This design comes from an exercise in tuning for small area and a short achievable clock period on the open sky130 flow, not from production work.
Where RTL was checked, it was by simulation tests only, not by an equivalence proof against the original.
The series may have gaps, and a smaller design here may also do less where the tests do not look.
Only the layout flow was run in runs 2 and 5 to 7; the RTL was not checked for function there.
Power and IR drop assume default switching activity.

File: flow/config.mk
export PLATFORM = sky130hd
export DESIGN_NAME = sad_8_2_arch1
export DESIGN_NICKNAME = sad_8_2_arch1
export VERILOG_FILES = /design/flow/design.v
export SDC_FILE = /design/flow/constraint.sdc
export NUM_CORES = 4
export LEC_CHECK = 0
export CAP_MARGIN = 20
export CORE_MARGIN = 2
export CORE_UTILIZATION = 40
export SLEW_MARGIN = 20
File: flow/constraint.sdc
create_clock -name core_clock -period 6.5 [get_ports {clk}]
set_input_delay 1.3000 -clock core_clock [delete_from_list [all_inputs] [get_ports {clk}]]
set_output_delay 1.3000 -clock core_clock [all_outputs]
set_load 0.01 [all_outputs]
File: flow/design.v
`timescale 1ns / 1ps
module full_adder(i_x1,i_x2,i_cin,o_sum,o_carry);
  input  i_x1;                
  input  i_x2;                
  input  i_cin;             
  output o_sum;
  output o_carry;
  wire   w_WIRE_1;
  wire   w_WIRE_2;
  wire   w_WIRE_3;
  assign w_WIRE_1 =  i_x1 ^ i_x2;
  assign w_WIRE_2 =   w_WIRE_1  & i_cin;
  assign w_WIRE_3 = (!w_WIRE_1) & i_x1;
  assign o_sum   =  w_WIRE_1 ^ i_cin;
  assign o_carry =  w_WIRE_2 | w_WIRE_3;
endmodule  
`timescale 1ns / 1ps
module ripple_carry_adder 
  #(parameter WIDTH = 2)
  (
   input [WIDTH-1:0] i_add_term1,
   input [WIDTH-1:0] i_add_term2,
   input                      i_carry_in,
   output [WIDTH:0]  o_result
   );
  wire [WIDTH:0]     w_CARRY;
  wire [WIDTH-1:0]   w_SUM;
   assign w_CARRY[0] = i_carry_in;
  genvar             ii;
  generate 
    for (ii=0; ii<WIDTH; ii=ii+1) 
      begin
        full_adder FA_rca( 
                          .i_x1     (i_add_term1[ii]),
                          .i_x2     (i_add_term2[ii]),
                          .i_cin    (w_CARRY[ii]),
                          .o_sum    (w_SUM[ii]),
                          .o_carry  (w_CARRY[ii+1])
                         );
      end
  endgenerate
  assign o_result = {w_CARRY[WIDTH], w_SUM};    
endmodule  
module compressor_4_2(a,b,c,d,cin,sum,carry,cout);
input	a;
input	b;
input	c;
input	d;
input	cin;				 
output	sum;
output	carry;
output	cout;				 
assign s1  = a  ^ b;
assign s2  = c  ^ d;
assign s3  = s1 ^ s2;
assign sum   = s3 ^ cin;
assign carry = s3 ? cin : d;
assign cout  = s1 ? c : a;
endmodule
`timescale 1ns / 1ps
module compressor_82_42(A,B,C,D,E,F,G,H,Cin0,Cin1,Cin2,Cin3,Cin4,
                        Sum,Carry,Cout0,Cout1,Cout2,Cout3,Cout4);
 input	A;
 input	B;
 input	C;
 input	D;
 input	E;
 input	F;
 input	G;
 input	H;
 input	Cin0;				 
 input	Cin1;				 
 input	Cin2;				 
 input	Cin3;				 
 input	Cin4;				 
 output	Sum;
 output	Carry;
 output	Cout0;				 
 output	Cout1;				 
 output	Cout2;				 
 output	Cout3;				 
 output	Cout4;				 
compressor_4_2	COMP_4_2_0(
                           .a			(E),
                           .b			(F),
                           .c			(G),
                           .d			(H),
                           .cin		    (Cin0),
                           .sum			(Sum_4_2_0),
                           .carry		(Cout3),
                           .cout		(Cout2)
                          );
compressor_4_2	COMP_4_2_1(
                           .a			(A),
                           .b			(B),
                           .c			(C),
                           .d			(D),
                           .cin		    (Cin1),
                           .sum			(Sum_4_2_1),
                           .carry		(Cout1),
                           .cout		(Cout0)
                          );
compressor_4_2	COMP_4_2_2(
                           .a			(Cin2),
                           .b			(Sum_4_2_1),
                           .c			(Cin3),
                           .d			(Sum_4_2_0),
                           .cin		    (Cin4),
                           .sum			(Sum),
                           .carry		(Carry),
                           .cout		(Cout4)
                          );						  
endmodule  
`timescale 1ns / 1ps
module compressor_array_82_42(P0,P1,P2,P3,P4,P5,P6,P7,Sum);
input	[7:0] P0,P1,P2,P3,P4,P5,P6,P7;
output	[10:0] Sum;
wire    [7:0]  S,Carry,Cout0,Cout1,Cout2,Cout3,Cout4;
wire    [10:0] C;
wire    [2:0]  c_sum;
 compressor_82_42 COMPRESSOR_82_42_I0(
								      .A(P0[0]),
								      .B(P1[0]),
								      .C(P2[0]),
								      .D(P3[0]),
								      .E(P4[0]),
								      .F(P5[0]),
								      .G(P6[0]),
									  .H(P7[0]),
								      .Cin0(1'b0),
								      .Cin1(1'b0),
								      .Cin2(1'b0),
								      .Cin3(1'b0),
								      .Cin4(1'b0),
								      .Sum(S[0]),
								      .Carry(Carry[0]),
								      .Cout0(Cout0[0]),
								      .Cout1(Cout1[0]),
								      .Cout2(Cout2[0]),
								      .Cout3(Cout3[0]),
								      .Cout4(Cout4[0])
								    );
genvar i;
generate
begin
 	for(i=1; i<=7; i=i+1) begin 
	compressor_82_42 COMPRESSOR_82_42_I(
  							            .A(P0[i]),
								        .B(P1[i]),
								        .C(P2[i]),
								        .D(P3[i]),
										.E(P4[i]),
										.F(P5[i]),
										.G(P6[i]),
										.H(P7[i]),
										.Cin0(Cout0[i-1]),
										.Cin1(Cout1[i-1]),
										.Cin2(Cout2[i-1]),
										.Cin3(Cout3[i-1]),
										.Cin4(Cout4[i-1]),
										.Sum(S[i]),
										.Carry(Carry[i]),
										.Cout0(Cout0[i]),
										.Cout1(Cout1[i]),
										.Cout2(Cout2[i]),
										.Cout3(Cout3[i]),
										.Cout4(Cout4[i])
										);
	end
end	
endgenerate
full_adder FULL_ADDER_0(
						.i_x1		(Carry[0]),
						.i_x2		(S[1]),
						.i_cin		(1'b0),
						.o_sum		(Sum[1]),
						.o_carry	(C[0])
					   ); 
full_adder FULL_ADDER_1(
						.i_x1		(Carry[1]),
						.i_x2		(S[2]),
						.i_cin		(C[0]),
						.o_sum		(Sum[2]),
						.o_carry	(C[1])
					   );
full_adder FULL_ADDER_2(
						.i_x1		(Carry[2]),
						.i_x2		(S[3]),
						.i_cin		(C[1]),
						.o_sum		(Sum[3]),
						.o_carry	(C[2])
					   );
full_adder FULL_ADDER_3(
						.i_x1		(Carry[3]),
						.i_x2		(S[4]),
						.i_cin		(C[2]),
						.o_sum		(Sum[4]),
						.o_carry	(C[3])
					   );
full_adder FULL_ADDER_4(
						.i_x1		(Carry[4]),
						.i_x2		(S[5]),
						.i_cin		(C[3]),
						.o_sum		(Sum[5]),
						.o_carry	(C[4])
					   );
full_adder FULL_ADDER_5(
						.i_x1		(Carry[5]),
						.i_x2		(S[6]),
						.i_cin		(C[4]),
						.o_sum		(Sum[6]),
						.o_carry	(C[5])
					   );
full_adder FULL_ADDER_6(
						.i_x1		(Carry[6]),
						.i_x2		(S[7]),
						.i_cin		(C[5]),
						.o_sum		(Sum[7]),
						.o_carry	(C[6])
					   ); 
full_adder FULL_ADDER_8(
						.i_x1		(C[6]),
						.i_x2		(Cout0[7]),
						.i_cin		(Cout1[7]),
						.o_sum		(c_sum[0]),
						.o_carry	(C[7])
					   );
full_adder FULL_ADDER_9(
						.i_x1		(Cout2[7]),
						.i_x2		(Cout3[7]),
						.i_cin		(Cout4[7]),
						.o_sum		(c_sum[1]),
						.o_carry	(C[8])
					   );
full_adder FULL_ADDER_10(
						.i_x1		(c_sum[0]),
						.i_x2		(c_sum[1]),
						.i_cin		(Carry[7]),
						.o_sum		(Sum[8]),
						.o_carry	(C[9])
					   );
full_adder FULL_ADDER_11(
						.i_x1		(C[7]),
						.i_x2		(C[9]),
						.i_cin		(C[8]),
						.o_sum		(c_sum[2]),
						.o_carry	(C[10])
					   );
assign Sum[9]  = c_sum[2];
assign Sum[10] = C[10];
assign Sum[0]  = S[0];
endmodule
`timescale 1ns / 1ps
module sad_8_2_arch1(clk,reset,org0,org1,org2,org3,org4,org5,org6,org7,
                               ref0,ref1,ref2,ref3,ref4,ref5,ref6,ref7,final_sum);
input          clk,reset; 
input	[7:0]  ref0,ref1,ref2,ref3,ref4,ref5,ref6,ref7;
input	[7:0]  org0,org1,org2,org3,org4,org5,org6,org7;
output	[15:0] final_sum;
wire	[10:0] sad_sum;
wire    [15:0]  rca_sum;
reg     [15:0]  sum_reg;
reg     [7:0]   sad_0,sad_1,sad_2,sad_3,sad_4,sad_5,sad_6,sad_7;
always @(posedge clk)
begin
  if(reset)
	sad_0 <= 8'd0;  
  else if (org0 > ref0)
	sad_0 <= org0 - ref0;
  else  
	sad_0 <= ref0 - org0;
end      
always @(posedge clk)
begin
  if(reset)
	sad_1 <= 8'd0;  
  else if (org1 > ref1)
	sad_1 <= org1 - ref1;
  else  
	sad_1 <= ref1 - org1;
end      
always @(posedge clk)
begin
  if(reset)
	sad_2 <= 8'd0;  
  else if (org2 > ref2)
	sad_2 <= org2 - ref2;
  else  
	sad_2 <= ref2 - org2;
end      
always @(posedge clk)
begin
  if(reset)
	sad_3 <= 8'd0;  
  else if (org3 > ref3)
	sad_3 <= org3 - ref3;
  else  
	sad_3 <= ref3 - org3;
end      
always @(posedge clk)
begin
  if(reset)
	sad_4 <= 8'd0;  
  else if (org4 > ref4)
	sad_4 <= org4 - ref4;
  else  
	sad_4 <= ref4 - org4;
end      
always @(posedge clk)
begin
  if(reset)
	sad_5 <= 8'd0;  
  else if (org5 > ref5)
	sad_5 <= org5 - ref5;
  else  
	sad_5 <= ref5 - org5;
end      
always @(posedge clk)
begin
  if(reset)
	sad_6 <= 8'd0;  
  else if (org6 > ref6)
	sad_6 <= org6 - ref6;
  else  
	sad_6 <= ref6 - org6;
end      
always @(posedge clk)
begin
  if(reset)
	sad_7 <= 8'd0;  
  else if (org7 > ref7)
	sad_7 <= org7 - ref7;
  else  
	sad_7 <= ref7 - org7;
end    
compressor_array_82_42 COMPRESSOR_ARRAY_82_42(
											  .P0		(sad_0),
											  .P1		(sad_1),
											  .P2		(sad_2),
											  .P3		(sad_3),
											  .P4		(sad_4),
											  .P5		(sad_5),
											  .P6		(sad_6),
											  .P7		(sad_7),
											  .Sum		(sad_sum)
											 ); 
ripple_carry_adder #(.WIDTH(15)) RCA_inst_1_1(
                                              .i_add_term1   ({4'd0,sad_sum}),
                                              .i_add_term2   (sum_reg[14:0]),
   											  .i_carry_in    (1'b0),   
                                              .o_result      (rca_sum)
                                             );	
reg reset_l;											 
always @ (posedge clk)
begin
	reset_l <= reset;
end
always @(posedge clk)
begin
	if(reset_l)
		sum_reg <= 16'd0;
	else
		sum_reg <= rca_sum[15:0];
end
assign final_sum = sum_reg[15:0];
endmodule  
File: flow/run.sh
#!/bin/bash
# synth_recipe.tcl (not shown) runs the flow's synth.tcl, then flattens the netlist and writes it again
# the make line also repeats each setting of config.mk as NAME=value (left out here)
make -C /OpenROAD-flow-scripts/flow DESIGN_CONFIG=/design/flow/config.mk WORK_HOME=/design/flow/orfs CLKGATE_MAP_FILE= SYNTH_SCRIPT=/design/flow/synth_recipe.tcl finish
==> metrics.md, run 1 <==
| Metric | Value |
|---|---|
| Status | `complete, no violations` |
| Final setup violating endpoints | `0` |
| Syn Inst Count | `1,216` |
| Power Internal | `3.09 mW` |
| Combinational share of power | `0.778` |
| Avg Cell Area, Syn | `8.33 um2` |
| VDD IR-drop max | `0.645 mV` |
| Slew HR | `0.549` |
| Setup CP Type | `flip-flop to flip-flop` |
| Seq pwr share | `0.128` |
| Measured slew at the worst slew-check pin | `0.675 ns` |
| GP Congestion | `0.813` |
| Hold Vio Cnt, Final | `0` |
| Vias in the first global route | `8,037` |
| Seq/Total Area, Yosys | `0.160` |
| Final slew viol count | `0` |
| Leakage power | `5.63 nW` |
| FP Rows | `58` |
| Post-synth EDFFs | `0` |
| Power Dens Cells | `469 mW/mm2` |
| Final HPWL DP | `18,800 um` |
| Hold Path Class | `flip-flop to flip-flop` |
| Top Usage Layer GRT | `met2` |
| CP max FO | `10` |
| Met1 usage | `0.230` |
| Pin count of the biggest net entering global routing | `66` |
| Post-CTS Setup Inserts | `0` |
| Sw frac | `0.457` |
| IO Pins | `146` |
| Max reg flops | `16` |
| Most used DFF post-synth | `dfxtp_1` |
| FFs w/ async S/R, synth | `0` |
| Most frequent cells in the layout | `150 x inv_1, 144 x clkdlybuf4s50_1, 127 x ha_1` |
| Clk sinks | `81` |
| CORE AREA | `0.0250 mm2` |
| Critical Path AT | `6.22 ns` |
run 1: kinds of logic (layout without fill, tap and decap cells):
logic type,count (synthesis),after routing,synth area share
simple gates,275,275,0.137
flops,81,81,0.160
buf+inv,195,318,0.0780
fa+ha+maj,171,171,0.217
xor+xnor,154,154,0.155
mux,54,54,0.0561
compound gates,286,286,0.197
run 1: stage by stage:
stage	instance area [um2]	instances	util	hold WS, ns
3_5_place_dp	11800	1653	0.472	0.579
6_report	12100	1669	0.484	0.585
2_1_floorplan	10100	1216	-	0.478
4_1_cts	12100	1669	0.484	0.594
3_3_place_gp	11800	1653	0.472	0.563
5_1_grt	12100	1669	0.484	0.614
run 1: synth_stat cells (5+ instances only):
master | n | area [um2]
ha_1 | 127 | 1590
a21o_1 | 39 | 293
or3_1 | 8 | 50.1
nor2b_1 | 36 | 225
fa_1 | 16 | 320
a21oi_1 | 72 | 360
a221oi_1 | 16 | 140
a211oi_1 | 14 | 105
nand2_1 | 35 | 131
a31oi_1 | 9 | 56.3
o31a_1 | 5 | 43.8
dfxtp_1 | 81 | 1620
and3_1 | 8 | 50.1
mux2_2 | 18 | 203
xor2_1 | 42 | 368
o21bai_1 | 12 | 90.1
inv_1 | 150 | 563
o221ai_1 | 5 | 43.8
nand3_1 | 12 | 60.1
mux2i_1 | 35 | 350
xor3_1 | 6 | 143
nor2_1 | 109 | 409
buf_1 | 5 | 18.8
o211ai_1 | 8 | 60.1
maj3_1 | 25 | 250
o21ai_0 | 36 | 180
xnor2_1 | 96 | 841
nand2b_1 | 6 | 37.5
buf_4 | 15 | 113
o22ai_1 | 8 | 50.1
clkbuf_1 | 24 | 90.1
nand4_1 | 11 | 68.8
o21a_1 | 12 | 90.1
o31ai_1 | 8 | 60.1
and2_1 | 9 | 56.3
or2_2 | 6 | 37.5
nor3_1 | 9 | 45.0
and4_1 | 8 | 70.1
run 1: power by group through the flow:
stage	registers (mW)	clock network [mW]	logic (mW)
finish	0.726	0.539	4.43
global route	0.741	0.574	5.00
CTS	0.726	0.556	4.44
detailed placement	0.737	0	4.42
global placement	0.734	0	4.39
floorplan	0.690	0	3.78
run 1: metal layers:
metal  part of all wire  routed length, um
met1               0.50              11000
met2               0.47              10400
met3              0.030                678
met4             0.0070                155
met5                  0                  0
run 1: final cells by class:
class | count | area, um2
well taps | 330 | 413
multi-input cells | 940 | 7720
fillers | 2417 | 12900
clock inverters | 7 | 90.1
clock buffers | 9 | 225
inverters | 150 | 563
flip-flops and latches | 81 | 1620
repair buffers | 152 | 1500
run 1: worst max-delay path, cell delays in order (launching register included):
cell and delay (ns):
dfxtp_1 0.37, xor3_1 0.48, o22ai_1 0.34, nor3_2 0.12
o211a_1 0.27, o31a_1 0.39, o2111ai_1 0.22, o211ai_1 0.12
or4b_1 0.69, or2_0 0.29, or4_1 0.41, o311a_1 0.15
nand2_1 0.08, a21oi_1 0.08, xnor2_1 0.17, maj3_2 0.33
maj3_1 0.36, ha_1 0.21, ha_1 0.20, ha_1 0.20
ha_1 0.28, nor2b_1 0.13
run 1: final timing paths:
kind	startpoint	endpoint	slack, ns	cells after the start
max	sad_1[3]	sum_reg[14]	0.50	21
max reg2reg	sad_1[3]	sum_reg[14]	0.50	21
min reg2reg	sum_reg[0]	sum_reg[0]	0.59	2
min	sum_reg[0]	sum_reg[0]	0.59	2
**Run 1: signal wires by layer**

Two of the layers only.
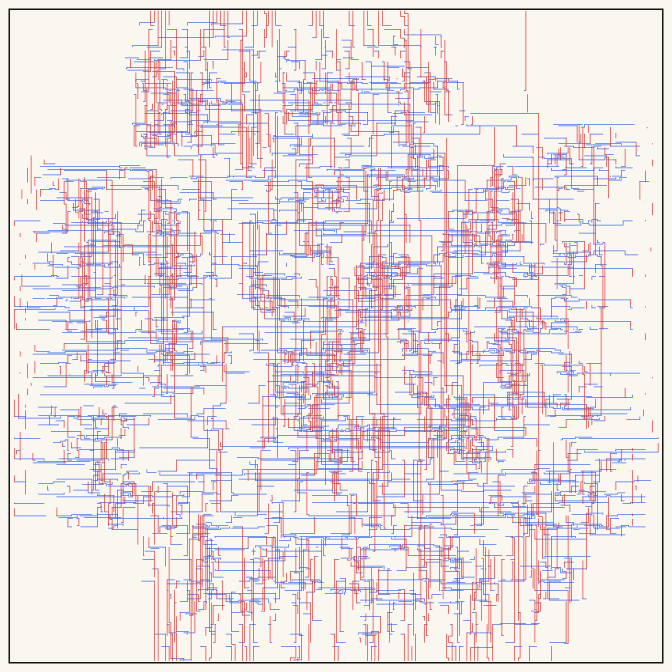
Key: M1 = blue [wire length 11,000 um]; M2 = red [wire length 10,400 um]
Vias: 8,428
wire per inst: 13.3 um
GRT Overall Usage: 0.171
final WL: 22,200 um

**Run 1: finished layout with every layer on**

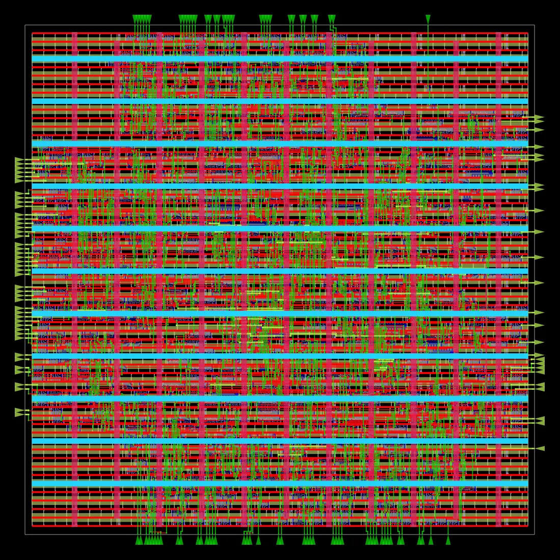
Finished Layout Cells: 1,669
die span in y: 163 um
Die ar.: 0.0266 mm2

**Run 1: gate families picked out**

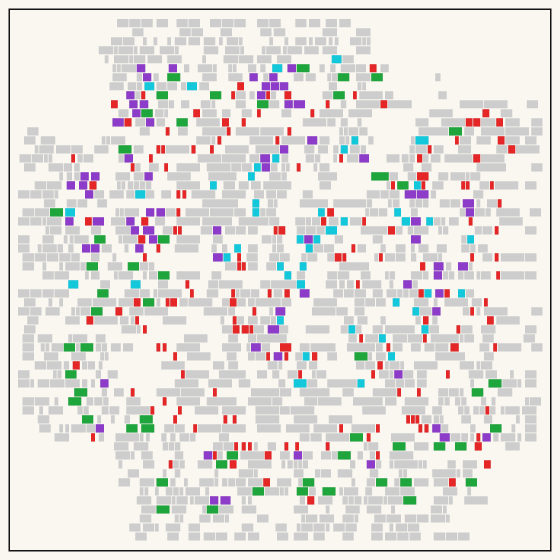
Key: mux cells = green [cells 54, most used mux2i_1, where all over the die]; nor cells = red [cells 160, most used nor2_1]; non-inverting ao/oa cells = purple [cells 72, most used a21o_1, where all over the die]; and/or cells = cyan [cells 46, most used and2_1]
commonest non-fill, non-tap cell in the layout: inv_1
fraction of area in multi-input gates: 0.636

## Run 2: files that changed since run 1, shown whole
==> flow/design.v <==
module sad_8_2_arch1(clk,reset,org0,org1,org2,org3,org4,org5,org6,org7,
                               ref0,ref1,ref2,ref3,ref4,ref5,ref6,ref7,final_sum);
input          clk,reset;
input   [7:0]  ref0,ref1,ref2,ref3,ref4,ref5,ref6,ref7;
input   [7:0]  org0,org1,org2,org3,org4,org5,org6,org7;
output  [15:0] final_sum;
  wire [7:0] t0, x0; wire c0;
  wire [8:0] k0;
  assign k0[0] = 1'b0;
  genvar j0;
  generate for (j0 = 0; j0 < 8; j0 = j0 + 1) begin : rc0
    assign t0[j0] = org0[j0] ^ ~ref0[j0] ^ k0[j0];
    assign k0[j0+1] = (org0[j0] & ~ref0[j0]) | (k0[j0] & (org0[j0] ^ ~ref0[j0]));
  end endgenerate
  assign c0 = k0[8];
  assign x0 = t0 ^ {8{~c0}};
  wire [7:0] t1, x1; wire c1;
  wire [8:0] k1;
  assign k1[0] = 1'b0;
  genvar j1;
  generate for (j1 = 0; j1 < 8; j1 = j1 + 1) begin : rc1
    assign t1[j1] = org1[j1] ^ ~ref1[j1] ^ k1[j1];
    assign k1[j1+1] = (org1[j1] & ~ref1[j1]) | (k1[j1] & (org1[j1] ^ ~ref1[j1]));
  end endgenerate
  assign c1 = k1[8];
  assign x1 = t1 ^ {8{~c1}};
  wire [7:0] t2, x2; wire c2;
  wire [8:0] k2;
  assign k2[0] = 1'b0;
  genvar j2;
  generate for (j2 = 0; j2 < 8; j2 = j2 + 1) begin : rc2
    assign t2[j2] = org2[j2] ^ ~ref2[j2] ^ k2[j2];
    assign k2[j2+1] = (org2[j2] & ~ref2[j2]) | (k2[j2] & (org2[j2] ^ ~ref2[j2]));
  end endgenerate
  assign c2 = k2[8];
  assign x2 = t2 ^ {8{~c2}};
  wire [7:0] t3, x3; wire c3;
  wire [8:0] k3;
  assign k3[0] = 1'b0;
  genvar j3;
  generate for (j3 = 0; j3 < 8; j3 = j3 + 1) begin : rc3
    assign t3[j3] = org3[j3] ^ ~ref3[j3] ^ k3[j3];
    assign k3[j3+1] = (org3[j3] & ~ref3[j3]) | (k3[j3] & (org3[j3] ^ ~ref3[j3]));
  end endgenerate
  assign c3 = k3[8];
  assign x3 = t3 ^ {8{~c3}};
  wire [7:0] t4, x4; wire c4;
  wire [8:0] k4;
  assign k4[0] = 1'b0;
  genvar j4;
  generate for (j4 = 0; j4 < 8; j4 = j4 + 1) begin : rc4
    assign t4[j4] = org4[j4] ^ ~ref4[j4] ^ k4[j4];
    assign k4[j4+1] = (org4[j4] & ~ref4[j4]) | (k4[j4] & (org4[j4] ^ ~ref4[j4]));
  end endgenerate
  assign c4 = k4[8];
  assign x4 = t4 ^ {8{~c4}};
  wire [7:0] t5, x5; wire c5;
  wire [8:0] k5;
  assign k5[0] = 1'b0;
  genvar j5;
  generate for (j5 = 0; j5 < 8; j5 = j5 + 1) begin : rc5
    assign t5[j5] = org5[j5] ^ ~ref5[j5] ^ k5[j5];
    assign k5[j5+1] = (org5[j5] & ~ref5[j5]) | (k5[j5] & (org5[j5] ^ ~ref5[j5]));
  end endgenerate
  assign c5 = k5[8];
  assign x5 = t5 ^ {8{~c5}};
  wire [7:0] t6, x6; wire c6;
  wire [8:0] k6;
  assign k6[0] = 1'b0;
  genvar j6;
  generate for (j6 = 0; j6 < 8; j6 = j6 + 1) begin : rc6
    assign t6[j6] = org6[j6] ^ ~ref6[j6] ^ k6[j6];
    assign k6[j6+1] = (org6[j6] & ~ref6[j6]) | (k6[j6] & (org6[j6] ^ ~ref6[j6]));
  end endgenerate
  assign c6 = k6[8];
  assign x6 = t6 ^ {8{~c6}};
  wire [7:0] t7, x7; wire c7;
  wire [8:0] k7;
  assign k7[0] = 1'b0;
  genvar j7;
  generate for (j7 = 0; j7 < 8; j7 = j7 + 1) begin : rc7
    assign t7[j7] = org7[j7] ^ ~ref7[j7] ^ k7[j7];
    assign k7[j7+1] = (org7[j7] & ~ref7[j7]) | (k7[j7] & (org7[j7] ^ ~ref7[j7]));
  end endgenerate
  assign c7 = k7[8];
  assign x7 = t7 ^ {8{~c7}};
  wire as1, ac2;
  assign as1 = c0 ^ c1 ^ c2;
  assign ac2 = (c0 & c1) | (c2 & (c0 ^ c1));
  wire as3, ac4;
  assign as3 = c3 ^ c4 ^ c5;
  assign ac4 = (c3 & c4) | (c5 & (c3 ^ c4));
  wire as5, ac6;
  assign as5 = c6 ^ c7 ^ x0[0];
  assign ac6 = (c6 & c7) | (x0[0] & (c6 ^ c7));
  wire as7, ac8;
  assign as7 = x1[0] ^ x2[0] ^ x3[0];
  assign ac8 = (x1[0] & x2[0]) | (x3[0] & (x1[0] ^ x2[0]));
  wire as9, ac10;
  assign as9 = x4[0] ^ x5[0] ^ x6[0];
  assign ac10 = (x4[0] & x5[0]) | (x6[0] & (x4[0] ^ x5[0]));
  wire as11, ac12;
  assign as11 = x7[0] ^ as1 ^ as3;
  assign ac12 = (x7[0] & as1) | (as3 & (x7[0] ^ as1));
  wire as13, ac14;
  assign as13 = as5 ^ as7 ^ as9;
  assign ac14 = (as5 & as7) | (as9 & (as5 ^ as7));
  wire as15, ac16;
  assign as15 = x0[1] ^ x1[1] ^ x2[1];
  assign ac16 = (x0[1] & x1[1]) | (x2[1] & (x0[1] ^ x1[1]));
  wire as17, ac18;
  assign as17 = x3[1] ^ x4[1] ^ x5[1];
  assign ac18 = (x3[1] & x4[1]) | (x5[1] & (x3[1] ^ x4[1]));
  wire as19, ac20;
  assign as19 = x6[1] ^ x7[1] ^ ac2;
  assign ac20 = (x6[1] & x7[1]) | (ac2 & (x6[1] ^ x7[1]));
  wire as21, ac22;
  assign as21 = ac4 ^ ac10 ^ ac6;
  assign ac22 = (ac4 & ac10) | (ac6 & (ac4 ^ ac10));
  wire as23, ac24;
  assign as23 = ac8 ^ as15 ^ as17;
  assign ac24 = (ac8 & as15) | (as17 & (ac8 ^ as15));
  wire as25, ac26;
  assign as25 = ac12 ^ as19 ^ as21;
  assign ac26 = (ac12 & as19) | (as21 & (ac12 ^ as19));
  wire as27, ac28;
  assign as27 = x0[2] ^ x1[2] ^ x2[2];
  assign ac28 = (x0[2] & x1[2]) | (x2[2] & (x0[2] ^ x1[2]));
  wire as29, ac30;
  assign as29 = x3[2] ^ x4[2] ^ x5[2];
  assign ac30 = (x3[2] & x4[2]) | (x5[2] & (x3[2] ^ x4[2]));
  wire as31, ac32;
  assign as31 = x6[2] ^ x7[2] ^ ac16;
  assign ac32 = (x6[2] & x7[2]) | (ac16 & (x6[2] ^ x7[2]));
  wire as33, ac34;
  assign as33 = ac18 ^ as27 ^ as29;
  assign ac34 = (ac18 & as27) | (as29 & (ac18 ^ as27));
  wire as35, ac36;
  assign as35 = ac20 ^ ac22 ^ as31;
  assign ac36 = (ac20 & ac22) | (as31 & (ac20 ^ ac22));
  wire as37, ac38;
  assign as37 = ac24 ^ as33 ^ ac26;
  assign ac38 = (ac24 & as33) | (ac26 & (ac24 ^ as33));
  wire as39, ac40;
  assign as39 = x0[3] ^ x1[3] ^ x2[3];
  assign ac40 = (x0[3] & x1[3]) | (x2[3] & (x0[3] ^ x1[3]));
  wire as41, ac42;
  assign as41 = x3[3] ^ x4[3] ^ x5[3];
  assign ac42 = (x3[3] & x4[3]) | (x5[3] & (x3[3] ^ x4[3]));
  wire as43, ac44;
  assign as43 = x6[3] ^ x7[3] ^ ac28;
  assign ac44 = (x6[3] & x7[3]) | (ac28 & (x6[3] ^ x7[3]));
  wire as45, ac46;
  assign as45 = ac30 ^ as39 ^ as41;
  assign ac46 = (ac30 & as39) | (as41 & (ac30 ^ as39));
  wire as47, ac48;
  assign as47 = ac32 ^ as43 ^ ac34;
  assign ac48 = (ac32 & as43) | (ac34 & (ac32 ^ as43));
  wire as49, ac50;
  assign as49 = as45 ^ ac36 ^ as47;
  assign ac50 = (as45 & ac36) | (as47 & (as45 ^ ac36));
  wire as51, ac52;
  assign as51 = x0[4] ^ x1[4] ^ x2[4];
  assign ac52 = (x0[4] & x1[4]) | (x2[4] & (x0[4] ^ x1[4]));
  wire as53, ac54;
  assign as53 = x3[4] ^ x4[4] ^ x5[4];
  assign ac54 = (x3[4] & x4[4]) | (x5[4] & (x3[4] ^ x4[4]));
  wire as55, ac56;
  assign as55 = x6[4] ^ x7[4] ^ ac40;
  assign ac56 = (x6[4] & x7[4]) | (ac40 & (x6[4] ^ x7[4]));
  wire as57, ac58;
  assign as57 = ac42 ^ as51 ^ as53;
  assign ac58 = (ac42 & as51) | (as53 & (ac42 ^ as51));
  wire as59, ac60;
  assign as59 = ac44 ^ as55 ^ ac46;
  assign ac60 = (ac44 & as55) | (ac46 & (ac44 ^ as55));
  wire as61, ac62;
  assign as61 = as57 ^ ac48 ^ as59;
  assign ac62 = (as57 & ac48) | (as59 & (as57 ^ ac48));
  wire as63, ac64;
  assign as63 = x0[5] ^ x1[5] ^ x2[5];
  assign ac64 = (x0[5] & x1[5]) | (x2[5] & (x0[5] ^ x1[5]));
  wire as65, ac66;
  assign as65 = x3[5] ^ x4[5] ^ x5[5];
  assign ac66 = (x3[5] & x4[5]) | (x5[5] & (x3[5] ^ x4[5]));
  wire as67, ac68;
  assign as67 = x6[5] ^ x7[5] ^ ac52;
  assign ac68 = (x6[5] & x7[5]) | (ac52 & (x6[5] ^ x7[5]));
  wire as69, ac70;
  assign as69 = ac54 ^ as63 ^ as65;
  assign ac70 = (ac54 & as63) | (as65 & (ac54 ^ as63));
  wire as71, ac72;
  assign as71 = ac56 ^ as67 ^ ac58;
  assign ac72 = (ac56 & as67) | (ac58 & (ac56 ^ as67));
  wire as73, ac74;
  assign as73 = as69 ^ ac60 ^ as71;
  assign ac74 = (as69 & ac60) | (as71 & (as69 ^ ac60));
  wire as75, ac76;
  assign as75 = x0[6] ^ x1[6] ^ x2[6];
  assign ac76 = (x0[6] & x1[6]) | (x2[6] & (x0[6] ^ x1[6]));
  wire as77, ac78;
  assign as77 = x3[6] ^ x4[6] ^ x5[6];
  assign ac78 = (x3[6] & x4[6]) | (x5[6] & (x3[6] ^ x4[6]));
  wire as79, ac80;
  assign as79 = x6[6] ^ x7[6] ^ ac64;
  assign ac80 = (x6[6] & x7[6]) | (ac64 & (x6[6] ^ x7[6]));
  wire as81, ac82;
  assign as81 = ac66 ^ as75 ^ as77;
  assign ac82 = (ac66 & as75) | (as77 & (ac66 ^ as75));
  wire as83, ac84;
  assign as83 = ac68 ^ as79 ^ ac70;
  assign ac84 = (ac68 & as79) | (ac70 & (ac68 ^ as79));
  wire as85, ac86;
  assign as85 = as81 ^ ac72 ^ as83;
  assign ac86 = (as81 & ac72) | (as83 & (as81 ^ ac72));
  wire as87, ac88;
  assign as87 = x0[7] ^ x1[7] ^ x2[7];
  assign ac88 = (x0[7] & x1[7]) | (x2[7] & (x0[7] ^ x1[7]));
  wire as89, ac90;
  assign as89 = x3[7] ^ x4[7] ^ x5[7];
  assign ac90 = (x3[7] & x4[7]) | (x5[7] & (x3[7] ^ x4[7]));
  wire as91, ac92;
  assign as91 = x6[7] ^ x7[7] ^ ac76;
  assign ac92 = (x6[7] & x7[7]) | (ac76 & (x6[7] ^ x7[7]));
  wire as93, ac94;
  assign as93 = ac78 ^ as87 ^ as89;
  assign ac94 = (ac78 & as87) | (as89 & (ac78 ^ as87));
  wire as95, ac96;
  assign as95 = ac80 ^ as91 ^ ac82;
  assign ac96 = (ac80 & as91) | (ac82 & (ac80 ^ as91));
  wire as97, ac98;
  assign as97 = as93 ^ ac84 ^ as95;
  assign ac98 = (as93 & ac84) | (as95 & (as93 ^ ac84));
  wire as99, ac100;
  assign as99 = ac88 ^ ac90 ^ ac92;
  assign ac100 = (ac88 & ac90) | (ac92 & (ac88 ^ ac90));
  wire as101, ac102;
  assign as101 = ac94 ^ ac96 ^ as99;
  assign ac102 = (ac94 & ac96) | (as99 & (ac94 ^ ac96));
  reg p0_0, p0_1, p1_0, p1_1, p1_2, p2_0, p2_1, p3_0, p3_1, p4_0, p4_1, p5_0, p5_1, p6_0, p6_1, p7_0, p7_1, p8_0, p8_1, p9_0, p9_1;
  reg reset_l;
  always @(posedge clk) begin
    p0_0 <= as11;
    p0_1 <= as13;
    p1_0 <= ac14;
    p1_1 <= as23;
    p1_2 <= as25;
    p2_0 <= as35;
    p2_1 <= as37;
    p3_0 <= ac38;
    p3_1 <= as49;
    p4_0 <= ac50;
    p4_1 <= as61;
    p5_0 <= ac62;
    p5_1 <= as73;
    p6_0 <= ac74;
    p6_1 <= as85;
    p7_0 <= ac86;
    p7_1 <= as97;
    p8_0 <= ac98;
    p8_1 <= as101;
    p9_0 <= ac100;
    p9_1 <= ac102;
    reset_l <= reset;
  end
  reg [15:0] sum_reg;
  wire bs103, bc104;
  assign bs103 = p0_0 ^ p0_1 ^ sum_reg[0];
  assign bc104 = (p0_0 & p0_1) | (sum_reg[0] & (p0_0 ^ p0_1));
  wire bs105, bc106;
  assign bs105 = p1_0 ^ p1_1 ^ p1_2;
  assign bc106 = (p1_0 & p1_1) | (p1_2 & (p1_0 ^ p1_1));
  wire bs107, bc108;
  assign bs107 = sum_reg[1] ^ bc104 ^ bs105;
  assign bc108 = (sum_reg[1] & bc104) | (bs105 & (sum_reg[1] ^ bc104));
  wire bs109, bc110;
  assign bs109 = p2_0 ^ p2_1 ^ sum_reg[2];
  assign bc110 = (p2_0 & p2_1) | (sum_reg[2] & (p2_0 ^ p2_1));
  wire bs111, bc112;
  assign bs111 = bc106 ^ bs109 ^ bc108;
  assign bc112 = (bc106 & bs109) | (bc108 & (bc106 ^ bs109));
  wire bs113, bc114;
  assign bs113 = p3_0 ^ p3_1 ^ sum_reg[3];
  assign bc114 = (p3_0 & p3_1) | (sum_reg[3] & (p3_0 ^ p3_1));
  wire bs115, bc116;
  assign bs115 = bc110 ^ bs113 ^ bc112;
  assign bc116 = (bc110 & bs113) | (bc112 & (bc110 ^ bs113));
  wire bs117, bc118;
  assign bs117 = p4_0 ^ p4_1 ^ sum_reg[4];
  assign bc118 = (p4_0 & p4_1) | (sum_reg[4] & (p4_0 ^ p4_1));
  wire bs119, bc120;
  assign bs119 = bc114 ^ bs117 ^ bc116;
  assign bc120 = (bc114 & bs117) | (bc116 & (bc114 ^ bs117));
  wire bs121, bc122;
  assign bs121 = p5_0 ^ p5_1 ^ sum_reg[5];
  assign bc122 = (p5_0 & p5_1) | (sum_reg[5] & (p5_0 ^ p5_1));
  wire bs123, bc124;
  assign bs123 = bc118 ^ bs121 ^ bc120;
  assign bc124 = (bc118 & bs121) | (bc120 & (bc118 ^ bs121));
  wire bs125, bc126;
  assign bs125 = p6_0 ^ p6_1 ^ sum_reg[6];
  assign bc126 = (p6_0 & p6_1) | (sum_reg[6] & (p6_0 ^ p6_1));
  wire bs127, bc128;
  assign bs127 = bc122 ^ bs125 ^ bc124;
  assign bc128 = (bc122 & bs125) | (bc124 & (bc122 ^ bs125));
  wire bs129, bc130;
  assign bs129 = p7_0 ^ p7_1 ^ sum_reg[7];
  assign bc130 = (p7_0 & p7_1) | (sum_reg[7] & (p7_0 ^ p7_1));
  wire bs131, bc132;
  assign bs131 = bc126 ^ bs129 ^ bc128;
  assign bc132 = (bc126 & bs129) | (bc128 & (bc126 ^ bs129));
  wire bs133, bc134;
  assign bs133 = p8_0 ^ p8_1 ^ sum_reg[8];
  assign bc134 = (p8_0 & p8_1) | (sum_reg[8] & (p8_0 ^ p8_1));
  wire bs135, bc136;
  assign bs135 = bc130 ^ bs133 ^ bc132;
  assign bc136 = (bc130 & bs133) | (bc132 & (bc130 ^ bs133));
  wire bs137, bc138;
  assign bs137 = p9_0 ^ p9_1 ^ sum_reg[9];
  assign bc138 = (p9_0 & p9_1) | (sum_reg[9] & (p9_0 ^ p9_1));
  wire bs139, bc140;
  assign bs139 = bc134 ^ bs137 ^ bc136;
  assign bc140 = (bc134 & bs137) | (bc136 & (bc134 ^ bs137));
  wire bs141, bc142;
  assign bs141 = sum_reg[10] ^ bc138 ^ bc140;
  assign bc142 = (sum_reg[10] & bc138) | (bc140 & (sum_reg[10] ^ bc138));
  wire [15:0] ra = {1'b0, sum_reg[14], sum_reg[13], sum_reg[12], sum_reg[11], bs141, bs139, bs135, bs131, bs127, bs123, bs119, bs115, bs111, bs107, bs103};
  wire [15:0] rb = {1'b0, 1'b0, 1'b0, 1'b0, bc142, 1'b0, 1'b0, 1'b0, 1'b0, 1'b0, 1'b0, 1'b0, 1'b0, 1'b0, 1'b0, 1'b0};
  wire [15:0] nsum = ra + rb;
  always @(posedge clk)
    if (reset_l) sum_reg <= 16'd0;
    else         sum_reg <= nsum;
  assign final_sum = sum_reg;
endmodule
**Run 2: finished layout with every layer on**

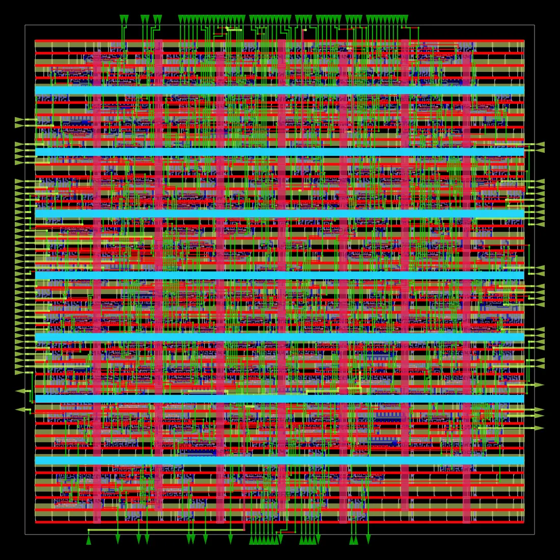
die width: 112 um
final WL: 9970 um
die span in y: 112 um

**Run 2: placement density heat map**

The die is cut into 11 by 11 equal tiles; dark blue is low, red is high, 0 to 100% covered.
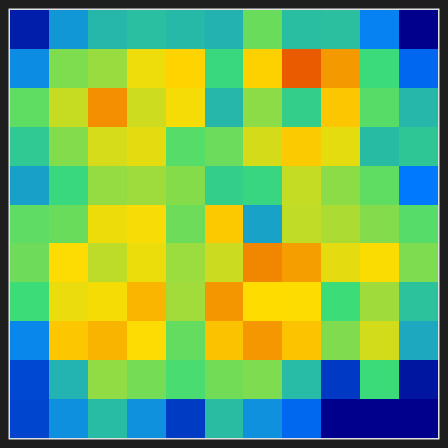
The mean over all tiles is 54%. 14% of the tiles are over 75% full. The emptiest ninth of the die: lower right. The fullest tile reaches 90%.
post-layout util: 0.608
CORE AREA: 0.0114 mm2
starting density of the core: 0.411

==> run 2 against run 1 <==
Critical endpoint is now p4_1. Area after synthesis decreased by 54%. Cell area decreased by 43%. Worst hold slack got worse by 0.032 ns. Critical path type is now input pin to flip-flop. Highest routed layer unchanged. Maximum frequency decreased by 5.7%. Combinational power decreased by 59%.
==> metrics.md, run 2 <==
| Metric | Value |
|---|---|
| Vias in the first global route | `3,534 (was 8,037)` |
| Most frequent cells in the layout | `133 x clkdlybuf4s50_1, 124 x inv_1, 74 x fa_1 (was 150 x inv_1, 144 x clkdlybuf4s50_1, 127 x ha_1)` |
| VDD IR-drop max | `0.225 mV (was 0.645 mV)` |
| CP delay by family, top | `adder cells (was simple AND/OR/NAND/NOR gates)` |
| Post-synth EDFFs | `0 (unchanged)` |
| Critical path depth in cells | `19 (was 21)` |
| Status | `complete, no violations (unchanged)` |
| M1 wire length | `3630 um (was 11,000 um)` |
| Worst r2r src | `p1_0 (was sad_1[3])` |
| Final HPWL DP | `9300 um (was 18,800 um)` |
| Finished Layout Cells | `714 (was 1,669)` |
| Max layer used | `met4 (unchanged)` |
| Slowest CP cell | `fa_1 (was or4b_1)` |
| Avg Cell Area, Syn | `11.6 um2 (was 8.33 um2)` |
| Yosys top cell by area | `fa_1 (was dfxtp_1)` |
| Final setup violating endpoints | `0 (unchanged)` |
| IO Pins | `146 (unchanged)` |
| DR WL met3 | `478 um (was 678 um)` |
| Worst setup path start | `ref3[0] (was sad_1[3])` |
| Seq/Total Area, Yosys | `0.162 (was 0.160)` |
| Slew HR | `0.604 (was 0.549)` |
| CP max FO | `8 (was 10)` |
| Syn Inst Count | `404 (was 1,216)` |
| Hold Path Class | `flip-flop to flip-flop (unchanged)` |
| WHS | `0.554 ns (was 0.585 ns)` |
| Power Dens Cells | `366 mW/mm2 (was 469 mW/mm2)` |
| RR Endpoint | `sum_reg[12] (was sum_reg[14])` |
| Met2 wire length | `5770 um (was 10,400 um)` |
| Top cell by count, worst path | `fa_2 (was ha_1)` |
| Synth area leaders | `fa_1 54%, dfxtp_1 16%, inv_1 11% (was dfxtp_1 16%, ha_1 16%, xnor2_1 8.3%)` |
| Setup crit end | `p4_1 (was sum_reg[14])` |
| Final slew viol count | `0 (unchanged)` |
**Run 2: signal metal coverage by tile**

The die is cut into 22 by 22 equal tiles; dark blue is low, red is high, scaled to the fullest tile. Values are wire area over tile area, all layers added.
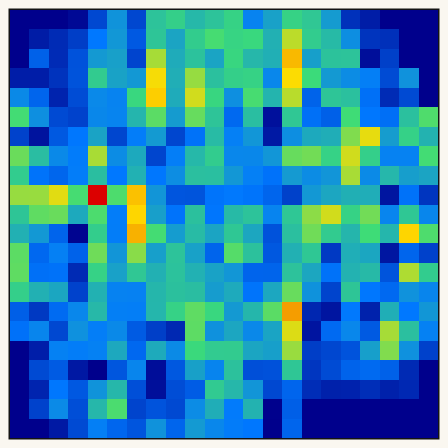
The fullest tile reaches 0.40. The mean over all tiles is 0.12. 13% of the tiles are over half the peak. 8.5% of the tiles are nearly empty.
wire per inst: 14.0 um
GRT Overall Usage: 0.167
Vias: 3,028

**Run 2: signal wires by layer**

Two of the layers only.
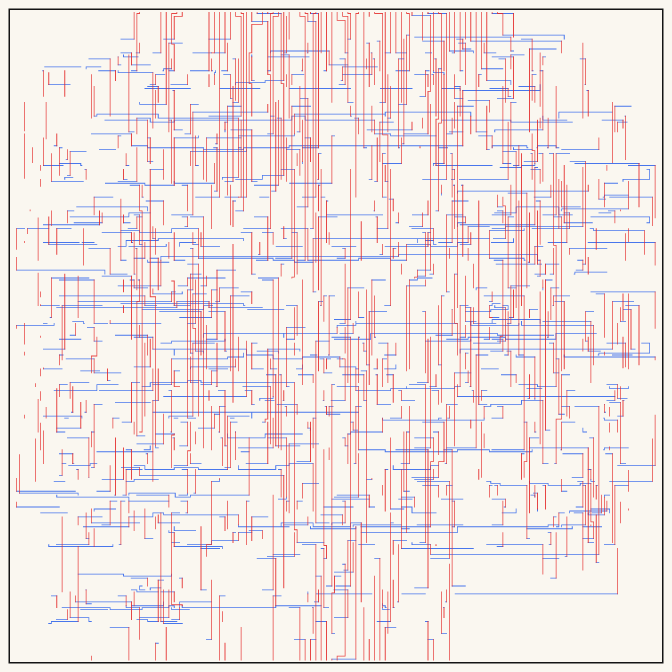
Key: M2 = red [wire length 5,770 um]; M1 = blue [wire length 3,630 um]

## run 2: cell type report
| cell class | count | area [um2] |
|---|---|---|
| Clock inverter | 2 | 37.5 |
| Timing Repair Buffer | 168 | 1730 |
| Sequential cell | 38 | 761 |
| Tap cell | 143 | 179 |
| Clock buffer | 6 | 129 |
| Inverter | 134 | 503 |
| Multi-Input combinational cell | 223 | 3600 |
| Fill cell | 993 | 4470 |
## run 2: timing repair
item / 4_1_cts / 5_1_grt
setup buffers: 3 / 3
pin swaps: 8 / 30
gates resized for setup: 48 / 48
setup endpoints to repair: 14 / 13
## run 2: cell families (layout without fill, tap and decap cells)
kind of cell,after synthesis,count (layout),synth area share
AOI/OAI and AO/OA,1,1,0.00160
xor gates and xnor gates,66,66,0.123
adders and majority gates,137,137,0.567
buffers and inverters,143,310,0.121
DFF,38,38,0.162
muxes,1,1,0.00320
and+or+nand+nor,18,18,0.0216
## run 2: report_power, final
| part | switching, mW | internal (mW) |
|---|---|---|
| combinational | 0.894 | 0.931 |
| clock | 0.0882 | 0.181 |
| sequential | 0.0595 | 0.387 |
| total | 1.04 | 1.50 |
## run 2: metal layers
metal	vias up	GRT usage
met5	-	0
met1	1526	0.196
li1	1416	-
met3	8	0.0302
met4	0	0.0260
met2	78	0.322
## run 2: per-stage QoR
stage | worst slack [ns] | util | instance area, um2 | setup TNS, ns
finish | 0.134 | 0.608 | 6950 | 0
global route | -0.0729 | 0.608 | 6950 | -0.189
CTS | 0.0107 | 0.592 | 6770 | 0
detailed placement | -0.731 | 0.566 | 6460 | -8.56
global placement | -0.569 | 0.566 | 6460 | -6.49
floorplan | 0.0346 | - | 4690 | 0
## run 2: how the worst min path moves through the flow
| stage | to | slack, ns | startpoint | cells past startpoint |
|---|---|---|---|---|
| global placement | sum_reg[13] | 0.54 | sum_reg[13] | 2 |
| floorplan | sum_reg[5] | 0.46 | reset_l | 1 |
| CTS | sum_reg[15] | 0.56 | sum_reg[13] | 1 |
| finish | sum_reg[15] | 0.55 | sum_reg[13] | 1 |
| detailed placement | sum_reg[15] | 0.55 | sum_reg[13] | 1 |
| global route | sum_reg[15] | 0.58 | sum_reg[13] | 1 |
## run 2: worst reg2reg max path: stages (launching register included)
cell and delay (ns):
dfxtp_1 0.31, fa_1 0.47, inv_1 0.08, fa_1 0.17, fa_1 0.16, inv_1 0.05, fa_1 0.37, fa_1 0.38
fa_1 0.39, fa_1 0.38, fa_1 0.39, fa_1 0.40, fa_1 0.40, fa_1 0.38, ha_1 0.21, ha_1 0.27
nor2b_1 0.12
--- run 3 (changed files replaced; the others as in run 2) ---
==> flow/design.v <==
module sad_8_2_arch1(clk,reset,org0,org1,org2,org3,org4,org5,org6,org7,
                               ref0,ref1,ref2,ref3,ref4,ref5,ref6,ref7,final_sum);
input          clk,reset;
input   [7:0]  ref0,ref1,ref2,ref3,ref4,ref5,ref6,ref7;
input   [7:0]  org0,org1,org2,org3,org4,org5,org6,org7;
output  [15:0] final_sum;
  wire [7:0] x0; wire B0;
  wire [7:0] p0;
  assign p0 = org0 ^ ref0;
  wire q0_G1, q0_P2;
  assign q0_G1 = (~org0[1] & ref0[1]) | (~p0[1] & (~org0[0] & ref0[0]));
  assign q0_P2 = ~p0[1] & ~p0[0];
  wire q0_G3, q0_P4;
  assign q0_G3 = (~org0[3] & ref0[3]) | (~p0[3] & (~org0[2] & ref0[2]));
  assign q0_P4 = ~p0[3] & ~p0[2];
  wire q0_G5, q0_P6;
  assign q0_G5 = (~org0[5] & ref0[5]) | (~p0[5] & (~org0[4] & ref0[4]));
  assign q0_P6 = ~p0[5] & ~p0[4];
  wire q0_G7, q0_P8;
  assign q0_G7 = (~org0[7] & ref0[7]) | (~p0[7] & (~org0[6] & ref0[6]));
  assign q0_P8 = ~p0[7] & ~p0[6];
  wire q0_G9, q0_P10;
  assign q0_G9 = (~org0[2] & ref0[2]) | (~p0[2] & q0_G1);
  assign q0_P10 = ~p0[2] & q0_P2;
  wire q0_G11, q0_P12;
  assign q0_G11 = q0_G3 | (q0_P4 & q0_G1);
  assign q0_P12 = q0_P4 & q0_P2;
  wire q0_G13, q0_P14;
  assign q0_G13 = (~org0[6] & ref0[6]) | (~p0[6] & q0_G5);
  assign q0_P14 = ~p0[6] & q0_P6;
  wire q0_G15, q0_P16;
  assign q0_G15 = q0_G7 | (q0_P8 & q0_G5);
  assign q0_P16 = q0_P8 & q0_P6;
  wire q0_G17, q0_P18;
  assign q0_G17 = (~org0[4] & ref0[4]) | (~p0[4] & q0_G11);
  assign q0_P18 = ~p0[4] & q0_P12;
  wire q0_G19, q0_P20;
  assign q0_G19 = q0_G5 | (q0_P6 & q0_G11);
  assign q0_P20 = q0_P6 & q0_P12;
  wire q0_G21, q0_P22;
  assign q0_G21 = q0_G13 | (q0_P14 & q0_G11);
  assign q0_P22 = q0_P14 & q0_P12;
  wire q0_G23, q0_P24;
  assign q0_G23 = q0_G15 | (q0_P16 & q0_G11);
  assign q0_P24 = q0_P16 & q0_P12;
  wire [8:0] b0 = {q0_G23, q0_G21, q0_G19, q0_G17, q0_G11, q0_G9, q0_G1, (~org0[0] & ref0[0]), 1'b0};
  assign B0 = b0[8];
  assign x0 = p0 ^ b0[7:0] ^ {8{B0}};
  wire [7:0] x1; wire B1;
  wire [7:0] p1;
  assign p1 = org1 ^ ref1;
  wire q1_G25, q1_P26;
  assign q1_G25 = (~org1[1] & ref1[1]) | (~p1[1] & (~org1[0] & ref1[0]));
  assign q1_P26 = ~p1[1] & ~p1[0];
  wire q1_G27, q1_P28;
  assign q1_G27 = (~org1[3] & ref1[3]) | (~p1[3] & (~org1[2] & ref1[2]));
  assign q1_P28 = ~p1[3] & ~p1[2];
  wire q1_G29, q1_P30;
  assign q1_G29 = (~org1[5] & ref1[5]) | (~p1[5] & (~org1[4] & ref1[4]));
  assign q1_P30 = ~p1[5] & ~p1[4];
  wire q1_G31, q1_P32;
  assign q1_G31 = (~org1[7] & ref1[7]) | (~p1[7] & (~org1[6] & ref1[6]));
  assign q1_P32 = ~p1[7] & ~p1[6];
  wire q1_G33, q1_P34;
  assign q1_G33 = (~org1[2] & ref1[2]) | (~p1[2] & q1_G25);
  assign q1_P34 = ~p1[2] & q1_P26;
  wire q1_G35, q1_P36;
  assign q1_G35 = q1_G27 | (q1_P28 & q1_G25);
  assign q1_P36 = q1_P28 & q1_P26;
  wire q1_G37, q1_P38;
  assign q1_G37 = (~org1[6] & ref1[6]) | (~p1[6] & q1_G29);
  assign q1_P38 = ~p1[6] & q1_P30;
  wire q1_G39, q1_P40;
  assign q1_G39 = q1_G31 | (q1_P32 & q1_G29);
  assign q1_P40 = q1_P32 & q1_P30;
  wire q1_G41, q1_P42;
  assign q1_G41 = (~org1[4] & ref1[4]) | (~p1[4] & q1_G35);
  assign q1_P42 = ~p1[4] & q1_P36;
  wire q1_G43, q1_P44;
  assign q1_G43 = q1_G29 | (q1_P30 & q1_G35);
  assign q1_P44 = q1_P30 & q1_P36;
  wire q1_G45, q1_P46;
  assign q1_G45 = q1_G37 | (q1_P38 & q1_G35);
  assign q1_P46 = q1_P38 & q1_P36;
  wire q1_G47, q1_P48;
  assign q1_G47 = q1_G39 | (q1_P40 & q1_G35);
  assign q1_P48 = q1_P40 & q1_P36;
  wire [8:0] b1 = {q1_G47, q1_G45, q1_G43, q1_G41, q1_G35, q1_G33, q1_G25, (~org1[0] & ref1[0]), 1'b0};
  assign B1 = b1[8];
  assign x1 = p1 ^ b1[7:0] ^ {8{B1}};
  wire [7:0] x2; wire B2;
  wire [7:0] p2;
  assign p2 = org2 ^ ref2;
  wire q2_G49, q2_P50;
  assign q2_G49 = (~org2[1] & ref2[1]) | (~p2[1] & (~org2[0] & ref2[0]));
  assign q2_P50 = ~p2[1] & ~p2[0];
  wire q2_G51, q2_P52;
  assign q2_G51 = (~org2[3] & ref2[3]) | (~p2[3] & (~org2[2] & ref2[2]));
  assign q2_P52 = ~p2[3] & ~p2[2];
  wire q2_G53, q2_P54;
  assign q2_G53 = (~org2[5] & ref2[5]) | (~p2[5] & (~org2[4] & ref2[4]));
  assign q2_P54 = ~p2[5] & ~p2[4];
  wire q2_G55, q2_P56;
  assign q2_G55 = (~org2[7] & ref2[7]) | (~p2[7] & (~org2[6] & ref2[6]));
  assign q2_P56 = ~p2[7] & ~p2[6];
  wire q2_G57, q2_P58;
  assign q2_G57 = (~org2[2] & ref2[2]) | (~p2[2] & q2_G49);
  assign q2_P58 = ~p2[2] & q2_P50;
  wire q2_G59, q2_P60;
  assign q2_G59 = q2_G51 | (q2_P52 & q2_G49);
  assign q2_P60 = q2_P52 & q2_P50;
  wire q2_G61, q2_P62;
  assign q2_G61 = (~org2[6] & ref2[6]) | (~p2[6] & q2_G53);
  assign q2_P62 = ~p2[6] & q2_P54;
  wire q2_G63, q2_P64;
  assign q2_G63 = q2_G55 | (q2_P56 & q2_G53);
  assign q2_P64 = q2_P56 & q2_P54;
  wire q2_G65, q2_P66;
  assign q2_G65 = (~org2[4] & ref2[4]) | (~p2[4] & q2_G59);
  assign q2_P66 = ~p2[4] & q2_P60;
  wire q2_G67, q2_P68;
  assign q2_G67 = q2_G53 | (q2_P54 & q2_G59);
  assign q2_P68 = q2_P54 & q2_P60;
  wire q2_G69, q2_P70;
  assign q2_G69 = q2_G61 | (q2_P62 & q2_G59);
  assign q2_P70 = q2_P62 & q2_P60;
  wire q2_G71, q2_P72;
  assign q2_G71 = q2_G63 | (q2_P64 & q2_G59);
  assign q2_P72 = q2_P64 & q2_P60;
  wire [8:0] b2 = {q2_G71, q2_G69, q2_G67, q2_G65, q2_G59, q2_G57, q2_G49, (~org2[0] & ref2[0]), 1'b0};
  assign B2 = b2[8];
  assign x2 = p2 ^ b2[7:0] ^ {8{B2}};
  wire [7:0] x3; wire B3;
  wire [7:0] p3;
  assign p3 = org3 ^ ref3;
  wire q3_G73, q3_P74;
  assign q3_G73 = (~org3[1] & ref3[1]) | (~p3[1] & (~org3[0] & ref3[0]));
  assign q3_P74 = ~p3[1] & ~p3[0];
  wire q3_G75, q3_P76;
  assign q3_G75 = (~org3[3] & ref3[3]) | (~p3[3] & (~org3[2] & ref3[2]));
  assign q3_P76 = ~p3[3] & ~p3[2];
  wire q3_G77, q3_P78;
  assign q3_G77 = (~org3[5] & ref3[5]) | (~p3[5] & (~org3[4] & ref3[4]));
  assign q3_P78 = ~p3[5] & ~p3[4];
  wire q3_G79, q3_P80;
  assign q3_G79 = (~org3[7] & ref3[7]) | (~p3[7] & (~org3[6] & ref3[6]));
  assign q3_P80 = ~p3[7] & ~p3[6];
  wire q3_G81, q3_P82;
  assign q3_G81 = (~org3[2] & ref3[2]) | (~p3[2] & q3_G73);
  assign q3_P82 = ~p3[2] & q3_P74;
  wire q3_G83, q3_P84;
  assign q3_G83 = q3_G75 | (q3_P76 & q3_G73);
  assign q3_P84 = q3_P76 & q3_P74;
  wire q3_G85, q3_P86;
  assign q3_G85 = (~org3[6] & ref3[6]) | (~p3[6] & q3_G77);
  assign q3_P86 = ~p3[6] & q3_P78;
  wire q3_G87, q3_P88;
  assign q3_G87 = q3_G79 | (q3_P80 & q3_G77);
  assign q3_P88 = q3_P80 & q3_P78;
  wire q3_G89, q3_P90;
  assign q3_G89 = (~org3[4] & ref3[4]) | (~p3[4] & q3_G83);
  assign q3_P90 = ~p3[4] & q3_P84;
  wire q3_G91, q3_P92;
  assign q3_G91 = q3_G77 | (q3_P78 & q3_G83);
  assign q3_P92 = q3_P78 & q3_P84;
  wire q3_G93, q3_P94;
  assign q3_G93 = q3_G85 | (q3_P86 & q3_G83);
  assign q3_P94 = q3_P86 & q3_P84;
  wire q3_G95, q3_P96;
  assign q3_G95 = q3_G87 | (q3_P88 & q3_G83);
  assign q3_P96 = q3_P88 & q3_P84;
  wire [8:0] b3 = {q3_G95, q3_G93, q3_G91, q3_G89, q3_G83, q3_G81, q3_G73, (~org3[0] & ref3[0]), 1'b0};
  assign B3 = b3[8];
  assign x3 = p3 ^ b3[7:0] ^ {8{B3}};
  wire [7:0] x4; wire B4;
  wire [7:0] p4;
  assign p4 = org4 ^ ref4;
  wire q4_G97, q4_P98;
  assign q4_G97 = (~org4[1] & ref4[1]) | (~p4[1] & (~org4[0] & ref4[0]));
  assign q4_P98 = ~p4[1] & ~p4[0];
  wire q4_G99, q4_P100;
  assign q4_G99 = (~org4[3] & ref4[3]) | (~p4[3] & (~org4[2] & ref4[2]));
  assign q4_P100 = ~p4[3] & ~p4[2];
  wire q4_G101, q4_P102;
  assign q4_G101 = (~org4[5] & ref4[5]) | (~p4[5] & (~org4[4] & ref4[4]));
  assign q4_P102 = ~p4[5] & ~p4[4];
  wire q4_G103, q4_P104;
  assign q4_G103 = (~org4[7] & ref4[7]) | (~p4[7] & (~org4[6] & ref4[6]));
  assign q4_P104 = ~p4[7] & ~p4[6];
  wire q4_G105, q4_P106;
  assign q4_G105 = (~org4[2] & ref4[2]) | (~p4[2] & q4_G97);
  assign q4_P106 = ~p4[2] & q4_P98;
  wire q4_G107, q4_P108;
  assign q4_G107 = q4_G99 | (q4_P100 & q4_G97);
  assign q4_P108 = q4_P100 & q4_P98;
  wire q4_G109, q4_P110;
  assign q4_G109 = (~org4[6] & ref4[6]) | (~p4[6] & q4_G101);
  assign q4_P110 = ~p4[6] & q4_P102;
  wire q4_G111, q4_P112;
  assign q4_G111 = q4_G103 | (q4_P104 & q4_G101);
  assign q4_P112 = q4_P104 & q4_P102;
  wire q4_G113, q4_P114;
  assign q4_G113 = (~org4[4] & ref4[4]) | (~p4[4] & q4_G107);
  assign q4_P114 = ~p4[4] & q4_P108;
  wire q4_G115, q4_P116;
  assign q4_G115 = q4_G101 | (q4_P102 & q4_G107);
  assign q4_P116 = q4_P102 & q4_P108;
  wire q4_G117, q4_P118;
  assign q4_G117 = q4_G109 | (q4_P110 & q4_G107);
  assign q4_P118 = q4_P110 & q4_P108;
  wire q4_G119, q4_P120;
  assign q4_G119 = q4_G111 | (q4_P112 & q4_G107);
  assign q4_P120 = q4_P112 & q4_P108;
  wire [8:0] b4 = {q4_G119, q4_G117, q4_G115, q4_G113, q4_G107, q4_G105, q4_G97, (~org4[0] & ref4[0]), 1'b0};
  assign B4 = b4[8];
  assign x4 = p4 ^ b4[7:0] ^ {8{B4}};
  wire [7:0] x5; wire B5;
  wire [7:0] p5;
  assign p5 = org5 ^ ref5;
  wire q5_G121, q5_P122;
  assign q5_G121 = (~org5[1] & ref5[1]) | (~p5[1] & (~org5[0] & ref5[0]));
  assign q5_P122 = ~p5[1] & ~p5[0];
  wire q5_G123, q5_P124;
  assign q5_G123 = (~org5[3] & ref5[3]) | (~p5[3] & (~org5[2] & ref5[2]));
  assign q5_P124 = ~p5[3] & ~p5[2];
  wire q5_G125, q5_P126;
  assign q5_G125 = (~org5[5] & ref5[5]) | (~p5[5] & (~org5[4] & ref5[4]));
  assign q5_P126 = ~p5[5] & ~p5[4];
  wire q5_G127, q5_P128;
  assign q5_G127 = (~org5[7] & ref5[7]) | (~p5[7] & (~org5[6] & ref5[6]));
  assign q5_P128 = ~p5[7] & ~p5[6];
  wire q5_G129, q5_P130;
  assign q5_G129 = (~org5[2] & ref5[2]) | (~p5[2] & q5_G121);
  assign q5_P130 = ~p5[2] & q5_P122;
  wire q5_G131, q5_P132;
  assign q5_G131 = q5_G123 | (q5_P124 & q5_G121);
  assign q5_P132 = q5_P124 & q5_P122;
  wire q5_G133, q5_P134;
  assign q5_G133 = (~org5[6] & ref5[6]) | (~p5[6] & q5_G125);
  assign q5_P134 = ~p5[6] & q5_P126;
  wire q5_G135, q5_P136;
  assign q5_G135 = q5_G127 | (q5_P128 & q5_G125);
  assign q5_P136 = q5_P128 & q5_P126;
  wire q5_G137, q5_P138;
  assign q5_G137 = (~org5[4] & ref5[4]) | (~p5[4] & q5_G131);
  assign q5_P138 = ~p5[4] & q5_P132;
  wire q5_G139, q5_P140;
  assign q5_G139 = q5_G125 | (q5_P126 & q5_G131);
  assign q5_P140 = q5_P126 & q5_P132;
  wire q5_G141, q5_P142;
  assign q5_G141 = q5_G133 | (q5_P134 & q5_G131);
  assign q5_P142 = q5_P134 & q5_P132;
  wire q5_G143, q5_P144;
  assign q5_G143 = q5_G135 | (q5_P136 & q5_G131);
  assign q5_P144 = q5_P136 & q5_P132;
  wire [8:0] b5 = {q5_G143, q5_G141, q5_G139, q5_G137, q5_G131, q5_G129, q5_G121, (~org5[0] & ref5[0]), 1'b0};
  assign B5 = b5[8];
  assign x5 = p5 ^ b5[7:0] ^ {8{B5}};
  wire [7:0] x6; wire B6;
  wire [7:0] p6;
  assign p6 = org6 ^ ref6;
  wire q6_G145, q6_P146;
  assign q6_G145 = (~org6[1] & ref6[1]) | (~p6[1] & (~org6[0] & ref6[0]));
  assign q6_P146 = ~p6[1] & ~p6[0];
  wire q6_G147, q6_P148;
  assign q6_G147 = (~org6[3] & ref6[3]) | (~p6[3] & (~org6[2] & ref6[2]));
  assign q6_P148 = ~p6[3] & ~p6[2];
  wire q6_G149, q6_P150;
  assign q6_G149 = (~org6[5] & ref6[5]) | (~p6[5] & (~org6[4] & ref6[4]));
  assign q6_P150 = ~p6[5] & ~p6[4];
  wire q6_G151, q6_P152;
  assign q6_G151 = (~org6[7] & ref6[7]) | (~p6[7] & (~org6[6] & ref6[6]));
  assign q6_P152 = ~p6[7] & ~p6[6];
  wire q6_G153, q6_P154;
  assign q6_G153 = (~org6[2] & ref6[2]) | (~p6[2] & q6_G145);
  assign q6_P154 = ~p6[2] & q6_P146;
  wire q6_G155, q6_P156;
  assign q6_G155 = q6_G147 | (q6_P148 & q6_G145);
  assign q6_P156 = q6_P148 & q6_P146;
  wire q6_G157, q6_P158;
  assign q6_G157 = (~org6[6] & ref6[6]) | (~p6[6] & q6_G149);
  assign q6_P158 = ~p6[6] & q6_P150;
  wire q6_G159, q6_P160;
  assign q6_G159 = q6_G151 | (q6_P152 & q6_G149);
  assign q6_P160 = q6_P152 & q6_P150;
  wire q6_G161, q6_P162;
  assign q6_G161 = (~org6[4] & ref6[4]) | (~p6[4] & q6_G155);
  assign q6_P162 = ~p6[4] & q6_P156;
  wire q6_G163, q6_P164;
  assign q6_G163 = q6_G149 | (q6_P150 & q6_G155);
  assign q6_P164 = q6_P150 & q6_P156;
  wire q6_G165, q6_P166;
  assign q6_G165 = q6_G157 | (q6_P158 & q6_G155);
  assign q6_P166 = q6_P158 & q6_P156;
  wire q6_G167, q6_P168;
  assign q6_G167 = q6_G159 | (q6_P160 & q6_G155);
  assign q6_P168 = q6_P160 & q6_P156;
  wire [8:0] b6 = {q6_G167, q6_G165, q6_G163, q6_G161, q6_G155, q6_G153, q6_G145, (~org6[0] & ref6[0]), 1'b0};
  assign B6 = b6[8];
  assign x6 = p6 ^ b6[7:0] ^ {8{B6}};
  wire [7:0] x7; wire B7;
  wire [7:0] p7;
  assign p7 = org7 ^ ref7;
  wire q7_G169, q7_P170;
  assign q7_G169 = (~org7[1] & ref7[1]) | (~p7[1] & (~org7[0] & ref7[0]));
  assign q7_P170 = ~p7[1] & ~p7[0];
  wire q7_G171, q7_P172;
  assign q7_G171 = (~org7[3] & ref7[3]) | (~p7[3] & (~org7[2] & ref7[2]));
  assign q7_P172 = ~p7[3] & ~p7[2];
  wire q7_G173, q7_P174;
  assign q7_G173 = (~org7[5] & ref7[5]) | (~p7[5] & (~org7[4] & ref7[4]));
  assign q7_P174 = ~p7[5] & ~p7[4];
  wire q7_G175, q7_P176;
  assign q7_G175 = (~org7[7] & ref7[7]) | (~p7[7] & (~org7[6] & ref7[6]));
  assign q7_P176 = ~p7[7] & ~p7[6];
  wire q7_G177, q7_P178;
  assign q7_G177 = (~org7[2] & ref7[2]) | (~p7[2] & q7_G169);
  assign q7_P178 = ~p7[2] & q7_P170;
  wire q7_G179, q7_P180;
  assign q7_G179 = q7_G171 | (q7_P172 & q7_G169);
  assign q7_P180 = q7_P172 & q7_P170;
  wire q7_G181, q7_P182;
  assign q7_G181 = (~org7[6] & ref7[6]) | (~p7[6] & q7_G173);
  assign q7_P182 = ~p7[6] & q7_P174;
  wire q7_G183, q7_P184;
  assign q7_G183 = q7_G175 | (q7_P176 & q7_G173);
  assign q7_P184 = q7_P176 & q7_P174;
  wire q7_G185, q7_P186;
  assign q7_G185 = (~org7[4] & ref7[4]) | (~p7[4] & q7_G179);
  assign q7_P186 = ~p7[4] & q7_P180;
  wire q7_G187, q7_P188;
  assign q7_G187 = q7_G173 | (q7_P174 & q7_G179);
  assign q7_P188 = q7_P174 & q7_P180;
  wire q7_G189, q7_P190;
  assign q7_G189 = q7_G181 | (q7_P182 & q7_G179);
  assign q7_P190 = q7_P182 & q7_P180;
  wire q7_G191, q7_P192;
  assign q7_G191 = q7_G183 | (q7_P184 & q7_G179);
  assign q7_P192 = q7_P184 & q7_P180;
  wire [8:0] b7 = {q7_G191, q7_G189, q7_G187, q7_G185, q7_G179, q7_G177, q7_G169, (~org7[0] & ref7[0]), 1'b0};
  assign B7 = b7[8];
  assign x7 = p7 ^ b7[7:0] ^ {8{B7}};
  wire as193, ac194;
  assign as193 = B0 ^ B1 ^ B2;
  assign ac194 = (B0 & B1) | (B2 & (B0 ^ B1));
  wire as195, ac196;
  assign as195 = B3 ^ B4 ^ B5;
  assign ac196 = (B3 & B4) | (B5 & (B3 ^ B4));
  wire as197, ac198;
  assign as197 = B6 ^ B7 ^ x0[0];
  assign ac198 = (B6 & B7) | (x0[0] & (B6 ^ B7));
  wire as199, ac200;
  assign as199 = x1[0] ^ x2[0] ^ x3[0];
  assign ac200 = (x1[0] & x2[0]) | (x3[0] & (x1[0] ^ x2[0]));
  wire as201, ac202;
  assign as201 = x4[0] ^ x5[0] ^ x6[0];
  assign ac202 = (x4[0] & x5[0]) | (x6[0] & (x4[0] ^ x5[0]));
  wire as203, ac204;
  assign as203 = x7[0] ^ as193 ^ as195;
  assign ac204 = (x7[0] & as193) | (as195 & (x7[0] ^ as193));
  wire as205, ac206;
  assign as205 = as197 ^ as199 ^ as201;
  assign ac206 = (as197 & as199) | (as201 & (as197 ^ as199));
  wire as207, ac208;
  assign as207 = x0[1] ^ x1[1] ^ x2[1];
  assign ac208 = (x0[1] & x1[1]) | (x2[1] & (x0[1] ^ x1[1]));
  wire as209, ac210;
  assign as209 = x3[1] ^ x4[1] ^ x5[1];
  assign ac210 = (x3[1] & x4[1]) | (x5[1] & (x3[1] ^ x4[1]));
  wire as211, ac212;
  assign as211 = x6[1] ^ x7[1] ^ ac194;
  assign ac212 = (x6[1] & x7[1]) | (ac194 & (x6[1] ^ x7[1]));
  wire as213, ac214;
  assign as213 = ac196 ^ ac198 ^ ac200;
  assign ac214 = (ac196 & ac198) | (ac200 & (ac196 ^ ac198));
  wire as215, ac216;
  assign as215 = ac202 ^ as207 ^ as209;
  assign ac216 = (ac202 & as207) | (as209 & (ac202 ^ as207));
  wire as217, ac218;
  assign as217 = ac204 ^ as211 ^ as213;
  assign ac218 = (ac204 & as211) | (as213 & (ac204 ^ as211));
  wire as219, ac220;
  assign as219 = x0[2] ^ x1[2] ^ x2[2];
  assign ac220 = (x0[2] & x1[2]) | (x2[2] & (x0[2] ^ x1[2]));
  wire as221, ac222;
  assign as221 = x3[2] ^ x4[2] ^ x5[2];
  assign ac222 = (x3[2] & x4[2]) | (x5[2] & (x3[2] ^ x4[2]));
  wire as223, ac224;
  assign as223 = x6[2] ^ x7[2] ^ ac208;
  assign ac224 = (x6[2] & x7[2]) | (ac208 & (x6[2] ^ x7[2]));
  wire as225, ac226;
  assign as225 = ac210 ^ as219 ^ as221;
  assign ac226 = (ac210 & as219) | (as221 & (ac210 ^ as219));
  wire as227, ac228;
  assign as227 = ac212 ^ ac214 ^ as223;
  assign ac228 = (ac212 & ac214) | (as223 & (ac212 ^ ac214));
  wire as229, ac230;
  assign as229 = ac216 ^ as225 ^ ac218;
  assign ac230 = (ac216 & as225) | (ac218 & (ac216 ^ as225));
  wire as231, ac232;
  assign as231 = x0[3] ^ x1[3] ^ x2[3];
  assign ac232 = (x0[3] & x1[3]) | (x2[3] & (x0[3] ^ x1[3]));
  wire as233, ac234;
  assign as233 = x3[3] ^ x4[3] ^ x5[3];
  assign ac234 = (x3[3] & x4[3]) | (x5[3] & (x3[3] ^ x4[3]));
  wire as235, ac236;
  assign as235 = x6[3] ^ x7[3] ^ ac220;
  assign ac236 = (x6[3] & x7[3]) | (ac220 & (x6[3] ^ x7[3]));
  wire as237, ac238;
  assign as237 = ac222 ^ as231 ^ as233;
  assign ac238 = (ac222 & as231) | (as233 & (ac222 ^ as231));
  wire as239, ac240;
  assign as239 = ac224 ^ as235 ^ ac226;
  assign ac240 = (ac224 & as235) | (ac226 & (ac224 ^ as235));
  wire as241, ac242;
  assign as241 = as237 ^ ac228 ^ as239;
  assign ac242 = (as237 & ac228) | (as239 & (as237 ^ ac228));
  wire as243, ac244;
  assign as243 = x0[4] ^ x1[4] ^ x2[4];
  assign ac244 = (x0[4] & x1[4]) | (x2[4] & (x0[4] ^ x1[4]));
  wire as245, ac246;
  assign as245 = x3[4] ^ x4[4] ^ x5[4];
  assign ac246 = (x3[4] & x4[4]) | (x5[4] & (x3[4] ^ x4[4]));
  wire as247, ac248;
  assign as247 = x6[4] ^ x7[4] ^ ac232;
  assign ac248 = (x6[4] & x7[4]) | (ac232 & (x6[4] ^ x7[4]));
  wire as249, ac250;
  assign as249 = ac234 ^ as243 ^ as245;
  assign ac250 = (ac234 & as243) | (as245 & (ac234 ^ as243));
  wire as251, ac252;
  assign as251 = ac236 ^ as247 ^ ac238;
  assign ac252 = (ac236 & as247) | (ac238 & (ac236 ^ as247));
  wire as253, ac254;
  assign as253 = as249 ^ ac240 ^ as251;
  assign ac254 = (as249 & ac240) | (as251 & (as249 ^ ac240));
  wire as255, ac256;
  assign as255 = x0[5] ^ x1[5] ^ x2[5];
  assign ac256 = (x0[5] & x1[5]) | (x2[5] & (x0[5] ^ x1[5]));
  wire as257, ac258;
  assign as257 = x3[5] ^ x4[5] ^ x5[5];
  assign ac258 = (x3[5] & x4[5]) | (x5[5] & (x3[5] ^ x4[5]));
  wire as259, ac260;
  assign as259 = x6[5] ^ x7[5] ^ ac244;
  assign ac260 = (x6[5] & x7[5]) | (ac244 & (x6[5] ^ x7[5]));
  wire as261, ac262;
  assign as261 = ac246 ^ as255 ^ as257;
  assign ac262 = (ac246 & as255) | (as257 & (ac246 ^ as255));
  wire as263, ac264;
  assign as263 = ac248 ^ as259 ^ ac250;
  assign ac264 = (ac248 & as259) | (ac250 & (ac248 ^ as259));
  wire as265, ac266;
  assign as265 = as261 ^ ac252 ^ as263;
  assign ac266 = (as261 & ac252) | (as263 & (as261 ^ ac252));
  wire as267, ac268;
  assign as267 = x0[6] ^ x1[6] ^ x2[6];
  assign ac268 = (x0[6] & x1[6]) | (x2[6] & (x0[6] ^ x1[6]));
  wire as269, ac270;
  assign as269 = x3[6] ^ x4[6] ^ x5[6];
  assign ac270 = (x3[6] & x4[6]) | (x5[6] & (x3[6] ^ x4[6]));
  wire as271, ac272;
  assign as271 = x6[6] ^ x7[6] ^ ac256;
  assign ac272 = (x6[6] & x7[6]) | (ac256 & (x6[6] ^ x7[6]));
  wire as273, ac274;
  assign as273 = ac258 ^ as267 ^ as269;
  assign ac274 = (ac258 & as267) | (as269 & (ac258 ^ as267));
  wire as275, ac276;
  assign as275 = ac260 ^ as271 ^ ac262;
  assign ac276 = (ac260 & as271) | (ac262 & (ac260 ^ as271));
  wire as277, ac278;
  assign as277 = as273 ^ ac264 ^ as275;
  assign ac278 = (as273 & ac264) | (as275 & (as273 ^ ac264));
  wire as279, ac280;
  assign as279 = x0[7] ^ x1[7] ^ x2[7];
  assign ac280 = (x0[7] & x1[7]) | (x2[7] & (x0[7] ^ x1[7]));
  wire as281, ac282;
  assign as281 = x3[7] ^ x4[7] ^ x5[7];
  assign ac282 = (x3[7] & x4[7]) | (x5[7] & (x3[7] ^ x4[7]));
  wire as283, ac284;
  assign as283 = x6[7] ^ x7[7] ^ ac268;
  assign ac284 = (x6[7] & x7[7]) | (ac268 & (x6[7] ^ x7[7]));
  wire as285, ac286;
  assign as285 = ac270 ^ as279 ^ as281;
  assign ac286 = (ac270 & as279) | (as281 & (ac270 ^ as279));
  wire as287, ac288;
  assign as287 = ac272 ^ as283 ^ ac274;
  assign ac288 = (ac272 & as283) | (ac274 & (ac272 ^ as283));
  wire as289, ac290;
  assign as289 = as285 ^ ac276 ^ as287;
  assign ac290 = (as285 & ac276) | (as287 & (as285 ^ ac276));
  wire as291, ac292;
  assign as291 = ac280 ^ ac282 ^ ac284;
  assign ac292 = (ac280 & ac282) | (ac284 & (ac280 ^ ac282));
  wire as293, ac294;
  assign as293 = ac286 ^ ac288 ^ as291;
  assign ac294 = (ac286 & ac288) | (as291 & (ac286 ^ ac288));
  reg p0_0, p0_1, p1_0, p1_1, p1_2, p2_0, p2_1, p3_0, p3_1, p4_0, p4_1, p5_0, p5_1, p6_0, p6_1, p7_0, p7_1, p8_0, p8_1, p9_0, p9_1;
  reg reset_l;
  always @(posedge clk) begin
    p0_0 <= as203;
    p0_1 <= as205;
    p1_0 <= ac206;
    p1_1 <= as215;
    p1_2 <= as217;
    p2_0 <= as227;
    p2_1 <= as229;
    p3_0 <= ac230;
    p3_1 <= as241;
    p4_0 <= ac242;
    p4_1 <= as253;
    p5_0 <= ac254;
    p5_1 <= as265;
    p6_0 <= ac266;
    p6_1 <= as277;
    p7_0 <= ac278;
    p7_1 <= as289;
    p8_0 <= ac290;
    p8_1 <= as293;
    p9_0 <= ac292;
    p9_1 <= ac294;
    reset_l <= reset;
  end
  reg [15:0] sum_reg;
  wire bs295, bc296;
  assign bs295 = p0_0 ^ p0_1 ^ sum_reg[0];
  assign bc296 = (p0_0 & p0_1) | (sum_reg[0] & (p0_0 ^ p0_1));
  wire bs297, bc298;
  assign bs297 = p1_0 ^ p1_1 ^ p1_2;
  assign bc298 = (p1_0 & p1_1) | (p1_2 & (p1_0 ^ p1_1));
  wire bs299, bc300;
  assign bs299 = sum_reg[1] ^ bc296 ^ bs297;
  assign bc300 = (sum_reg[1] & bc296) | (bs297 & (sum_reg[1] ^ bc296));
  wire bs301, bc302;
  assign bs301 = p2_0 ^ p2_1 ^ sum_reg[2];
  assign bc302 = (p2_0 & p2_1) | (sum_reg[2] & (p2_0 ^ p2_1));
  wire bs303, bc304;
  assign bs303 = bc298 ^ bs301 ^ bc300;
  assign bc304 = (bc298 & bs301) | (bc300 & (bc298 ^ bs301));
  wire bs305, bc306;
  assign bs305 = p3_0 ^ p3_1 ^ sum_reg[3];
  assign bc306 = (p3_0 & p3_1) | (sum_reg[3] & (p3_0 ^ p3_1));
  wire bs307, bc308;
  assign bs307 = bc302 ^ bs305 ^ bc304;
  assign bc308 = (bc302 & bs305) | (bc304 & (bc302 ^ bs305));
  wire bs309, bc310;
  assign bs309 = p4_0 ^ p4_1 ^ sum_reg[4];
  assign bc310 = (p4_0 & p4_1) | (sum_reg[4] & (p4_0 ^ p4_1));
  wire bs311, bc312;
  assign bs311 = bc306 ^ bs309 ^ bc308;
  assign bc312 = (bc306 & bs309) | (bc308 & (bc306 ^ bs309));
  wire bs313, bc314;
  assign bs313 = p5_0 ^ p5_1 ^ sum_reg[5];
  assign bc314 = (p5_0 & p5_1) | (sum_reg[5] & (p5_0 ^ p5_1));
  wire bs315, bc316;
  assign bs315 = bc310 ^ bs313 ^ bc312;
  assign bc316 = (bc310 & bs313) | (bc312 & (bc310 ^ bs313));
  wire bs317, bc318;
  assign bs317 = p6_0 ^ p6_1 ^ sum_reg[6];
  assign bc318 = (p6_0 & p6_1) | (sum_reg[6] & (p6_0 ^ p6_1));
  wire bs319, bc320;
  assign bs319 = bc314 ^ bs317 ^ bc316;
  assign bc320 = (bc314 & bs317) | (bc316 & (bc314 ^ bs317));
  wire bs321, bc322;
  assign bs321 = p7_0 ^ p7_1 ^ sum_reg[7];
  assign bc322 = (p7_0 & p7_1) | (sum_reg[7] & (p7_0 ^ p7_1));
  wire bs323, bc324;
  assign bs323 = bc318 ^ bs321 ^ bc320;
  assign bc324 = (bc318 & bs321) | (bc320 & (bc318 ^ bs321));
  wire bs325, bc326;
  assign bs325 = p8_0 ^ p8_1 ^ sum_reg[8];
  assign bc326 = (p8_0 & p8_1) | (sum_reg[8] & (p8_0 ^ p8_1));
  wire bs327, bc328;
  assign bs327 = bc322 ^ bs325 ^ bc324;
  assign bc328 = (bc322 & bs325) | (bc324 & (bc322 ^ bs325));
  wire bs329, bc330;
  assign bs329 = p9_0 ^ p9_1 ^ sum_reg[9];
  assign bc330 = (p9_0 & p9_1) | (sum_reg[9] & (p9_0 ^ p9_1));
  wire bs331, bc332;
  assign bs331 = bc326 ^ bs329 ^ bc328;
  assign bc332 = (bc326 & bs329) | (bc328 & (bc326 ^ bs329));
  wire bs333, bc334;
  assign bs333 = sum_reg[10] ^ bc330 ^ bc332;
  assign bc334 = (sum_reg[10] & bc330) | (bc332 & (sum_reg[10] ^ bc330));
  wire [15:0] ra = {1'b0, sum_reg[14], sum_reg[13], sum_reg[12], sum_reg[11], bs333, bs331, bs327, bs323, bs319, bs315, bs311, bs307, bs303, bs299, bs295};
  wire [15:0] rb = {1'b0, 1'b0, 1'b0, 1'b0, bc334, 1'b0, 1'b0, 1'b0, 1'b0, 1'b0, 1'b0, 1'b0, 1'b0, 1'b0, 1'b0, 1'b0};
  wire [15:0] nsum = ra + rb;
  always @(posedge clk)
    if (reset_l) sum_reg <= 16'd0;
    else         sum_reg <= nsum;
  assign final_sum = sum_reg;
endmodule
==> flow/config.mk <==
export PLATFORM = sky130hd
export DESIGN_NAME = sad_8_2_arch1
export DESIGN_NICKNAME = sad_8_2_arch1
export VERILOG_FILES = /design/flow/design.v
export SDC_FILE = /design/flow/constraint.sdc
export NUM_CORES = 4
export LEC_CHECK = 0
export CAP_MARGIN = 20
export CORE_MARGIN = 2
export CORE_UTILIZATION = 40
export SETUP_SLACK_MARGIN = 1.5
export SLEW_MARGIN = 20
**Run 3: gate families picked out**

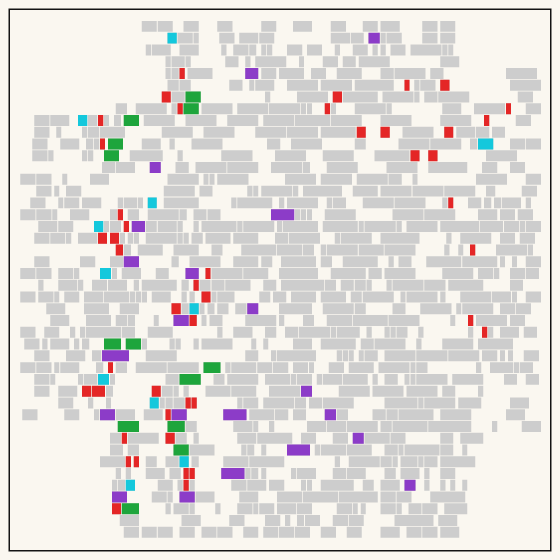
Key: and/or cells = cyan [cells 11, most used or2_2]; non-inverting ao/oa cells = purple [cells 21, most used a21o_1]; mux cells = green [cells 13, most used mux2i_1]; nor cells = red [cells 45, most used nor2_1, where all over the die]
fraction of area in multi-input gates: 0.589
Finished Layout Cells: 974

**Run 3: placement density heat map**

The die is cut into 12 by 12 equal tiles; dark blue is low, red is high, 0 to 100% covered.
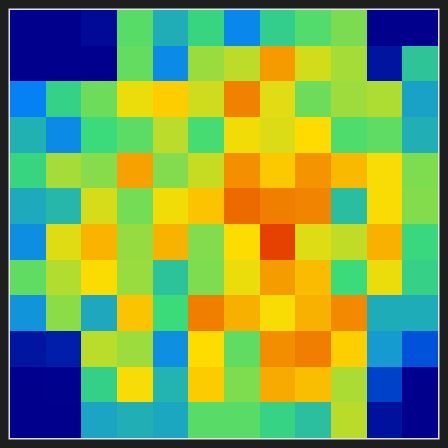
21% of the tiles are over 75% full. 9.0% of the tiles are nearly empty. The densest ninth of the die: center. The mean over all tiles is 53%. The fullest tile reaches 93%.
post-layout util: 0.588
CORE AREA: 0.0144 mm2
starting density of the core: 0.405

==> run 3 against run 2 <==
Final cell count grew 36%. Die area increased by 24%. Largest power group unchanged. Highest routed layer unchanged. Still clean on timing, DRC and antenna. Clock skew about the same.
==> metrics.md, run 3 <==
| Metric | Value |
|---|---|
| Measured slew at the worst slew-check pin | `0.584 ns (was 0.594 ns)` |
| Vias in the first global route | `5,011 (was 3,534)` |
| Most frequent cells after synthesis | `151 x inv_1, 95 x fa_1, 58 x ha_1 (was 134 x inv_1, 126 x fa_1, 51 x xnor2_1)` |
| Critical Path AT | `5.09 ns (was 6.52 ns)` |
| Worst r2r src | `p1_0 (unchanged)` |
| Clk sinks | `38 (unchanged)` |
| Final Cell Area | `0.00849 mm2 (was 0.00695 mm2)` |
| Seq/Total Area, Yosys | `0.130 (was 0.162)` |
| Top-count cell post-synth | `inv_1 (unchanged)` |
| Commonest non-fill, non-tap cell in the layout | `inv_1 (was clkdlybuf4s50_1)` |
| Post-Place Cells | `932 (was 700)` |
| Status | `complete, no violations (unchanged)` |
| Avg Cell Area, Syn | `9.64 um2 (was 11.6 um2)` |
| Die width | `125 um (was 112 um)` |
| Setup TNS | `0 ns (unchanged)` |
| Slew HR | `0.610 (was 0.604)` |
| Leakage power | `3.96 nW (was 3.14 nW)` |
| Syn Inst Count | `606 (was 404)` |
| Seq pwr share | `0.160 (was 0.176)` |
| Fill cells | `1,236 (was 993)` |
| Clock group share of total power | `0.088 (was 0.106)` |
| Synth area leaders | `fa_1 33%, dfxtp_1 13%, ha_1 12% (was fa_1 54%, dfxtp_1 16%, inv_1 11%)` |
| Share of the synthesized area in the top cell type | `0.326 (was 0.538)` |
| FFs w/ async S/R, synth | `0 (unchanged)` |
| Hold Path Class | `flip-flop to flip-flop (unchanged)` |
| Most frequent cells in the layout | `128 x inv_1, 124 x clkdlybuf4s50_1, 66 x fa_1 (was 133 x clkdlybuf4s50_1, 124 x inv_1, 74 x fa_1)` |
| PnR worst setup slack | `1.56 ns (was 0.134 ns)` |
| VDD IR-drop max | `0.173 mV (was 0.225 mV)` |
| Power Internal | `1.56 mW (was 1.50 mW)` |
| Register Area | `761 um2 (unchanged)` |
| Hold Vio Cnt, Final | `0 (unchanged)` |
| Combinational share of power | `0.752 (was 0.718)` |
| Post-synth EDFFs | `0 (unchanged)` |
| Placed Area | `0.00750 mm2 (was 0.00646 mm2)` |
| Crit path cell chain | `clkdlybuf4s50_1 > inv_1 > ha_1 > and3_2 > a211oi_4 > o21ai_4 > buf_4 > xnor2_1 > fa_2 > fa_1 > fa_1 > inv_2 > fa_1 (was clkbuf_2 > inv_2 > ha_4 > fa_2 > fa_2 > fa_2 > fa_2 > fa_2 > fa_2 > fa_2 > buf_8 > xor2_1 > fa_1 > inv_1 > fa_1 > inv_1 > fa_1 > inv_1 > fa_1)` |
**Run 3: finished layout with every layer on**

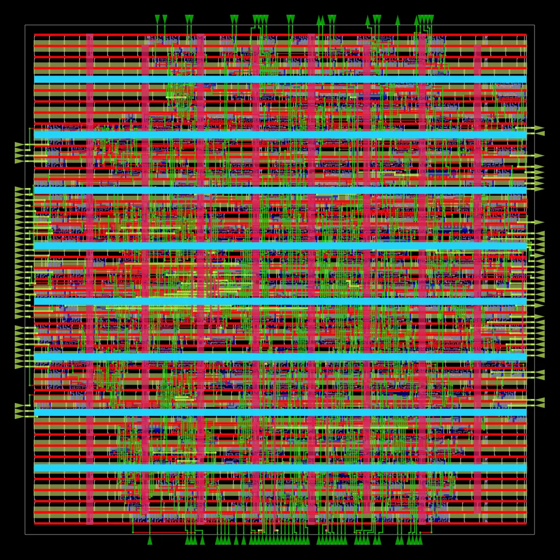
FP Rows: 44
die span in y: 125 um
final WL: 14,200 um
IO Pins: 146

**Run 3: signal wires by layer**

Two of the layers only.
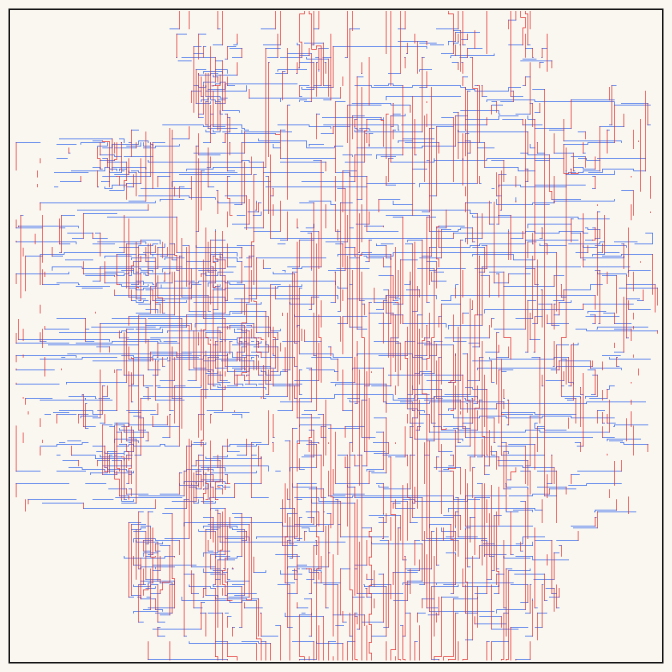
Key: M1 = blue [wire length 5,810 um]; M2 = red [wire length 7,390 um]
GRT Overall Usage: 0.184
wire per inst: 14.6 um
Vias: 4,610

==> run 3: layer usage <==
metal  global-route usage  vias up  part of all wire
met2                0.336      136              0.52
met1                0.232     2212              0.41
met5                    0        -                 0
met4               0.0438        0             0.021
li1                     -     2239                 -
met3               0.0228       23             0.052
==> run 3: worst max-delay path, delay by kind of cell <==
kind	cells	cell delay, ns
AO/OA/AOI/OAI	2	0.52
XOR/XNOR	1	0.13
adder cells (fa/ha/maj)	5	2.14
buffers and inverters	4	0.72
AND/OR/NAND/NOR	1	0.27
==> run 3: layout make-up <==
class	count	share of cell area
clock buffer	6	0.0164
clock inverter	2	0.00147
inverter	151	0.0668
multi-input combinational	414	0.589
sequential	38	0.0896
tap	184	0.0271
timing repair buffer	179	0.210
==> run 3: what timing repair did <==
| item | 4_1_cts | 5_1_grt |
|---|---|---|
| setup buffers | 17 | 17 |
| pin swaps | 38 | 66 |
| setup endpoints to repair | 17 | 16 |
| gates resized for setup | 67 | 74 |
| endpoints found under the hold margin | 0 | 0 |
==> run 3: worst paths after layout <==
kind            endpoint  slack, ns  depth (start not counted)
max reg2reg  sum_reg[12]       1.78                         18
min reg2reg  sum_reg[15]       0.56                          1
min          sum_reg[15]       0.56                          1
max                 p3_1       1.56                         13
==> run 3: stage by stage <==
stage	hold slack (ns)	utilization	power, mW
after CTS	0.558	0.558	2.73
after detailed placement	0.549	0.520	2.35
final	0.561	0.588	2.76
after global routing	0.588	0.588	3.15
after global placement	0.521	0.520	2.26
after floorplan	0.463	-	1.79
==> run 3: cell families after synthesis <==
logic type               Yosys count  share of synthesized area
buffers and inverters            154                      0.100
adder cells (fa/ha/maj)          153                      0.450
AND/OR/NAND/NOR                   99                     0.0791
AO/OA/AOI/OAI                     75                      0.106
XOR/XNOR                          74                      0.111
flip-flops                        38                      0.130
multiplexers                      13                     0.0231
==> run 3: power by group through the flow <==
stage	clock (mW)	combinational (mW)	sequential, mW
after detailed placement	0	1.90	0.448
after global routing	0.259	2.43	0.456
after floorplan	0	1.34	0.449
final	0.244	2.08	0.442
after global placement	0	1.81	0.447
after CTS	0.252	2.03	0.444
==> run 4, diff against run 3 <==
==> flow/flow/run.sh (new file) <==
#!/bin/bash
# Own layout flow: the standard flow (standard.sh, unchanged synthesis), with the
# port buffers that global placement inserts made sky130_fd_sc_hd__buf_1 instead of the
# default delay buffer.  Each tool's output goes to a log file in this folder.
set -euo pipefail
export BUFFER_PORTS_ARGS="-buffer_cell sky130_fd_sc_hd__buf_1"
bash standard.sh > standard.log 2>&1
==> flow/standard.sh (new file) <==
#!/bin/bash
# synth_recipe.tcl (not shown) runs the flow's synth.tcl, then flattens the netlist and writes it again
# the make line also repeats each setting of config.mk as NAME=value (left out here)
make -C /OpenROAD-flow-scripts/flow DESIGN_CONFIG=/design/flow/config.mk WORK_HOME=/design/flow/orfs CLKGATE_MAP_FILE= SYNTH_SCRIPT=/design/flow/synth_recipe.tcl "${@:-finish}"
removed: flow/run.sh
**Run 4: M4 wires**

Scale bar: 20 um.
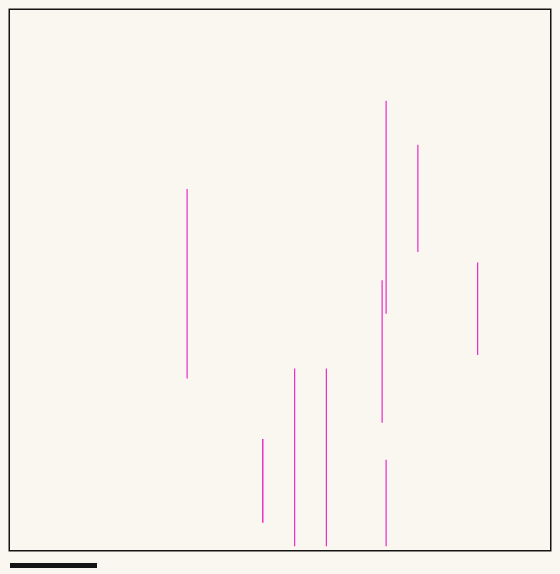
9 nets have wire on it. The layer holds 2.3% of the routed length. The layer carries 291 um of wire. The wires run mostly vertical. The longest straight run is 49.0 um.
final WL: 12,800 um
Vias: 4,408

**Run 4: gate families picked out**

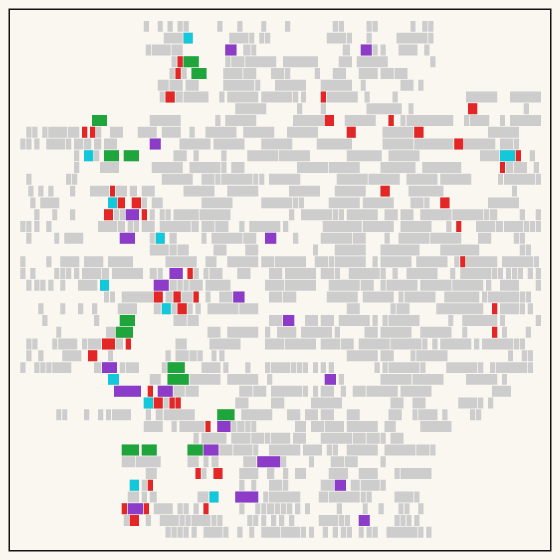
Key: mux cells = green [cells 13, most used mux2i_1]; nor cells = red [cells 45, most used nor2_1, where all over the die]; non-inverting ao/oa cells = purple [cells 21, most used a21o_1]; and/or cells = cyan [cells 11, most used or2_2]
Finished Layout Cells: 946
fraction of area in multi-input gates: 0.660

==> run 4 against run 3 <==
Final cell count shrank 2.9%. First-iteration DRC count is 1.9% lower. Highest routed layer unchanged. Global-route usage shrank 1.1 points. Core utilization decreased by 11 points. Maximum frequency grew 2.7%. Still clean. Combinational power shrank 13%. Largest cell class unchanged.
==> metrics.md, run 4 <==
| Metric | Value |
|---|---|
| Status | `complete, no violations (unchanged)` |
| Placed Area | `0.00659 mm2 (was 0.00750 mm2)` |
| Starting density of the core | `0.405 (unchanged)` |
| Post-synth EDFFs | `0 (unchanged)` |
| Leakage power | `3.24 nW (was 3.96 nW)` |
| Hold Path Class | `flip-flop to flip-flop (unchanged)` |
| Slowest CP cell | `fa_1 (unchanged)` |
| GP Congestion | `0.949 (was 0.981)` |
| Top cell by count, worst path | `fa_1 (unchanged)` |
| Measured slew at the worst slew-check pin | `0.592 ns (was 0.584 ns)` |
| Simple-Gate Fraction of Synth Area | `0.0791 (unchanged)` |
| FFs w/ async S/R, synth | `0 (unchanged)` |
| CP max FO | `3 (was 7)` |
| Post-Place Cells | `932 (unchanged)` |
| Setup TNS | `0 ns (unchanged)` |
| FP Rows | `44 (unchanged)` |
| Adder-Cell Fraction of Synth Area | `0.450 (unchanged)` |
| Avg Cell Area, Syn | `9.64 um2 (unchanged)` |
| IO Pins | `146 (unchanged)` |
| CP delay by family, top | `adder cells (unchanged)` |
| Slew HR | `0.605 (was 0.610)` |
| Share of the synthesized area in the top cell type | `0.326 (unchanged)` |
| Max reg flops | `16 (unchanged)` |
| Setup CP Type | `input pin to flip-flop (unchanged)` |
| Top-count cell post-synth | `inv_1 (unchanged)` |
| Crit path cell chain | `buf_1 > ha_1 > inv_1 > fa_1 > inv_1 > a21o_1 > a21oi_1 > fa_1 > xor2_2 > xnor2_1 > fa_1 > inv_1 > fa_1 > inv_1 > fa_1 > inv_1 > fa_1 (was clkdlybuf4s50_1 > inv_1 > ha_1 > and3_2 > a211oi_4 > o21ai_4 > buf_4 > xnor2_1 > fa_2 > fa_1 > fa_1 > inv_2 > fa_1)` |
| Most frequent cells in the layout | `151 x inv_1, 145 x buf_1, 87 x fa_1 (was 128 x inv_1, 124 x clkdlybuf4s50_1, 66 x fa_1)` |
| Xor-xnor portion of the synthesized cell area | `0.111 (unchanged)` |
| Final slew viol count | `0 (unchanged)` |
| Syn Inst Count | `606 (unchanged)` |
| Most frequent cells after synthesis | `151 x inv_1, 95 x fa_1, 58 x ha_1 (unchanged)` |
| Power Dens Cells | `372 mW/mm2 (was 326 mW/mm2)` |
| Max incr delay on CP | `0.49 ns (was 0.56 ns)` |
| Synth area leaders | `fa_1 33%, dfxtp_1 13%, ha_1 12% (unchanged)` |
| Vias in the first global route | `4,823 (was 5,011)` |
| Sum of buffers and inverters on the critical path | `6 (was 4)` |
| Largest family of logic cells by synthesized area | `adder cells (unchanged)` |
| VDD IR-drop max | `0.162 mV (was 0.173 mV)` |
| Seq/Total Area, Yosys | `0.130 (unchanged)` |
| Area fraction in compound gates after synthesis | `0.106 (unchanged)` |
| CORE AREA | `0.0144 mm2 (unchanged)` |
| Final setup violating endpoints | `0 (unchanged)` |
| Final HPWL DP | `11,600 um (was 12,000 um)` |
**Run 4: signal wires by layer**

Two of the layers only.
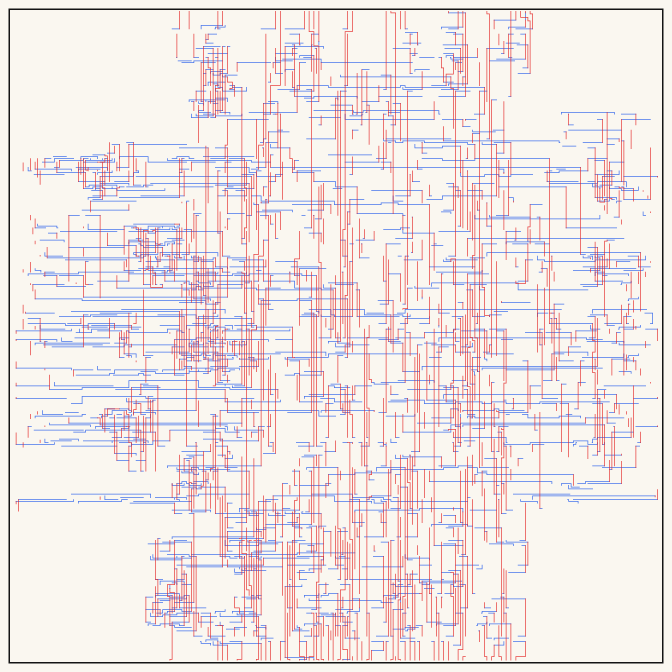
Key: M1 = blue [wire length 5,600 um]; M2 = red [wire length 6,340 um]
wire per inst: 13.6 um
GRT Overall Usage: 0.173

**Run 4: finished layout with every layer on**

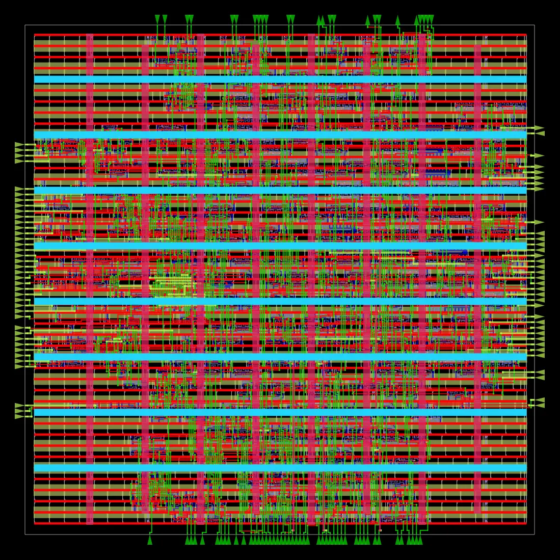
Final Cell Area: 0.00689 mm2
die width: 125 um
post-layout util: 0.478
Die ar.: 0.0156 mm2

run 4: worst reg2reg max path, stage by stage, from the launching register on:
cell,delay [ns]
dfxtp_1,0.31
fa_1,0.46
inv_1,0.08
fa_2,0.21
fa_2,0.22
fa_1,0.18
inv_1,0.06
fa_2,0.38
fa_2,0.35
fa_2,0.40
fa_2,0.40
fa_1,0.41
inv_1,0.08
fa_2,0.23
fa_2,0.21
inv_1,0.04
ha_1,0.19
ha_1,0.20
xnor2_1,0.17
nor2_1,0.06
run 4: cell type report:
class | count | area (um2)
fillers | 1407 | 7530
multi-input cells | 414 | 4550
clock inverters | 3 | 68.8
inverters | 151 | 567
repair buffers | 151 | 589
flip-flops and latches | 38 | 761
well taps | 184 | 230
clock buffers | 5 | 125
run 4: repair_timing:
item	CTS	global route
resized for setup	5	10
pin swaps	0	8
endpoints found under the setup margin	8	10
buffers inserted	0	6
run 4: cell families (layout without fill, tap and decap cells):
group | count (synthesis) | after routing
buffers and inverters | 154 | 310
xor gates and xnor gates | 74 | 74
muxes | 13 | 13
DFF | 38 | 38
adders and majority gates | 153 | 153
and+or+nand+nor | 99 | 99
AOI/OAI and AO/OA | 75 | 75
run 4: metal layers:
layer	vias to the layer above	wire, um	global-route usage
met2	130	6340	0.311
met3	19	616	0.0219
met1	2066	5600	0.222
met5	-	0	0
li1	2193	-	-
met4	0	291	0.0386
run 4: power breakdown:
group / total (mW) / internal, mW / switching (mW)
registers: 0.440 / 0.384 / 0.0557
logic: 1.81 / 0.833 / 0.976
clock network: 0.312 / 0.220 / 0.0919
total: 2.56 / 1.44 / 1.12
run 4: path summary, 6_finish.rpt:
path / start / end / slack [ns] / cells after the start
setup / recovery: ref2[0] / p6_1 / 1.69 / 17
hold / removal: sum_reg[14] / sum_reg[14] / 0.55 / 2
setup reg to reg: p1_0 / sum_reg[13] / 1.73 / 19
hold reg to reg: sum_reg[14] / sum_reg[14] / 0.55 / 2
run 4: metrics by stage:
stage / setup WS, ns / power [mW] / hold WS, ns
floorplan: 1.63 / 1.79 / 0.463
global placement: 1.27 / 2.16 / 0.509
detailed placement: 1.16 / 2.25 / 0.549
CTS: 1.47 / 2.59 / 0.560
global route: 1.50 / 2.97 / 0.585
finish: 1.69 / 2.56 / 0.551
--- run 5: outline of the changes from run 4 ---
flow/design.v: 590 -> 630 lines; modules unchanged: 0
  sad_8_2_arch1: edited, 590 -> 630 lines
--- a/flow/config.mk
+++ b/flow/config.mk
@@ -9,4 +9,4 @@
 export CORE_MARGIN = 2
 export CORE_UTILIZATION = 40
-export SETUP_SLACK_MARGIN = 1.5
+export SETUP_SLACK_MARGIN = 2.0
 export SLEW_MARGIN = 20
**Run 5: signal wires by layer**

Two of the layers only.
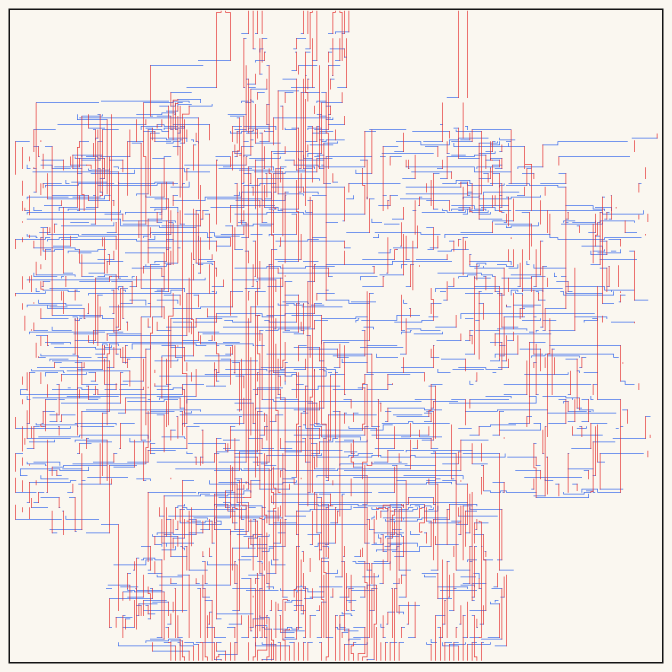
Key: M2 = red [wire length 6,580 um]; M1 = blue [wire length 6,100 um]
wire per inst: 12.5 um
GRT Overall Usage: 0.161

**Run 5: finished layout with every layer on**

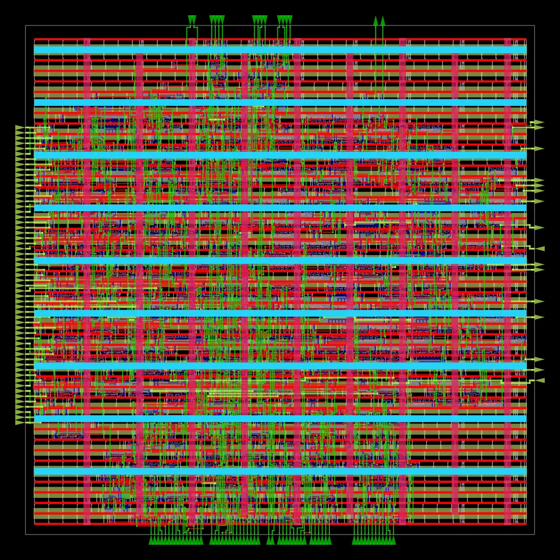
die span in y: 131 um
Final Cell Area: 0.00799 mm2

==> run 5 against run 4 <==
Core utilization rose by 2.5 points. Largest cell class unchanged. Clock skew up 0.0011 ns. Combinational power grew 77%. Area after synthesis increased by 11%. Setup slack better by 0.32 ns. Critical path depth is 1 lower. Non-clock buffer count up 25. Synthesized cell count increased by 13%. Sequential power is 16% higher. Sequential share of layout area grew 0.49 points. Via count up 8.6%. Clock power shrank 13%. Critical endpoint is now p4_1.
==> metrics.md, run 5 <==
| Metric | Value |
|---|---|
| Yosys top cell by area | `fa_1 (unchanged)` |
| Vias in the first global route | `4,965 (was 4,823)` |
| WHS | `0.521 ns (was 0.551 ns)` |
| Die ar. | `0.0173 mm2 (was 0.0156 mm2)` |
| Measured slew at the worst slew-check pin | `0.606 ns (was 0.592 ns)` |
| Slew HR | `0.595 (was 0.605)` |
| Clk sinks | `46 (was 38)` |
| Synth area leaders | `fa_1 27%, ha_1 17%, dfxtp_1 14% (was fa_1 33%, dfxtp_1 13%, ha_1 12%)` |
| Share of the synthesized area in the top cell type | `0.265 (was 0.326)` |
| Most frequent cells after synthesis | `182 x inv_1, 88 x ha_1, 86 x fa_1 (was 151 x inv_1, 95 x fa_1, 58 x ha_1)` |
| Most frequent cells in the layout | `180 x inv_1, 145 x buf_1, 81 x ha_1 (was 151 x inv_1, 145 x buf_1, 87 x fa_1)` |
| Vias | `4,785 (was 4,408)` |
| Setup CP Type | `input pin to flip-flop (unchanged)` |
| Most used DFF post-synth | `dfxtp_1 (unchanged)` |
| Status | `complete, no violations (unchanged)` |
| Final WL | `13,400 um (was 12,800 um)` |
| Critical Path AT | `4.67 ns (was 4.96 ns)` |
| Placed Area | `0.00731 mm2 (was 0.00659 mm2)` |
| Seq/Total Area, Yosys | `0.142 (was 0.130)` |
| CP max FO | `7 (was 3)` |
| Leakage power | `3.88 nW (was 3.24 nW)` |
| Post-synth EDFFs | `0 (unchanged)` |
| Die width | `131 um (was 125 um)` |
| IO Pins | `146 (unchanged)` |
| Setup TNS | `0 ns (unchanged)` |
| Power Dens Cells | `499 mW/mm2 (was 372 mW/mm2)` |
| Max reg flops | `16 (unchanged)` |
| VDD IR-drop max | `0.324 mV (was 0.162 mV)` |
| Hold Vio Cnt, Final | `0 (unchanged)` |
| FFs w/ async S/R, synth | `0 (unchanged)` |
| Avg Cell Area, Syn | `9.51 um2 (was 9.64 um2)` |
| Final slew viol count | `0 (unchanged)` |
| Fill cells | `1,531 (was 1,407)` |
| FP Rows | `46 (was 44)` |
| Final setup violating endpoints | `0 (unchanged)` |
**Run 5: placement density heat map**

The die is cut into 13 by 13 equal tiles; dark blue is low, red is high, 0 to 100% covered.
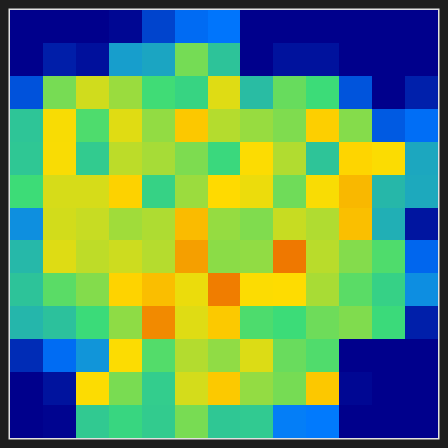
The mean over all tiles is 45%. The densest ninth of the die: center. The emptiest ninth of the die: upper right.
CORE AREA: 0.0159 mm2
starting density of the core: 0.409
post-layout util: 0.503

**Run 5: gate families picked out**

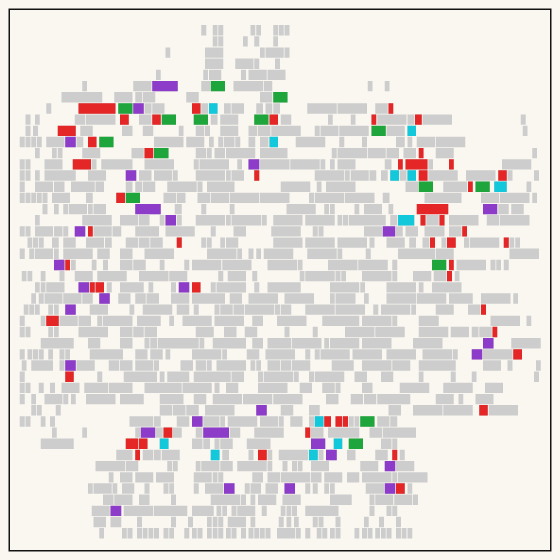
Key: and/or cells = cyan [cells 12]; nor cells = red [cells 53, most used nor2_1]; non-inverting ao/oa cells = purple [cells 29, most used o21a_1, where all over the die]; mux cells = green [cells 15, most used mux2i_1]
fraction of area in multi-input gates: 0.645
Finished Layout Cells: 1,077

## run 5: cell types whose count changed in the layout (fill, tap and decap cells not counted), sizes merged, moves of 12 or more
cell / change
ha: +30
a211oi: -12
xnor2: +17
buf: +25
inv: +31
nand2: -28
## run 5: cells by family (layout without fill, tap and decap cells)
family,after synthesis,count (layout),share of synthesized area
buffers and inverters,188,366,0.109
xor gates and xnor gates,89,89,0.121
adders and majority gates,174,174,0.435
AOI/OAI and AO/OA,83,83,0.0933
DFF,46,46,0.142
and+or+nand+nor,88,88,0.0767
muxes,15,15,0.0231
## run 5: path summary, 6_finish.rpt
check,from,end,slack [ns],cells past startpoint
setup / recovery,org5[0],p4_1,2.01,16
hold / removal,sum_reg[13],sum_reg[15],0.52,1
setup reg to reg,p4_0,sum_reg[13],2.80,13
hold reg to reg,sum_reg[13],sum_reg[15],0.52,1
## run 5: area by class of cell
class / instances / area, um2 / share of cell area
flip-flops and latches: 46 / 921 / 0.115
repair buffers: 176 / 797 / 0.0998
clock buffers: 8 / 166 / 0.0208
well taps: 216 / 270 / 0.0338
multi-input cells: 449 / 5150 / 0.645
inverters: 182 / 683 / 0.0856
## run 5: power breakdown
| group | internal [mW] | total, mW | switching [mW] |
|---|---|---|---|
| Combinational | 1.48 | 3.20 | 1.73 |
| Clock | 0.174 | 0.272 | 0.0984 |
| Sequential | 0.456 | 0.511 | 0.0542 |
| Total | 2.11 | 3.99 | 1.88 |
## run 5: layer usage
metal | routed length, um | GRT usage | up-vias
met4 | 147 | 0.0229 | 0
met5 | 0 | 0 | -
met1 | 6100 | 0.211 | 2209
met2 | 6580 | 0.290 | 97
li1 | - | - | 2468
met3 | 602 | 0.0201 | 11
## run 5: stage by stage
step / utilization / cells / total power, mW
2_1_floorplan: - / 683 / 3.01
3_3_place_gp: 0.460 / 1038 / 3.57
3_5_place_dp: 0.460 / 1038 / 3.65
4_1_cts: 0.477 / 1053 / 3.97
5_1_grt: 0.503 / 1077 / 4.58
6_report: 0.503 / 1077 / 3.99
## run 5: timing repair
item,CTS,global route
setup buffers,7,24
pin swaps,4,26
setup endpoints to repair,6,15
resized for setup,9,41
## run 5: critical path, cell delays in order
cell      delay [ns]
buf_1           0.06
inv_1           0.04
ha_1            0.16
inv_1           0.06
fa_1            0.17
nor2b_1         0.05
o21a_1          0.18
o21a_1          0.17
o21ai_1         0.16
nand2b_2        0.16
a31oi_4         0.29
xor2_1          0.32
fa_1            0.52
fa_1            0.49
fa_1            0.50
inv_1           0.04
--- run 6: outline of the changes from run 5 ---
flow/design.v: 630 -> 673 lines; modules unchanged: 0
  sad_8_2_arch1: edited, 630 -> 673 lines
**Run 6: placement density heat map**

The die is cut into 13 by 13 equal tiles; dark blue is low, red is high, 0 to 100% covered.
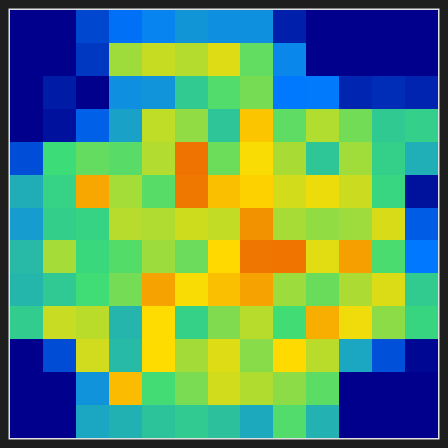
The densest ninth of the die: center. The mean over all tiles is 44%. 10% of the tiles are over 75% full.
post-layout util: 0.500
CORE AREA: 0.0160 mm2

**Run 6: signal wires by layer**

Two of the layers only.
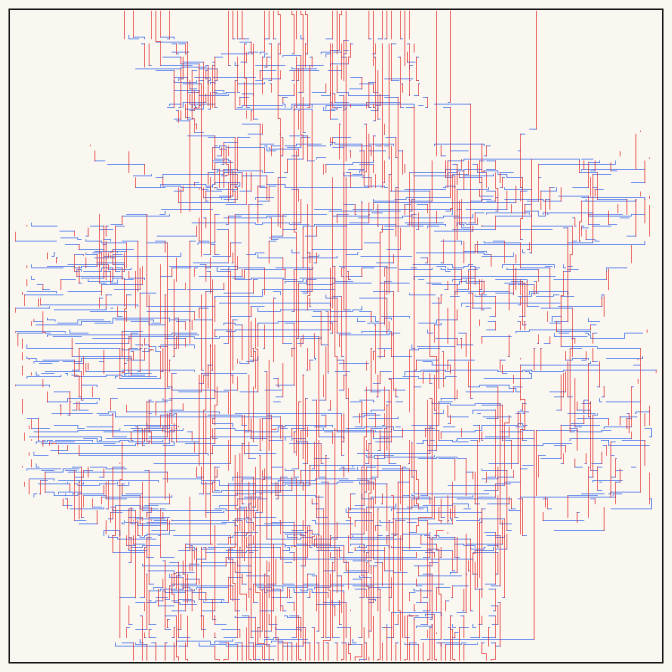
Key: M1 = blue [wire length 6,250 um]; M2 = red [wire length 7,100 um]
GRT Overall Usage: 0.166
Vias: 4,979
wire per inst: 12.7 um
final WL: 14,000 um

==> run 6 against run 5 <==
Global-route usage grew 0.47 points. Cell area is 0.25% higher. Sequential power shrank 3%. Still clean on timing, DRC and antenna. Die area grew 1.7%.
==> metrics.md, run 6 <==
| Metric | Value |
|---|---|
| Status | `complete, no violations (unchanged)` |
| Most frequent cells in the layout | `183 x inv_1, 145 x buf_1, 85 x ha_1 (was 180 x inv_1, 145 x buf_1, 81 x ha_1)` |
| Setup CP Type | `input pin to flip-flop (unchanged)` |
| Worst slack, placed | `1.46 ns (was 1.57 ns)` |
| VDD IR-drop max | `0.394 mV (was 0.324 mV)` |
| Setup crit end | `p5_1 (was p4_1)` |
| PnR worst setup slack | `2.10 ns (was 2.01 ns)` |
| #FFs+latches synth | `46 (unchanged)` |
| Avg Cell Area, Syn | `9.05 um2 (was 9.51 um2)` |
| Syn Inst Count | `730 (was 683)` |
| Top cell by count, worst path | `fa_2 (was fa_1)` |
| CP max FO | `6 (was 7)` |
| Pin count of the biggest net entering global routing | `19 (was 17)` |
| Combinational share of power | `0.787 (was 0.804)` |
| Power Dens Cells | `463 mW/mm2 (was 499 mW/mm2)` |
| Top-count cell post-synth | `inv_1 (unchanged)` |
| RR Endpoint | `sum_reg[14] (was sum_reg[13])` |
| Hold Path Class | `flip-flop to flip-flop (unchanged)` |
| Count of cell types in the netlist | `44 (was 53)` |
| FFs w/ async S/R, synth | `0 (unchanged)` |
| Grt ovf | `0 (unchanged)` |
| Most frequent cells after synthesis | `190 x inv_1, 86 x fa_1, 86 x ha_1 (was 182 x inv_1, 88 x ha_1, 86 x fa_1)` |
| Post-synth EDFFs | `0 (unchanged)` |
| Power Internal | `1.96 mW (was 2.11 mW)` |
| Final HPWL DP | `12,500 um (was 11,900 um)` |
| Seq/Total Area, Yosys | `0.139 (was 0.142)` |
| Worst r2r src | `p4_0 (unchanged)` |
| IO Pins | `146 (unchanged)` |
| WHS | `0.515 ns (was 0.521 ns)` |
| Max incr delay on CP | `0.49 ns (was 0.52 ns)` |
| Yosys top cell by area | `fa_1 (unchanged)` |
| Max reg flops | `16 (unchanged)` |
| Total power draw | `3.70 mW (was 3.99 mW)` |
| Final slew viol count | `0 (unchanged)` |
| Switching Power | `1.74 mW (was 1.88 mW)` |
| Sw frac | `0.470 (was 0.471)` |
| Slew HR | `0.593 (was 0.595)` |
| Most used DFF post-synth | `dfxtp_1 (unchanged)` |
| Commonest non-fill, non-tap cell in the layout | `inv_1 (unchanged)` |
| Slowest CP cell | `fa_2 (was fa_1)` |
| Die width | `133 um (was 131 um)` |
| GP Congestion | `0.869 (was 0.906)` |
| Leakage power | `3.86 nW (was 3.88 nW)` |
| Clock group share of total power | `0.078 (was 0.068)` |
| Seq pwr share | `0.134 (was 0.128)` |
| Reg-to-reg slack, setup | `2.70 ns (was 2.80 ns)` |
| First-pass GRT wire length | `23,600 um (was 22,800 um)` |
| Final setup violating endpoints | `0 (unchanged)` |
| Setup TNS | `0 ns (unchanged)` |
| Hold Vio Cnt, Final | `0 (unchanged)` |
| Clk sinks | `46 (unchanged)` |
| Die ar. | `0.0176 mm2 (was 0.0173 mm2)` |
| Measured slew at the worst slew-check pin | `0.610 ns (was 0.606 ns)` |
**Run 6: finished layout with every layer on**

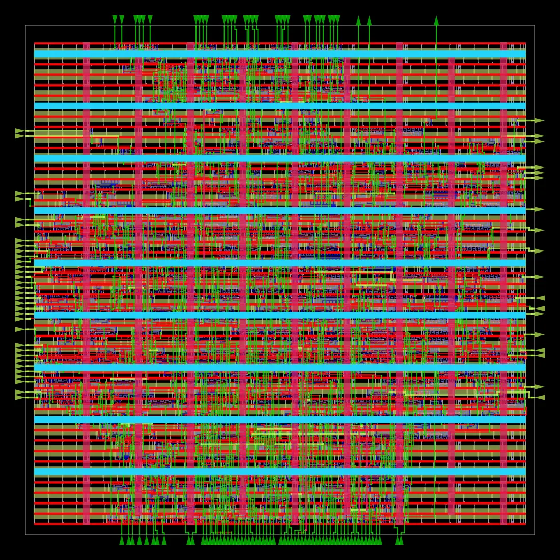
FP Rows: 46
die span in y: 133 um
Final Cell Area: 0.00801 mm2

**Run 6: M4 wires**

Scale bar: 50 um.
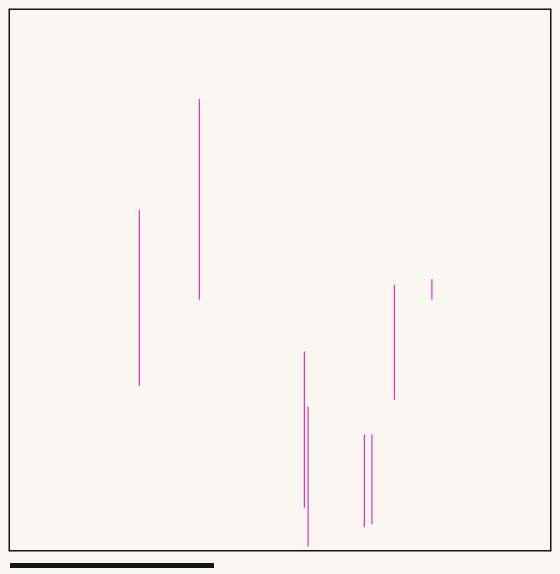
The longest straight run is 49.0 um. The wires run mostly vertical.

==> run 6: cell count changes in the layout (fill, tap and decap cells not counted), sizes merged, moves of 8 or more <==
cell and change:
inv +9, nand2 +19, buf -19, nor2 +12, a32oi +8, a21oi +9
==> run 6: final cells by class <==
type	instances	area, um2
Clock buffer	5	125
Clock inverter	3	43.8
Fill cell	1594	8000
Inverter	190	713
Multi-Input combinational cell	491	5270
Sequential cell	46	921
Tap cell	216	270
Timing Repair Buffer	157	667
==> run 6: repair_timing <==
action,CTS,global route
buffers inserted,6,6
pin swaps,7,31
cloned,0,0
resized for setup,9,65
endpoints found under the setup margin,11,14
==> run 6: stage by stage <==
stage               cell area, um2  std cells  utilization
floorplan                     6640        730            -
global placement              7440       1088        0.465
detailed placement            7440       1088        0.465
CTS                           7690       1102        0.481
global route                  8010       1108        0.500
finish                        8010       1108        0.500
==> run 6: power by group through the flow <==
| stage | Sequential [mW] | Combinational, mW | Clock (mW) |
|---|---|---|---|
| after floorplan | 0.507 | 2.29 | 0 |
| after global placement | 0.505 | 2.79 | 0 |
| after detailed placement | 0.505 | 2.85 | 0 |
| after CTS | 0.499 | 2.88 | 0.297 |
| after global routing | 0.513 | 3.47 | 0.310 |
| final | 0.498 | 2.92 | 0.291 |
==> run 6: cell families after synthesis <==
logic type,count (synthesis),share of synthesized area
and+or+nand+nor,124,0.0968
adders and majority gates,172,0.424
muxes,17,0.0277
DFF,46,0.139
buffers and inverters,193,0.110
AOI/OAI and AO/OA,95,0.0917
xor gates and xnor gates,83,0.111
==> run 6: layer usage <==
| metal | vias to the layer above | share of wire | wire length [um] | global-route usage |
|---|---|---|---|---|
| met5 | - | 0 | 0 | 0 |
| met4 | 0 | 0.017 | 240 | 0.0418 |
| met3 | 16 | 0.031 | 429 | 0.0165 |
| met1 | 2284 | 0.45 | 6250 | 0.212 |
| met2 | 91 | 0.51 | 7100 | 0.299 |
| li1 | 2588 | - | - | - |
==> run 6: how the worst min path moves through the flow <==
| stage | start | slack (ns) | to | cells after the start |
|---|---|---|---|---|
| finish | sum_reg[13] | 0.51 | sum_reg[13] | 2 |
| global route | sum_reg[12] | 0.55 | sum_reg[15] | 1 |
| CTS | sum_reg[13] | 0.52 | sum_reg[13] | 2 |
| detailed placement | sum_reg[13] | 0.51 | sum_reg[13] | 2 |
| global placement | sum_reg[13] | 0.51 | sum_reg[13] | 2 |
| floorplan | sum_reg[13] | 0.52 | sum_reg[13] | 2 |
==> run 6: worst max-delay path: cells and delay by family <==
family	cells	cell delay, ns
adders and majority gates	5	1.84
xor gates and xnor gates	1	0.21
and+or+nand+nor	1	0.12
AOI/OAI and AO/OA	5	0.75
buffers and inverters	4	0.34
## Run 7: large edit since run 6, in outline
flow/design.v: 673 -> 749 lines; modules unchanged: 0
  sad_8_2_arch1: edited, 673 -> 749 lines
==> flow/run.sh (new file) <==
#!/bin/bash
# synth_recipe.tcl (not shown) runs the flow's synth.tcl, then flattens the netlist and writes it again
# the make line also repeats each setting of config.mk as NAME=value (left out here)
make -C /OpenROAD-flow-scripts/flow DESIGN_CONFIG=/design/flow/config.mk WORK_HOME=/design/flow/orfs CLKGATE_MAP_FILE= SYNTH_SCRIPT=/design/flow/synth_recipe.tcl finish
--- a/flow/config.mk
+++ b/flow/config.mk
@@ -9,4 +9,4 @@
 export CORE_MARGIN = 2
 export CORE_UTILIZATION = 40
-export SETUP_SLACK_MARGIN = 2.0
+export SETUP_SLACK_MARGIN = 1.5
 export SLEW_MARGIN = 20
removed: flow/flow/run.sh
removed: flow/standard.sh
**Run 7: signal metal coverage by tile**

The die is cut into 25 by 25 equal tiles; dark blue is low, red is high, scaled to the fullest tile. Values are wire area over tile area, all layers added.
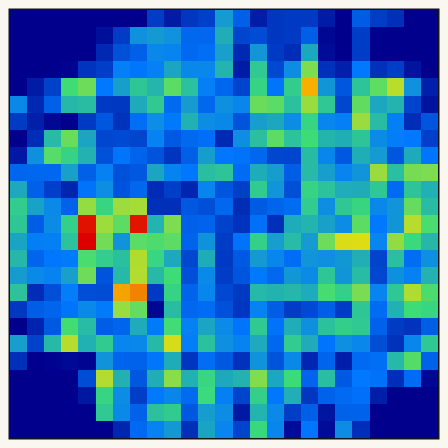
The fullest tile reaches 0.47. The emptiest ninth of the die: upper left. 13% of the tiles are nearly empty. The mean over all tiles is 0.12.
GRT Overall Usage: 0.171
final WL: 13,000 um
wire per inst: 13.5 um
Vias: 4,430

**Run 7: gate families picked out**

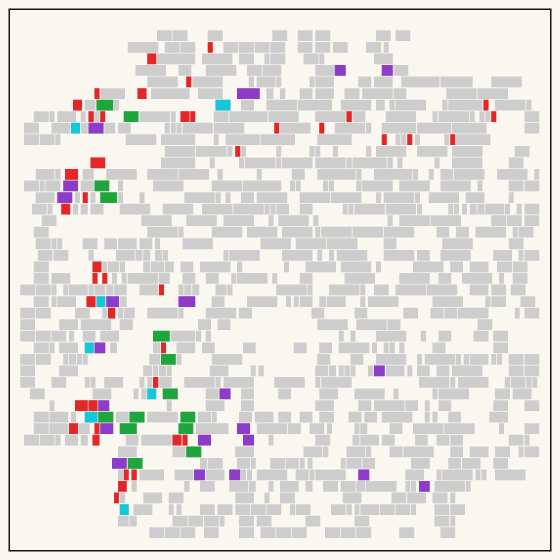
Key: nor cells = red [cells 42, most used nor2_1]; and/or cells = cyan [cells 7, most used or2_2]; non-inverting ao/oa cells = purple [cells 21, most used a21o_1]; mux cells = green [cells 14, most used mux2i_1]
Finished Layout Cells: 959
fraction of area in multi-input gates: 0.566

==> run 7 against run 6 <==
Wire length down 7.6%. Final cell count decreased by 13%. Core utilization increased by 3.9 points. Critical path depth is 3 higher.
==> metrics.md, run 7 <==
| Metric | Value |
|---|---|
| Status | `complete, no violations (unchanged)` |
| Final HPWL DP | `11,900 um (was 12,500 um)` |
| Starting density of the core | `0.414 (was 0.413)` |
| Most frequent cells in the layout | `176 x inv_1, 145 x clkdlybuf4s50_1, 83 x fa_1 (was 183 x inv_1, 145 x buf_1, 85 x ha_1)` |
| Reg-to-reg slack, setup | `1.24 ns (was 2.70 ns)` |
| Worst Min Path Start | `sum_reg[14] (was sum_reg[13])` |
| Worst Hold Path Cells | `2 (unchanged)` |
| Post-synth EDFFs | `0 (unchanged)` |
| Max reg flops | `16 (unchanged)` |
| Die ar. | `0.0162 mm2 (was 0.0176 mm2)` |
| VDD IR-drop max | `0.298 mV (was 0.394 mV)` |
| Setup TNS | `0 ns (unchanged)` |
| Max incr delay on CP | `0.56 ns (was 0.49 ns)` |
| Syn Inst Count | `628 (was 730)` |
| Clk sinks | `47 (was 46)` |
| Top cell by count, worst path | `fa_2 (unchanged)` |
| Crit path cell chain | `fa_2 > inv_2 > fa_2 > fa_2 > fa_2 > fa_2 > fa_2 > fa_2 > fa_2 > fa_2 > fa_2 > inv_2 > fa_2 > inv_2 > fa_2 > inv_2 > ha_4 > ha_4 > nor2b_1 (was buf_1 > inv_1 > ha_2 > inv_2 > fa_2 > nor2b_2 > o21a_1 > o21a_1 > o21ai_4 > a32oi_2 > buf_6 > o21ai_4 > xnor2_2 > fa_2 > fa_2 > fa_1)` |
| Register Area | `942 um2 (was 921 um2)` |
| Avg Cell Area, Syn | `9.65 um2 (was 9.05 um2)` |
| Die width | `127 um (was 133 um)` |
| Grt ovf | `0 (unchanged)` |
| Fill cells | `1,310 (was 1,594)` |
| Yosys top cell by area | `fa_1 (unchanged)` |
| Top-count cell post-synth | `inv_1 (unchanged)` |
| Vias in the first global route | `4,820 (was 5,084)` |
| Slowest CP cell | `fa_2 (unchanged)` |
| Hold Vio Cnt, Final | `0 (unchanged)` |
| Commonest non-fill, non-tap cell in the layout | `inv_1 (unchanged)` |
| Measured slew at the worst slew-check pin | `0.592 ns (was 0.610 ns)` |
| First-pass GRT wire length | `22,200 um (was 23,600 um)` |
**Run 7: finished layout with every layer on**

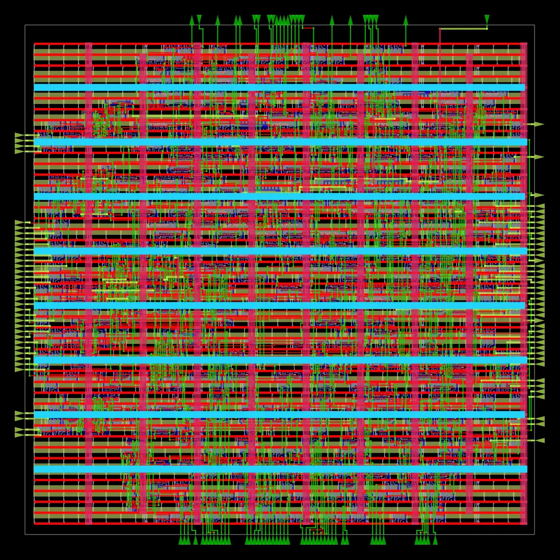
die span in y: 127 um
post-layout util: 0.540

**Run 7: signal wires by layer**

Two of the layers only.
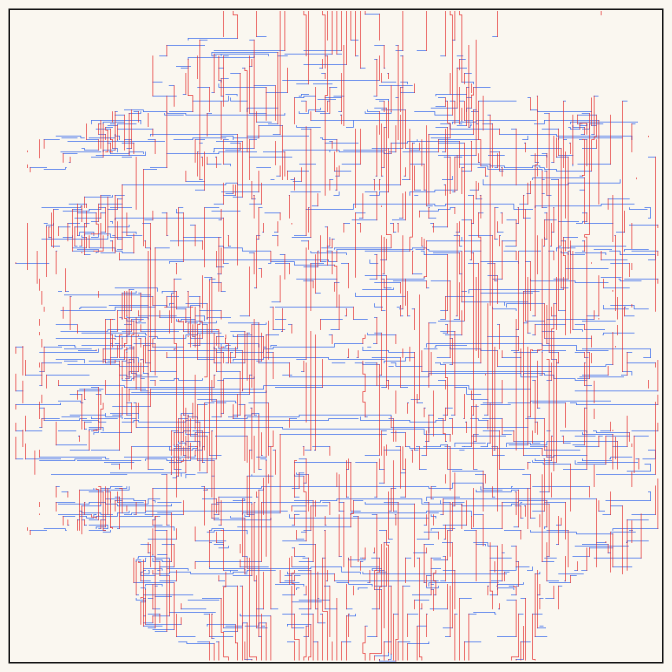
Key: M1 = blue [wire length 5,620 um]; M2 = red [wire length 6,660 um]

[run 7: worst max-delay path: cells and delay by family (launching register included)]
kind,cells,cell delay (ns)
flops,1,0.32
simple gates,1,0.12
fa+ha+maj,14,4.47
buf+inv,4,0.21
[run 7: power breakdown]
group | internal (mW) | switching [mW]
Clock | 0.138 | 0.0932
Sequential | 0.462 | 0.0674
Combinational | 1.01 | 1.12
Total | 1.61 | 1.28
[run 7: what timing repair did]
item / CTS / global route
gates resized for setup: 4 / 0
pin swaps: 1 / 1
endpoints found under the setup margin: 6 / 6
[run 7: per-stage QoR]
stage          power (mW)  instances  setup WS, ns  hold slack, ns  area [um2]
2_1_floorplan        2.11        628          1.38           0.456        6120
3_3_place_gp         2.62        953          1.29           0.524        7760
3_5_place_dp         2.72        953          1.20           0.535        7760
4_1_cts              2.98        959          1.20           0.550        7900
5_1_grt              3.37        959          1.08           0.583        7900
6_report             2.89        959          1.24           0.551        7900
[run 7: metal layers]
layer | GRT usage | vias up | routed length (um)
met5 | 0 | - | 0
met1 | 0.222 | 2098 | 5620
li1 | - | 2221 | -
met3 | 0.0205 | 8 | 577
met2 | 0.315 | 103 | 6660
met4 | 0.0239 | 0 | 101
[run 7: cell type report]
class,count,area share
Inverter,180,0.0855
Clock buffer,6,0.0163
Tap cell,184,0.0291
Multi-Input combinational cell,397,0.566
Timing Repair Buffer,145,0.184
Sequential cell,47,0.119
[run 7: worst max path at each step]
| stage | from | endpoint | slack [ns] | depth (start not counted) |
|---|---|---|---|---|
| global route | p0_0 | sum_reg[12] | 1.08 | 19 |
| CTS | p0_0 | sum_reg[12] | 1.20 | 19 |
| detailed placement | p0_0 | sum_reg[12] | 1.20 | 19 |
| global placement | p0_0 | sum_reg[12] | 1.29 | 19 |
| floorplan | p0_0 | sum_reg[12] | 1.38 | 19 |
| finish | p0_0 | sum_reg[12] | 1.24 | 19 |
[run 7: cells by family after synthesis]
family / after synthesis / share of synthesized area
and+or+nand+nor: 84 / 0.0659
xor gates and xnor gates: 76 / 0.110
adders and majority gates: 153 / 0.434
DFF: 47 / 0.155
muxes: 14 / 0.0239
buffers and inverters: 184 / 0.118
AOI/OAI and AO/OA: 70 / 0.0939

-- re-timing with driven ports --
Ports are ideal in the flow. The routed layouts listed here were re-timed in OpenROAD. Step 1, drivers: a clkbuf_16 drives clk and a buf_2 each remaining input, both assumed. Step 2 times the ports against the registers' clock, not the clock port: input delays grow and output delays shrink by t, the midpoint of the rising clock arrivals with the driver on. Slacks: no drivers / after step 1 / after step 2; pairs: no drivers / after step 1.
| run | shift t [ns] | setup WS [ns] | hold WS [ns] | latest minus earliest clock arrival (ns) |
|---|---|---|---|---|
| run 1 | 0.392 | 0.496 / 0.496 / 0.496 | 0.585 / 0.585 / 0.585 | 0.006 / 0.005 |
| run 2 | 0.305 | 0.134 / 0.133 / -0.172 | 0.554 / 0.554 / 0.554 | 0.005 / 0.005 |
| run 3 | 0.308 | 1.561 / 1.569 / 1.261 | 0.561 / 0.561 / 0.561 | 0.005 / 0.005 |
| run 4 | 0.304 | 1.691 / 1.696 / 1.391 | 0.551 / 0.551 / 0.551 | 0.005 / 0.005 |
| run 5 | 0.311 | 2.010 / 2.017 / 1.705 | 0.521 / 0.521 / 0.521 | 0.005 / 0.005 |
| run 6 | 0.317 | 2.098 / 2.111 / 1.794 | 0.515 / 0.515 / 0.515 | 0.009 / 0.009 |
| run 7 | 0.310 | 1.241 / 1.241 / 1.241 | 0.551 / 0.551 / 0.551 | 0.004 / 0.004 |
With both steps, setup timing fails in run 2, where it was met with ideal ports. The setup slack of run 2, which loses most, moves by -0.001 ns with the drivers and by -0.306 ns with both steps.
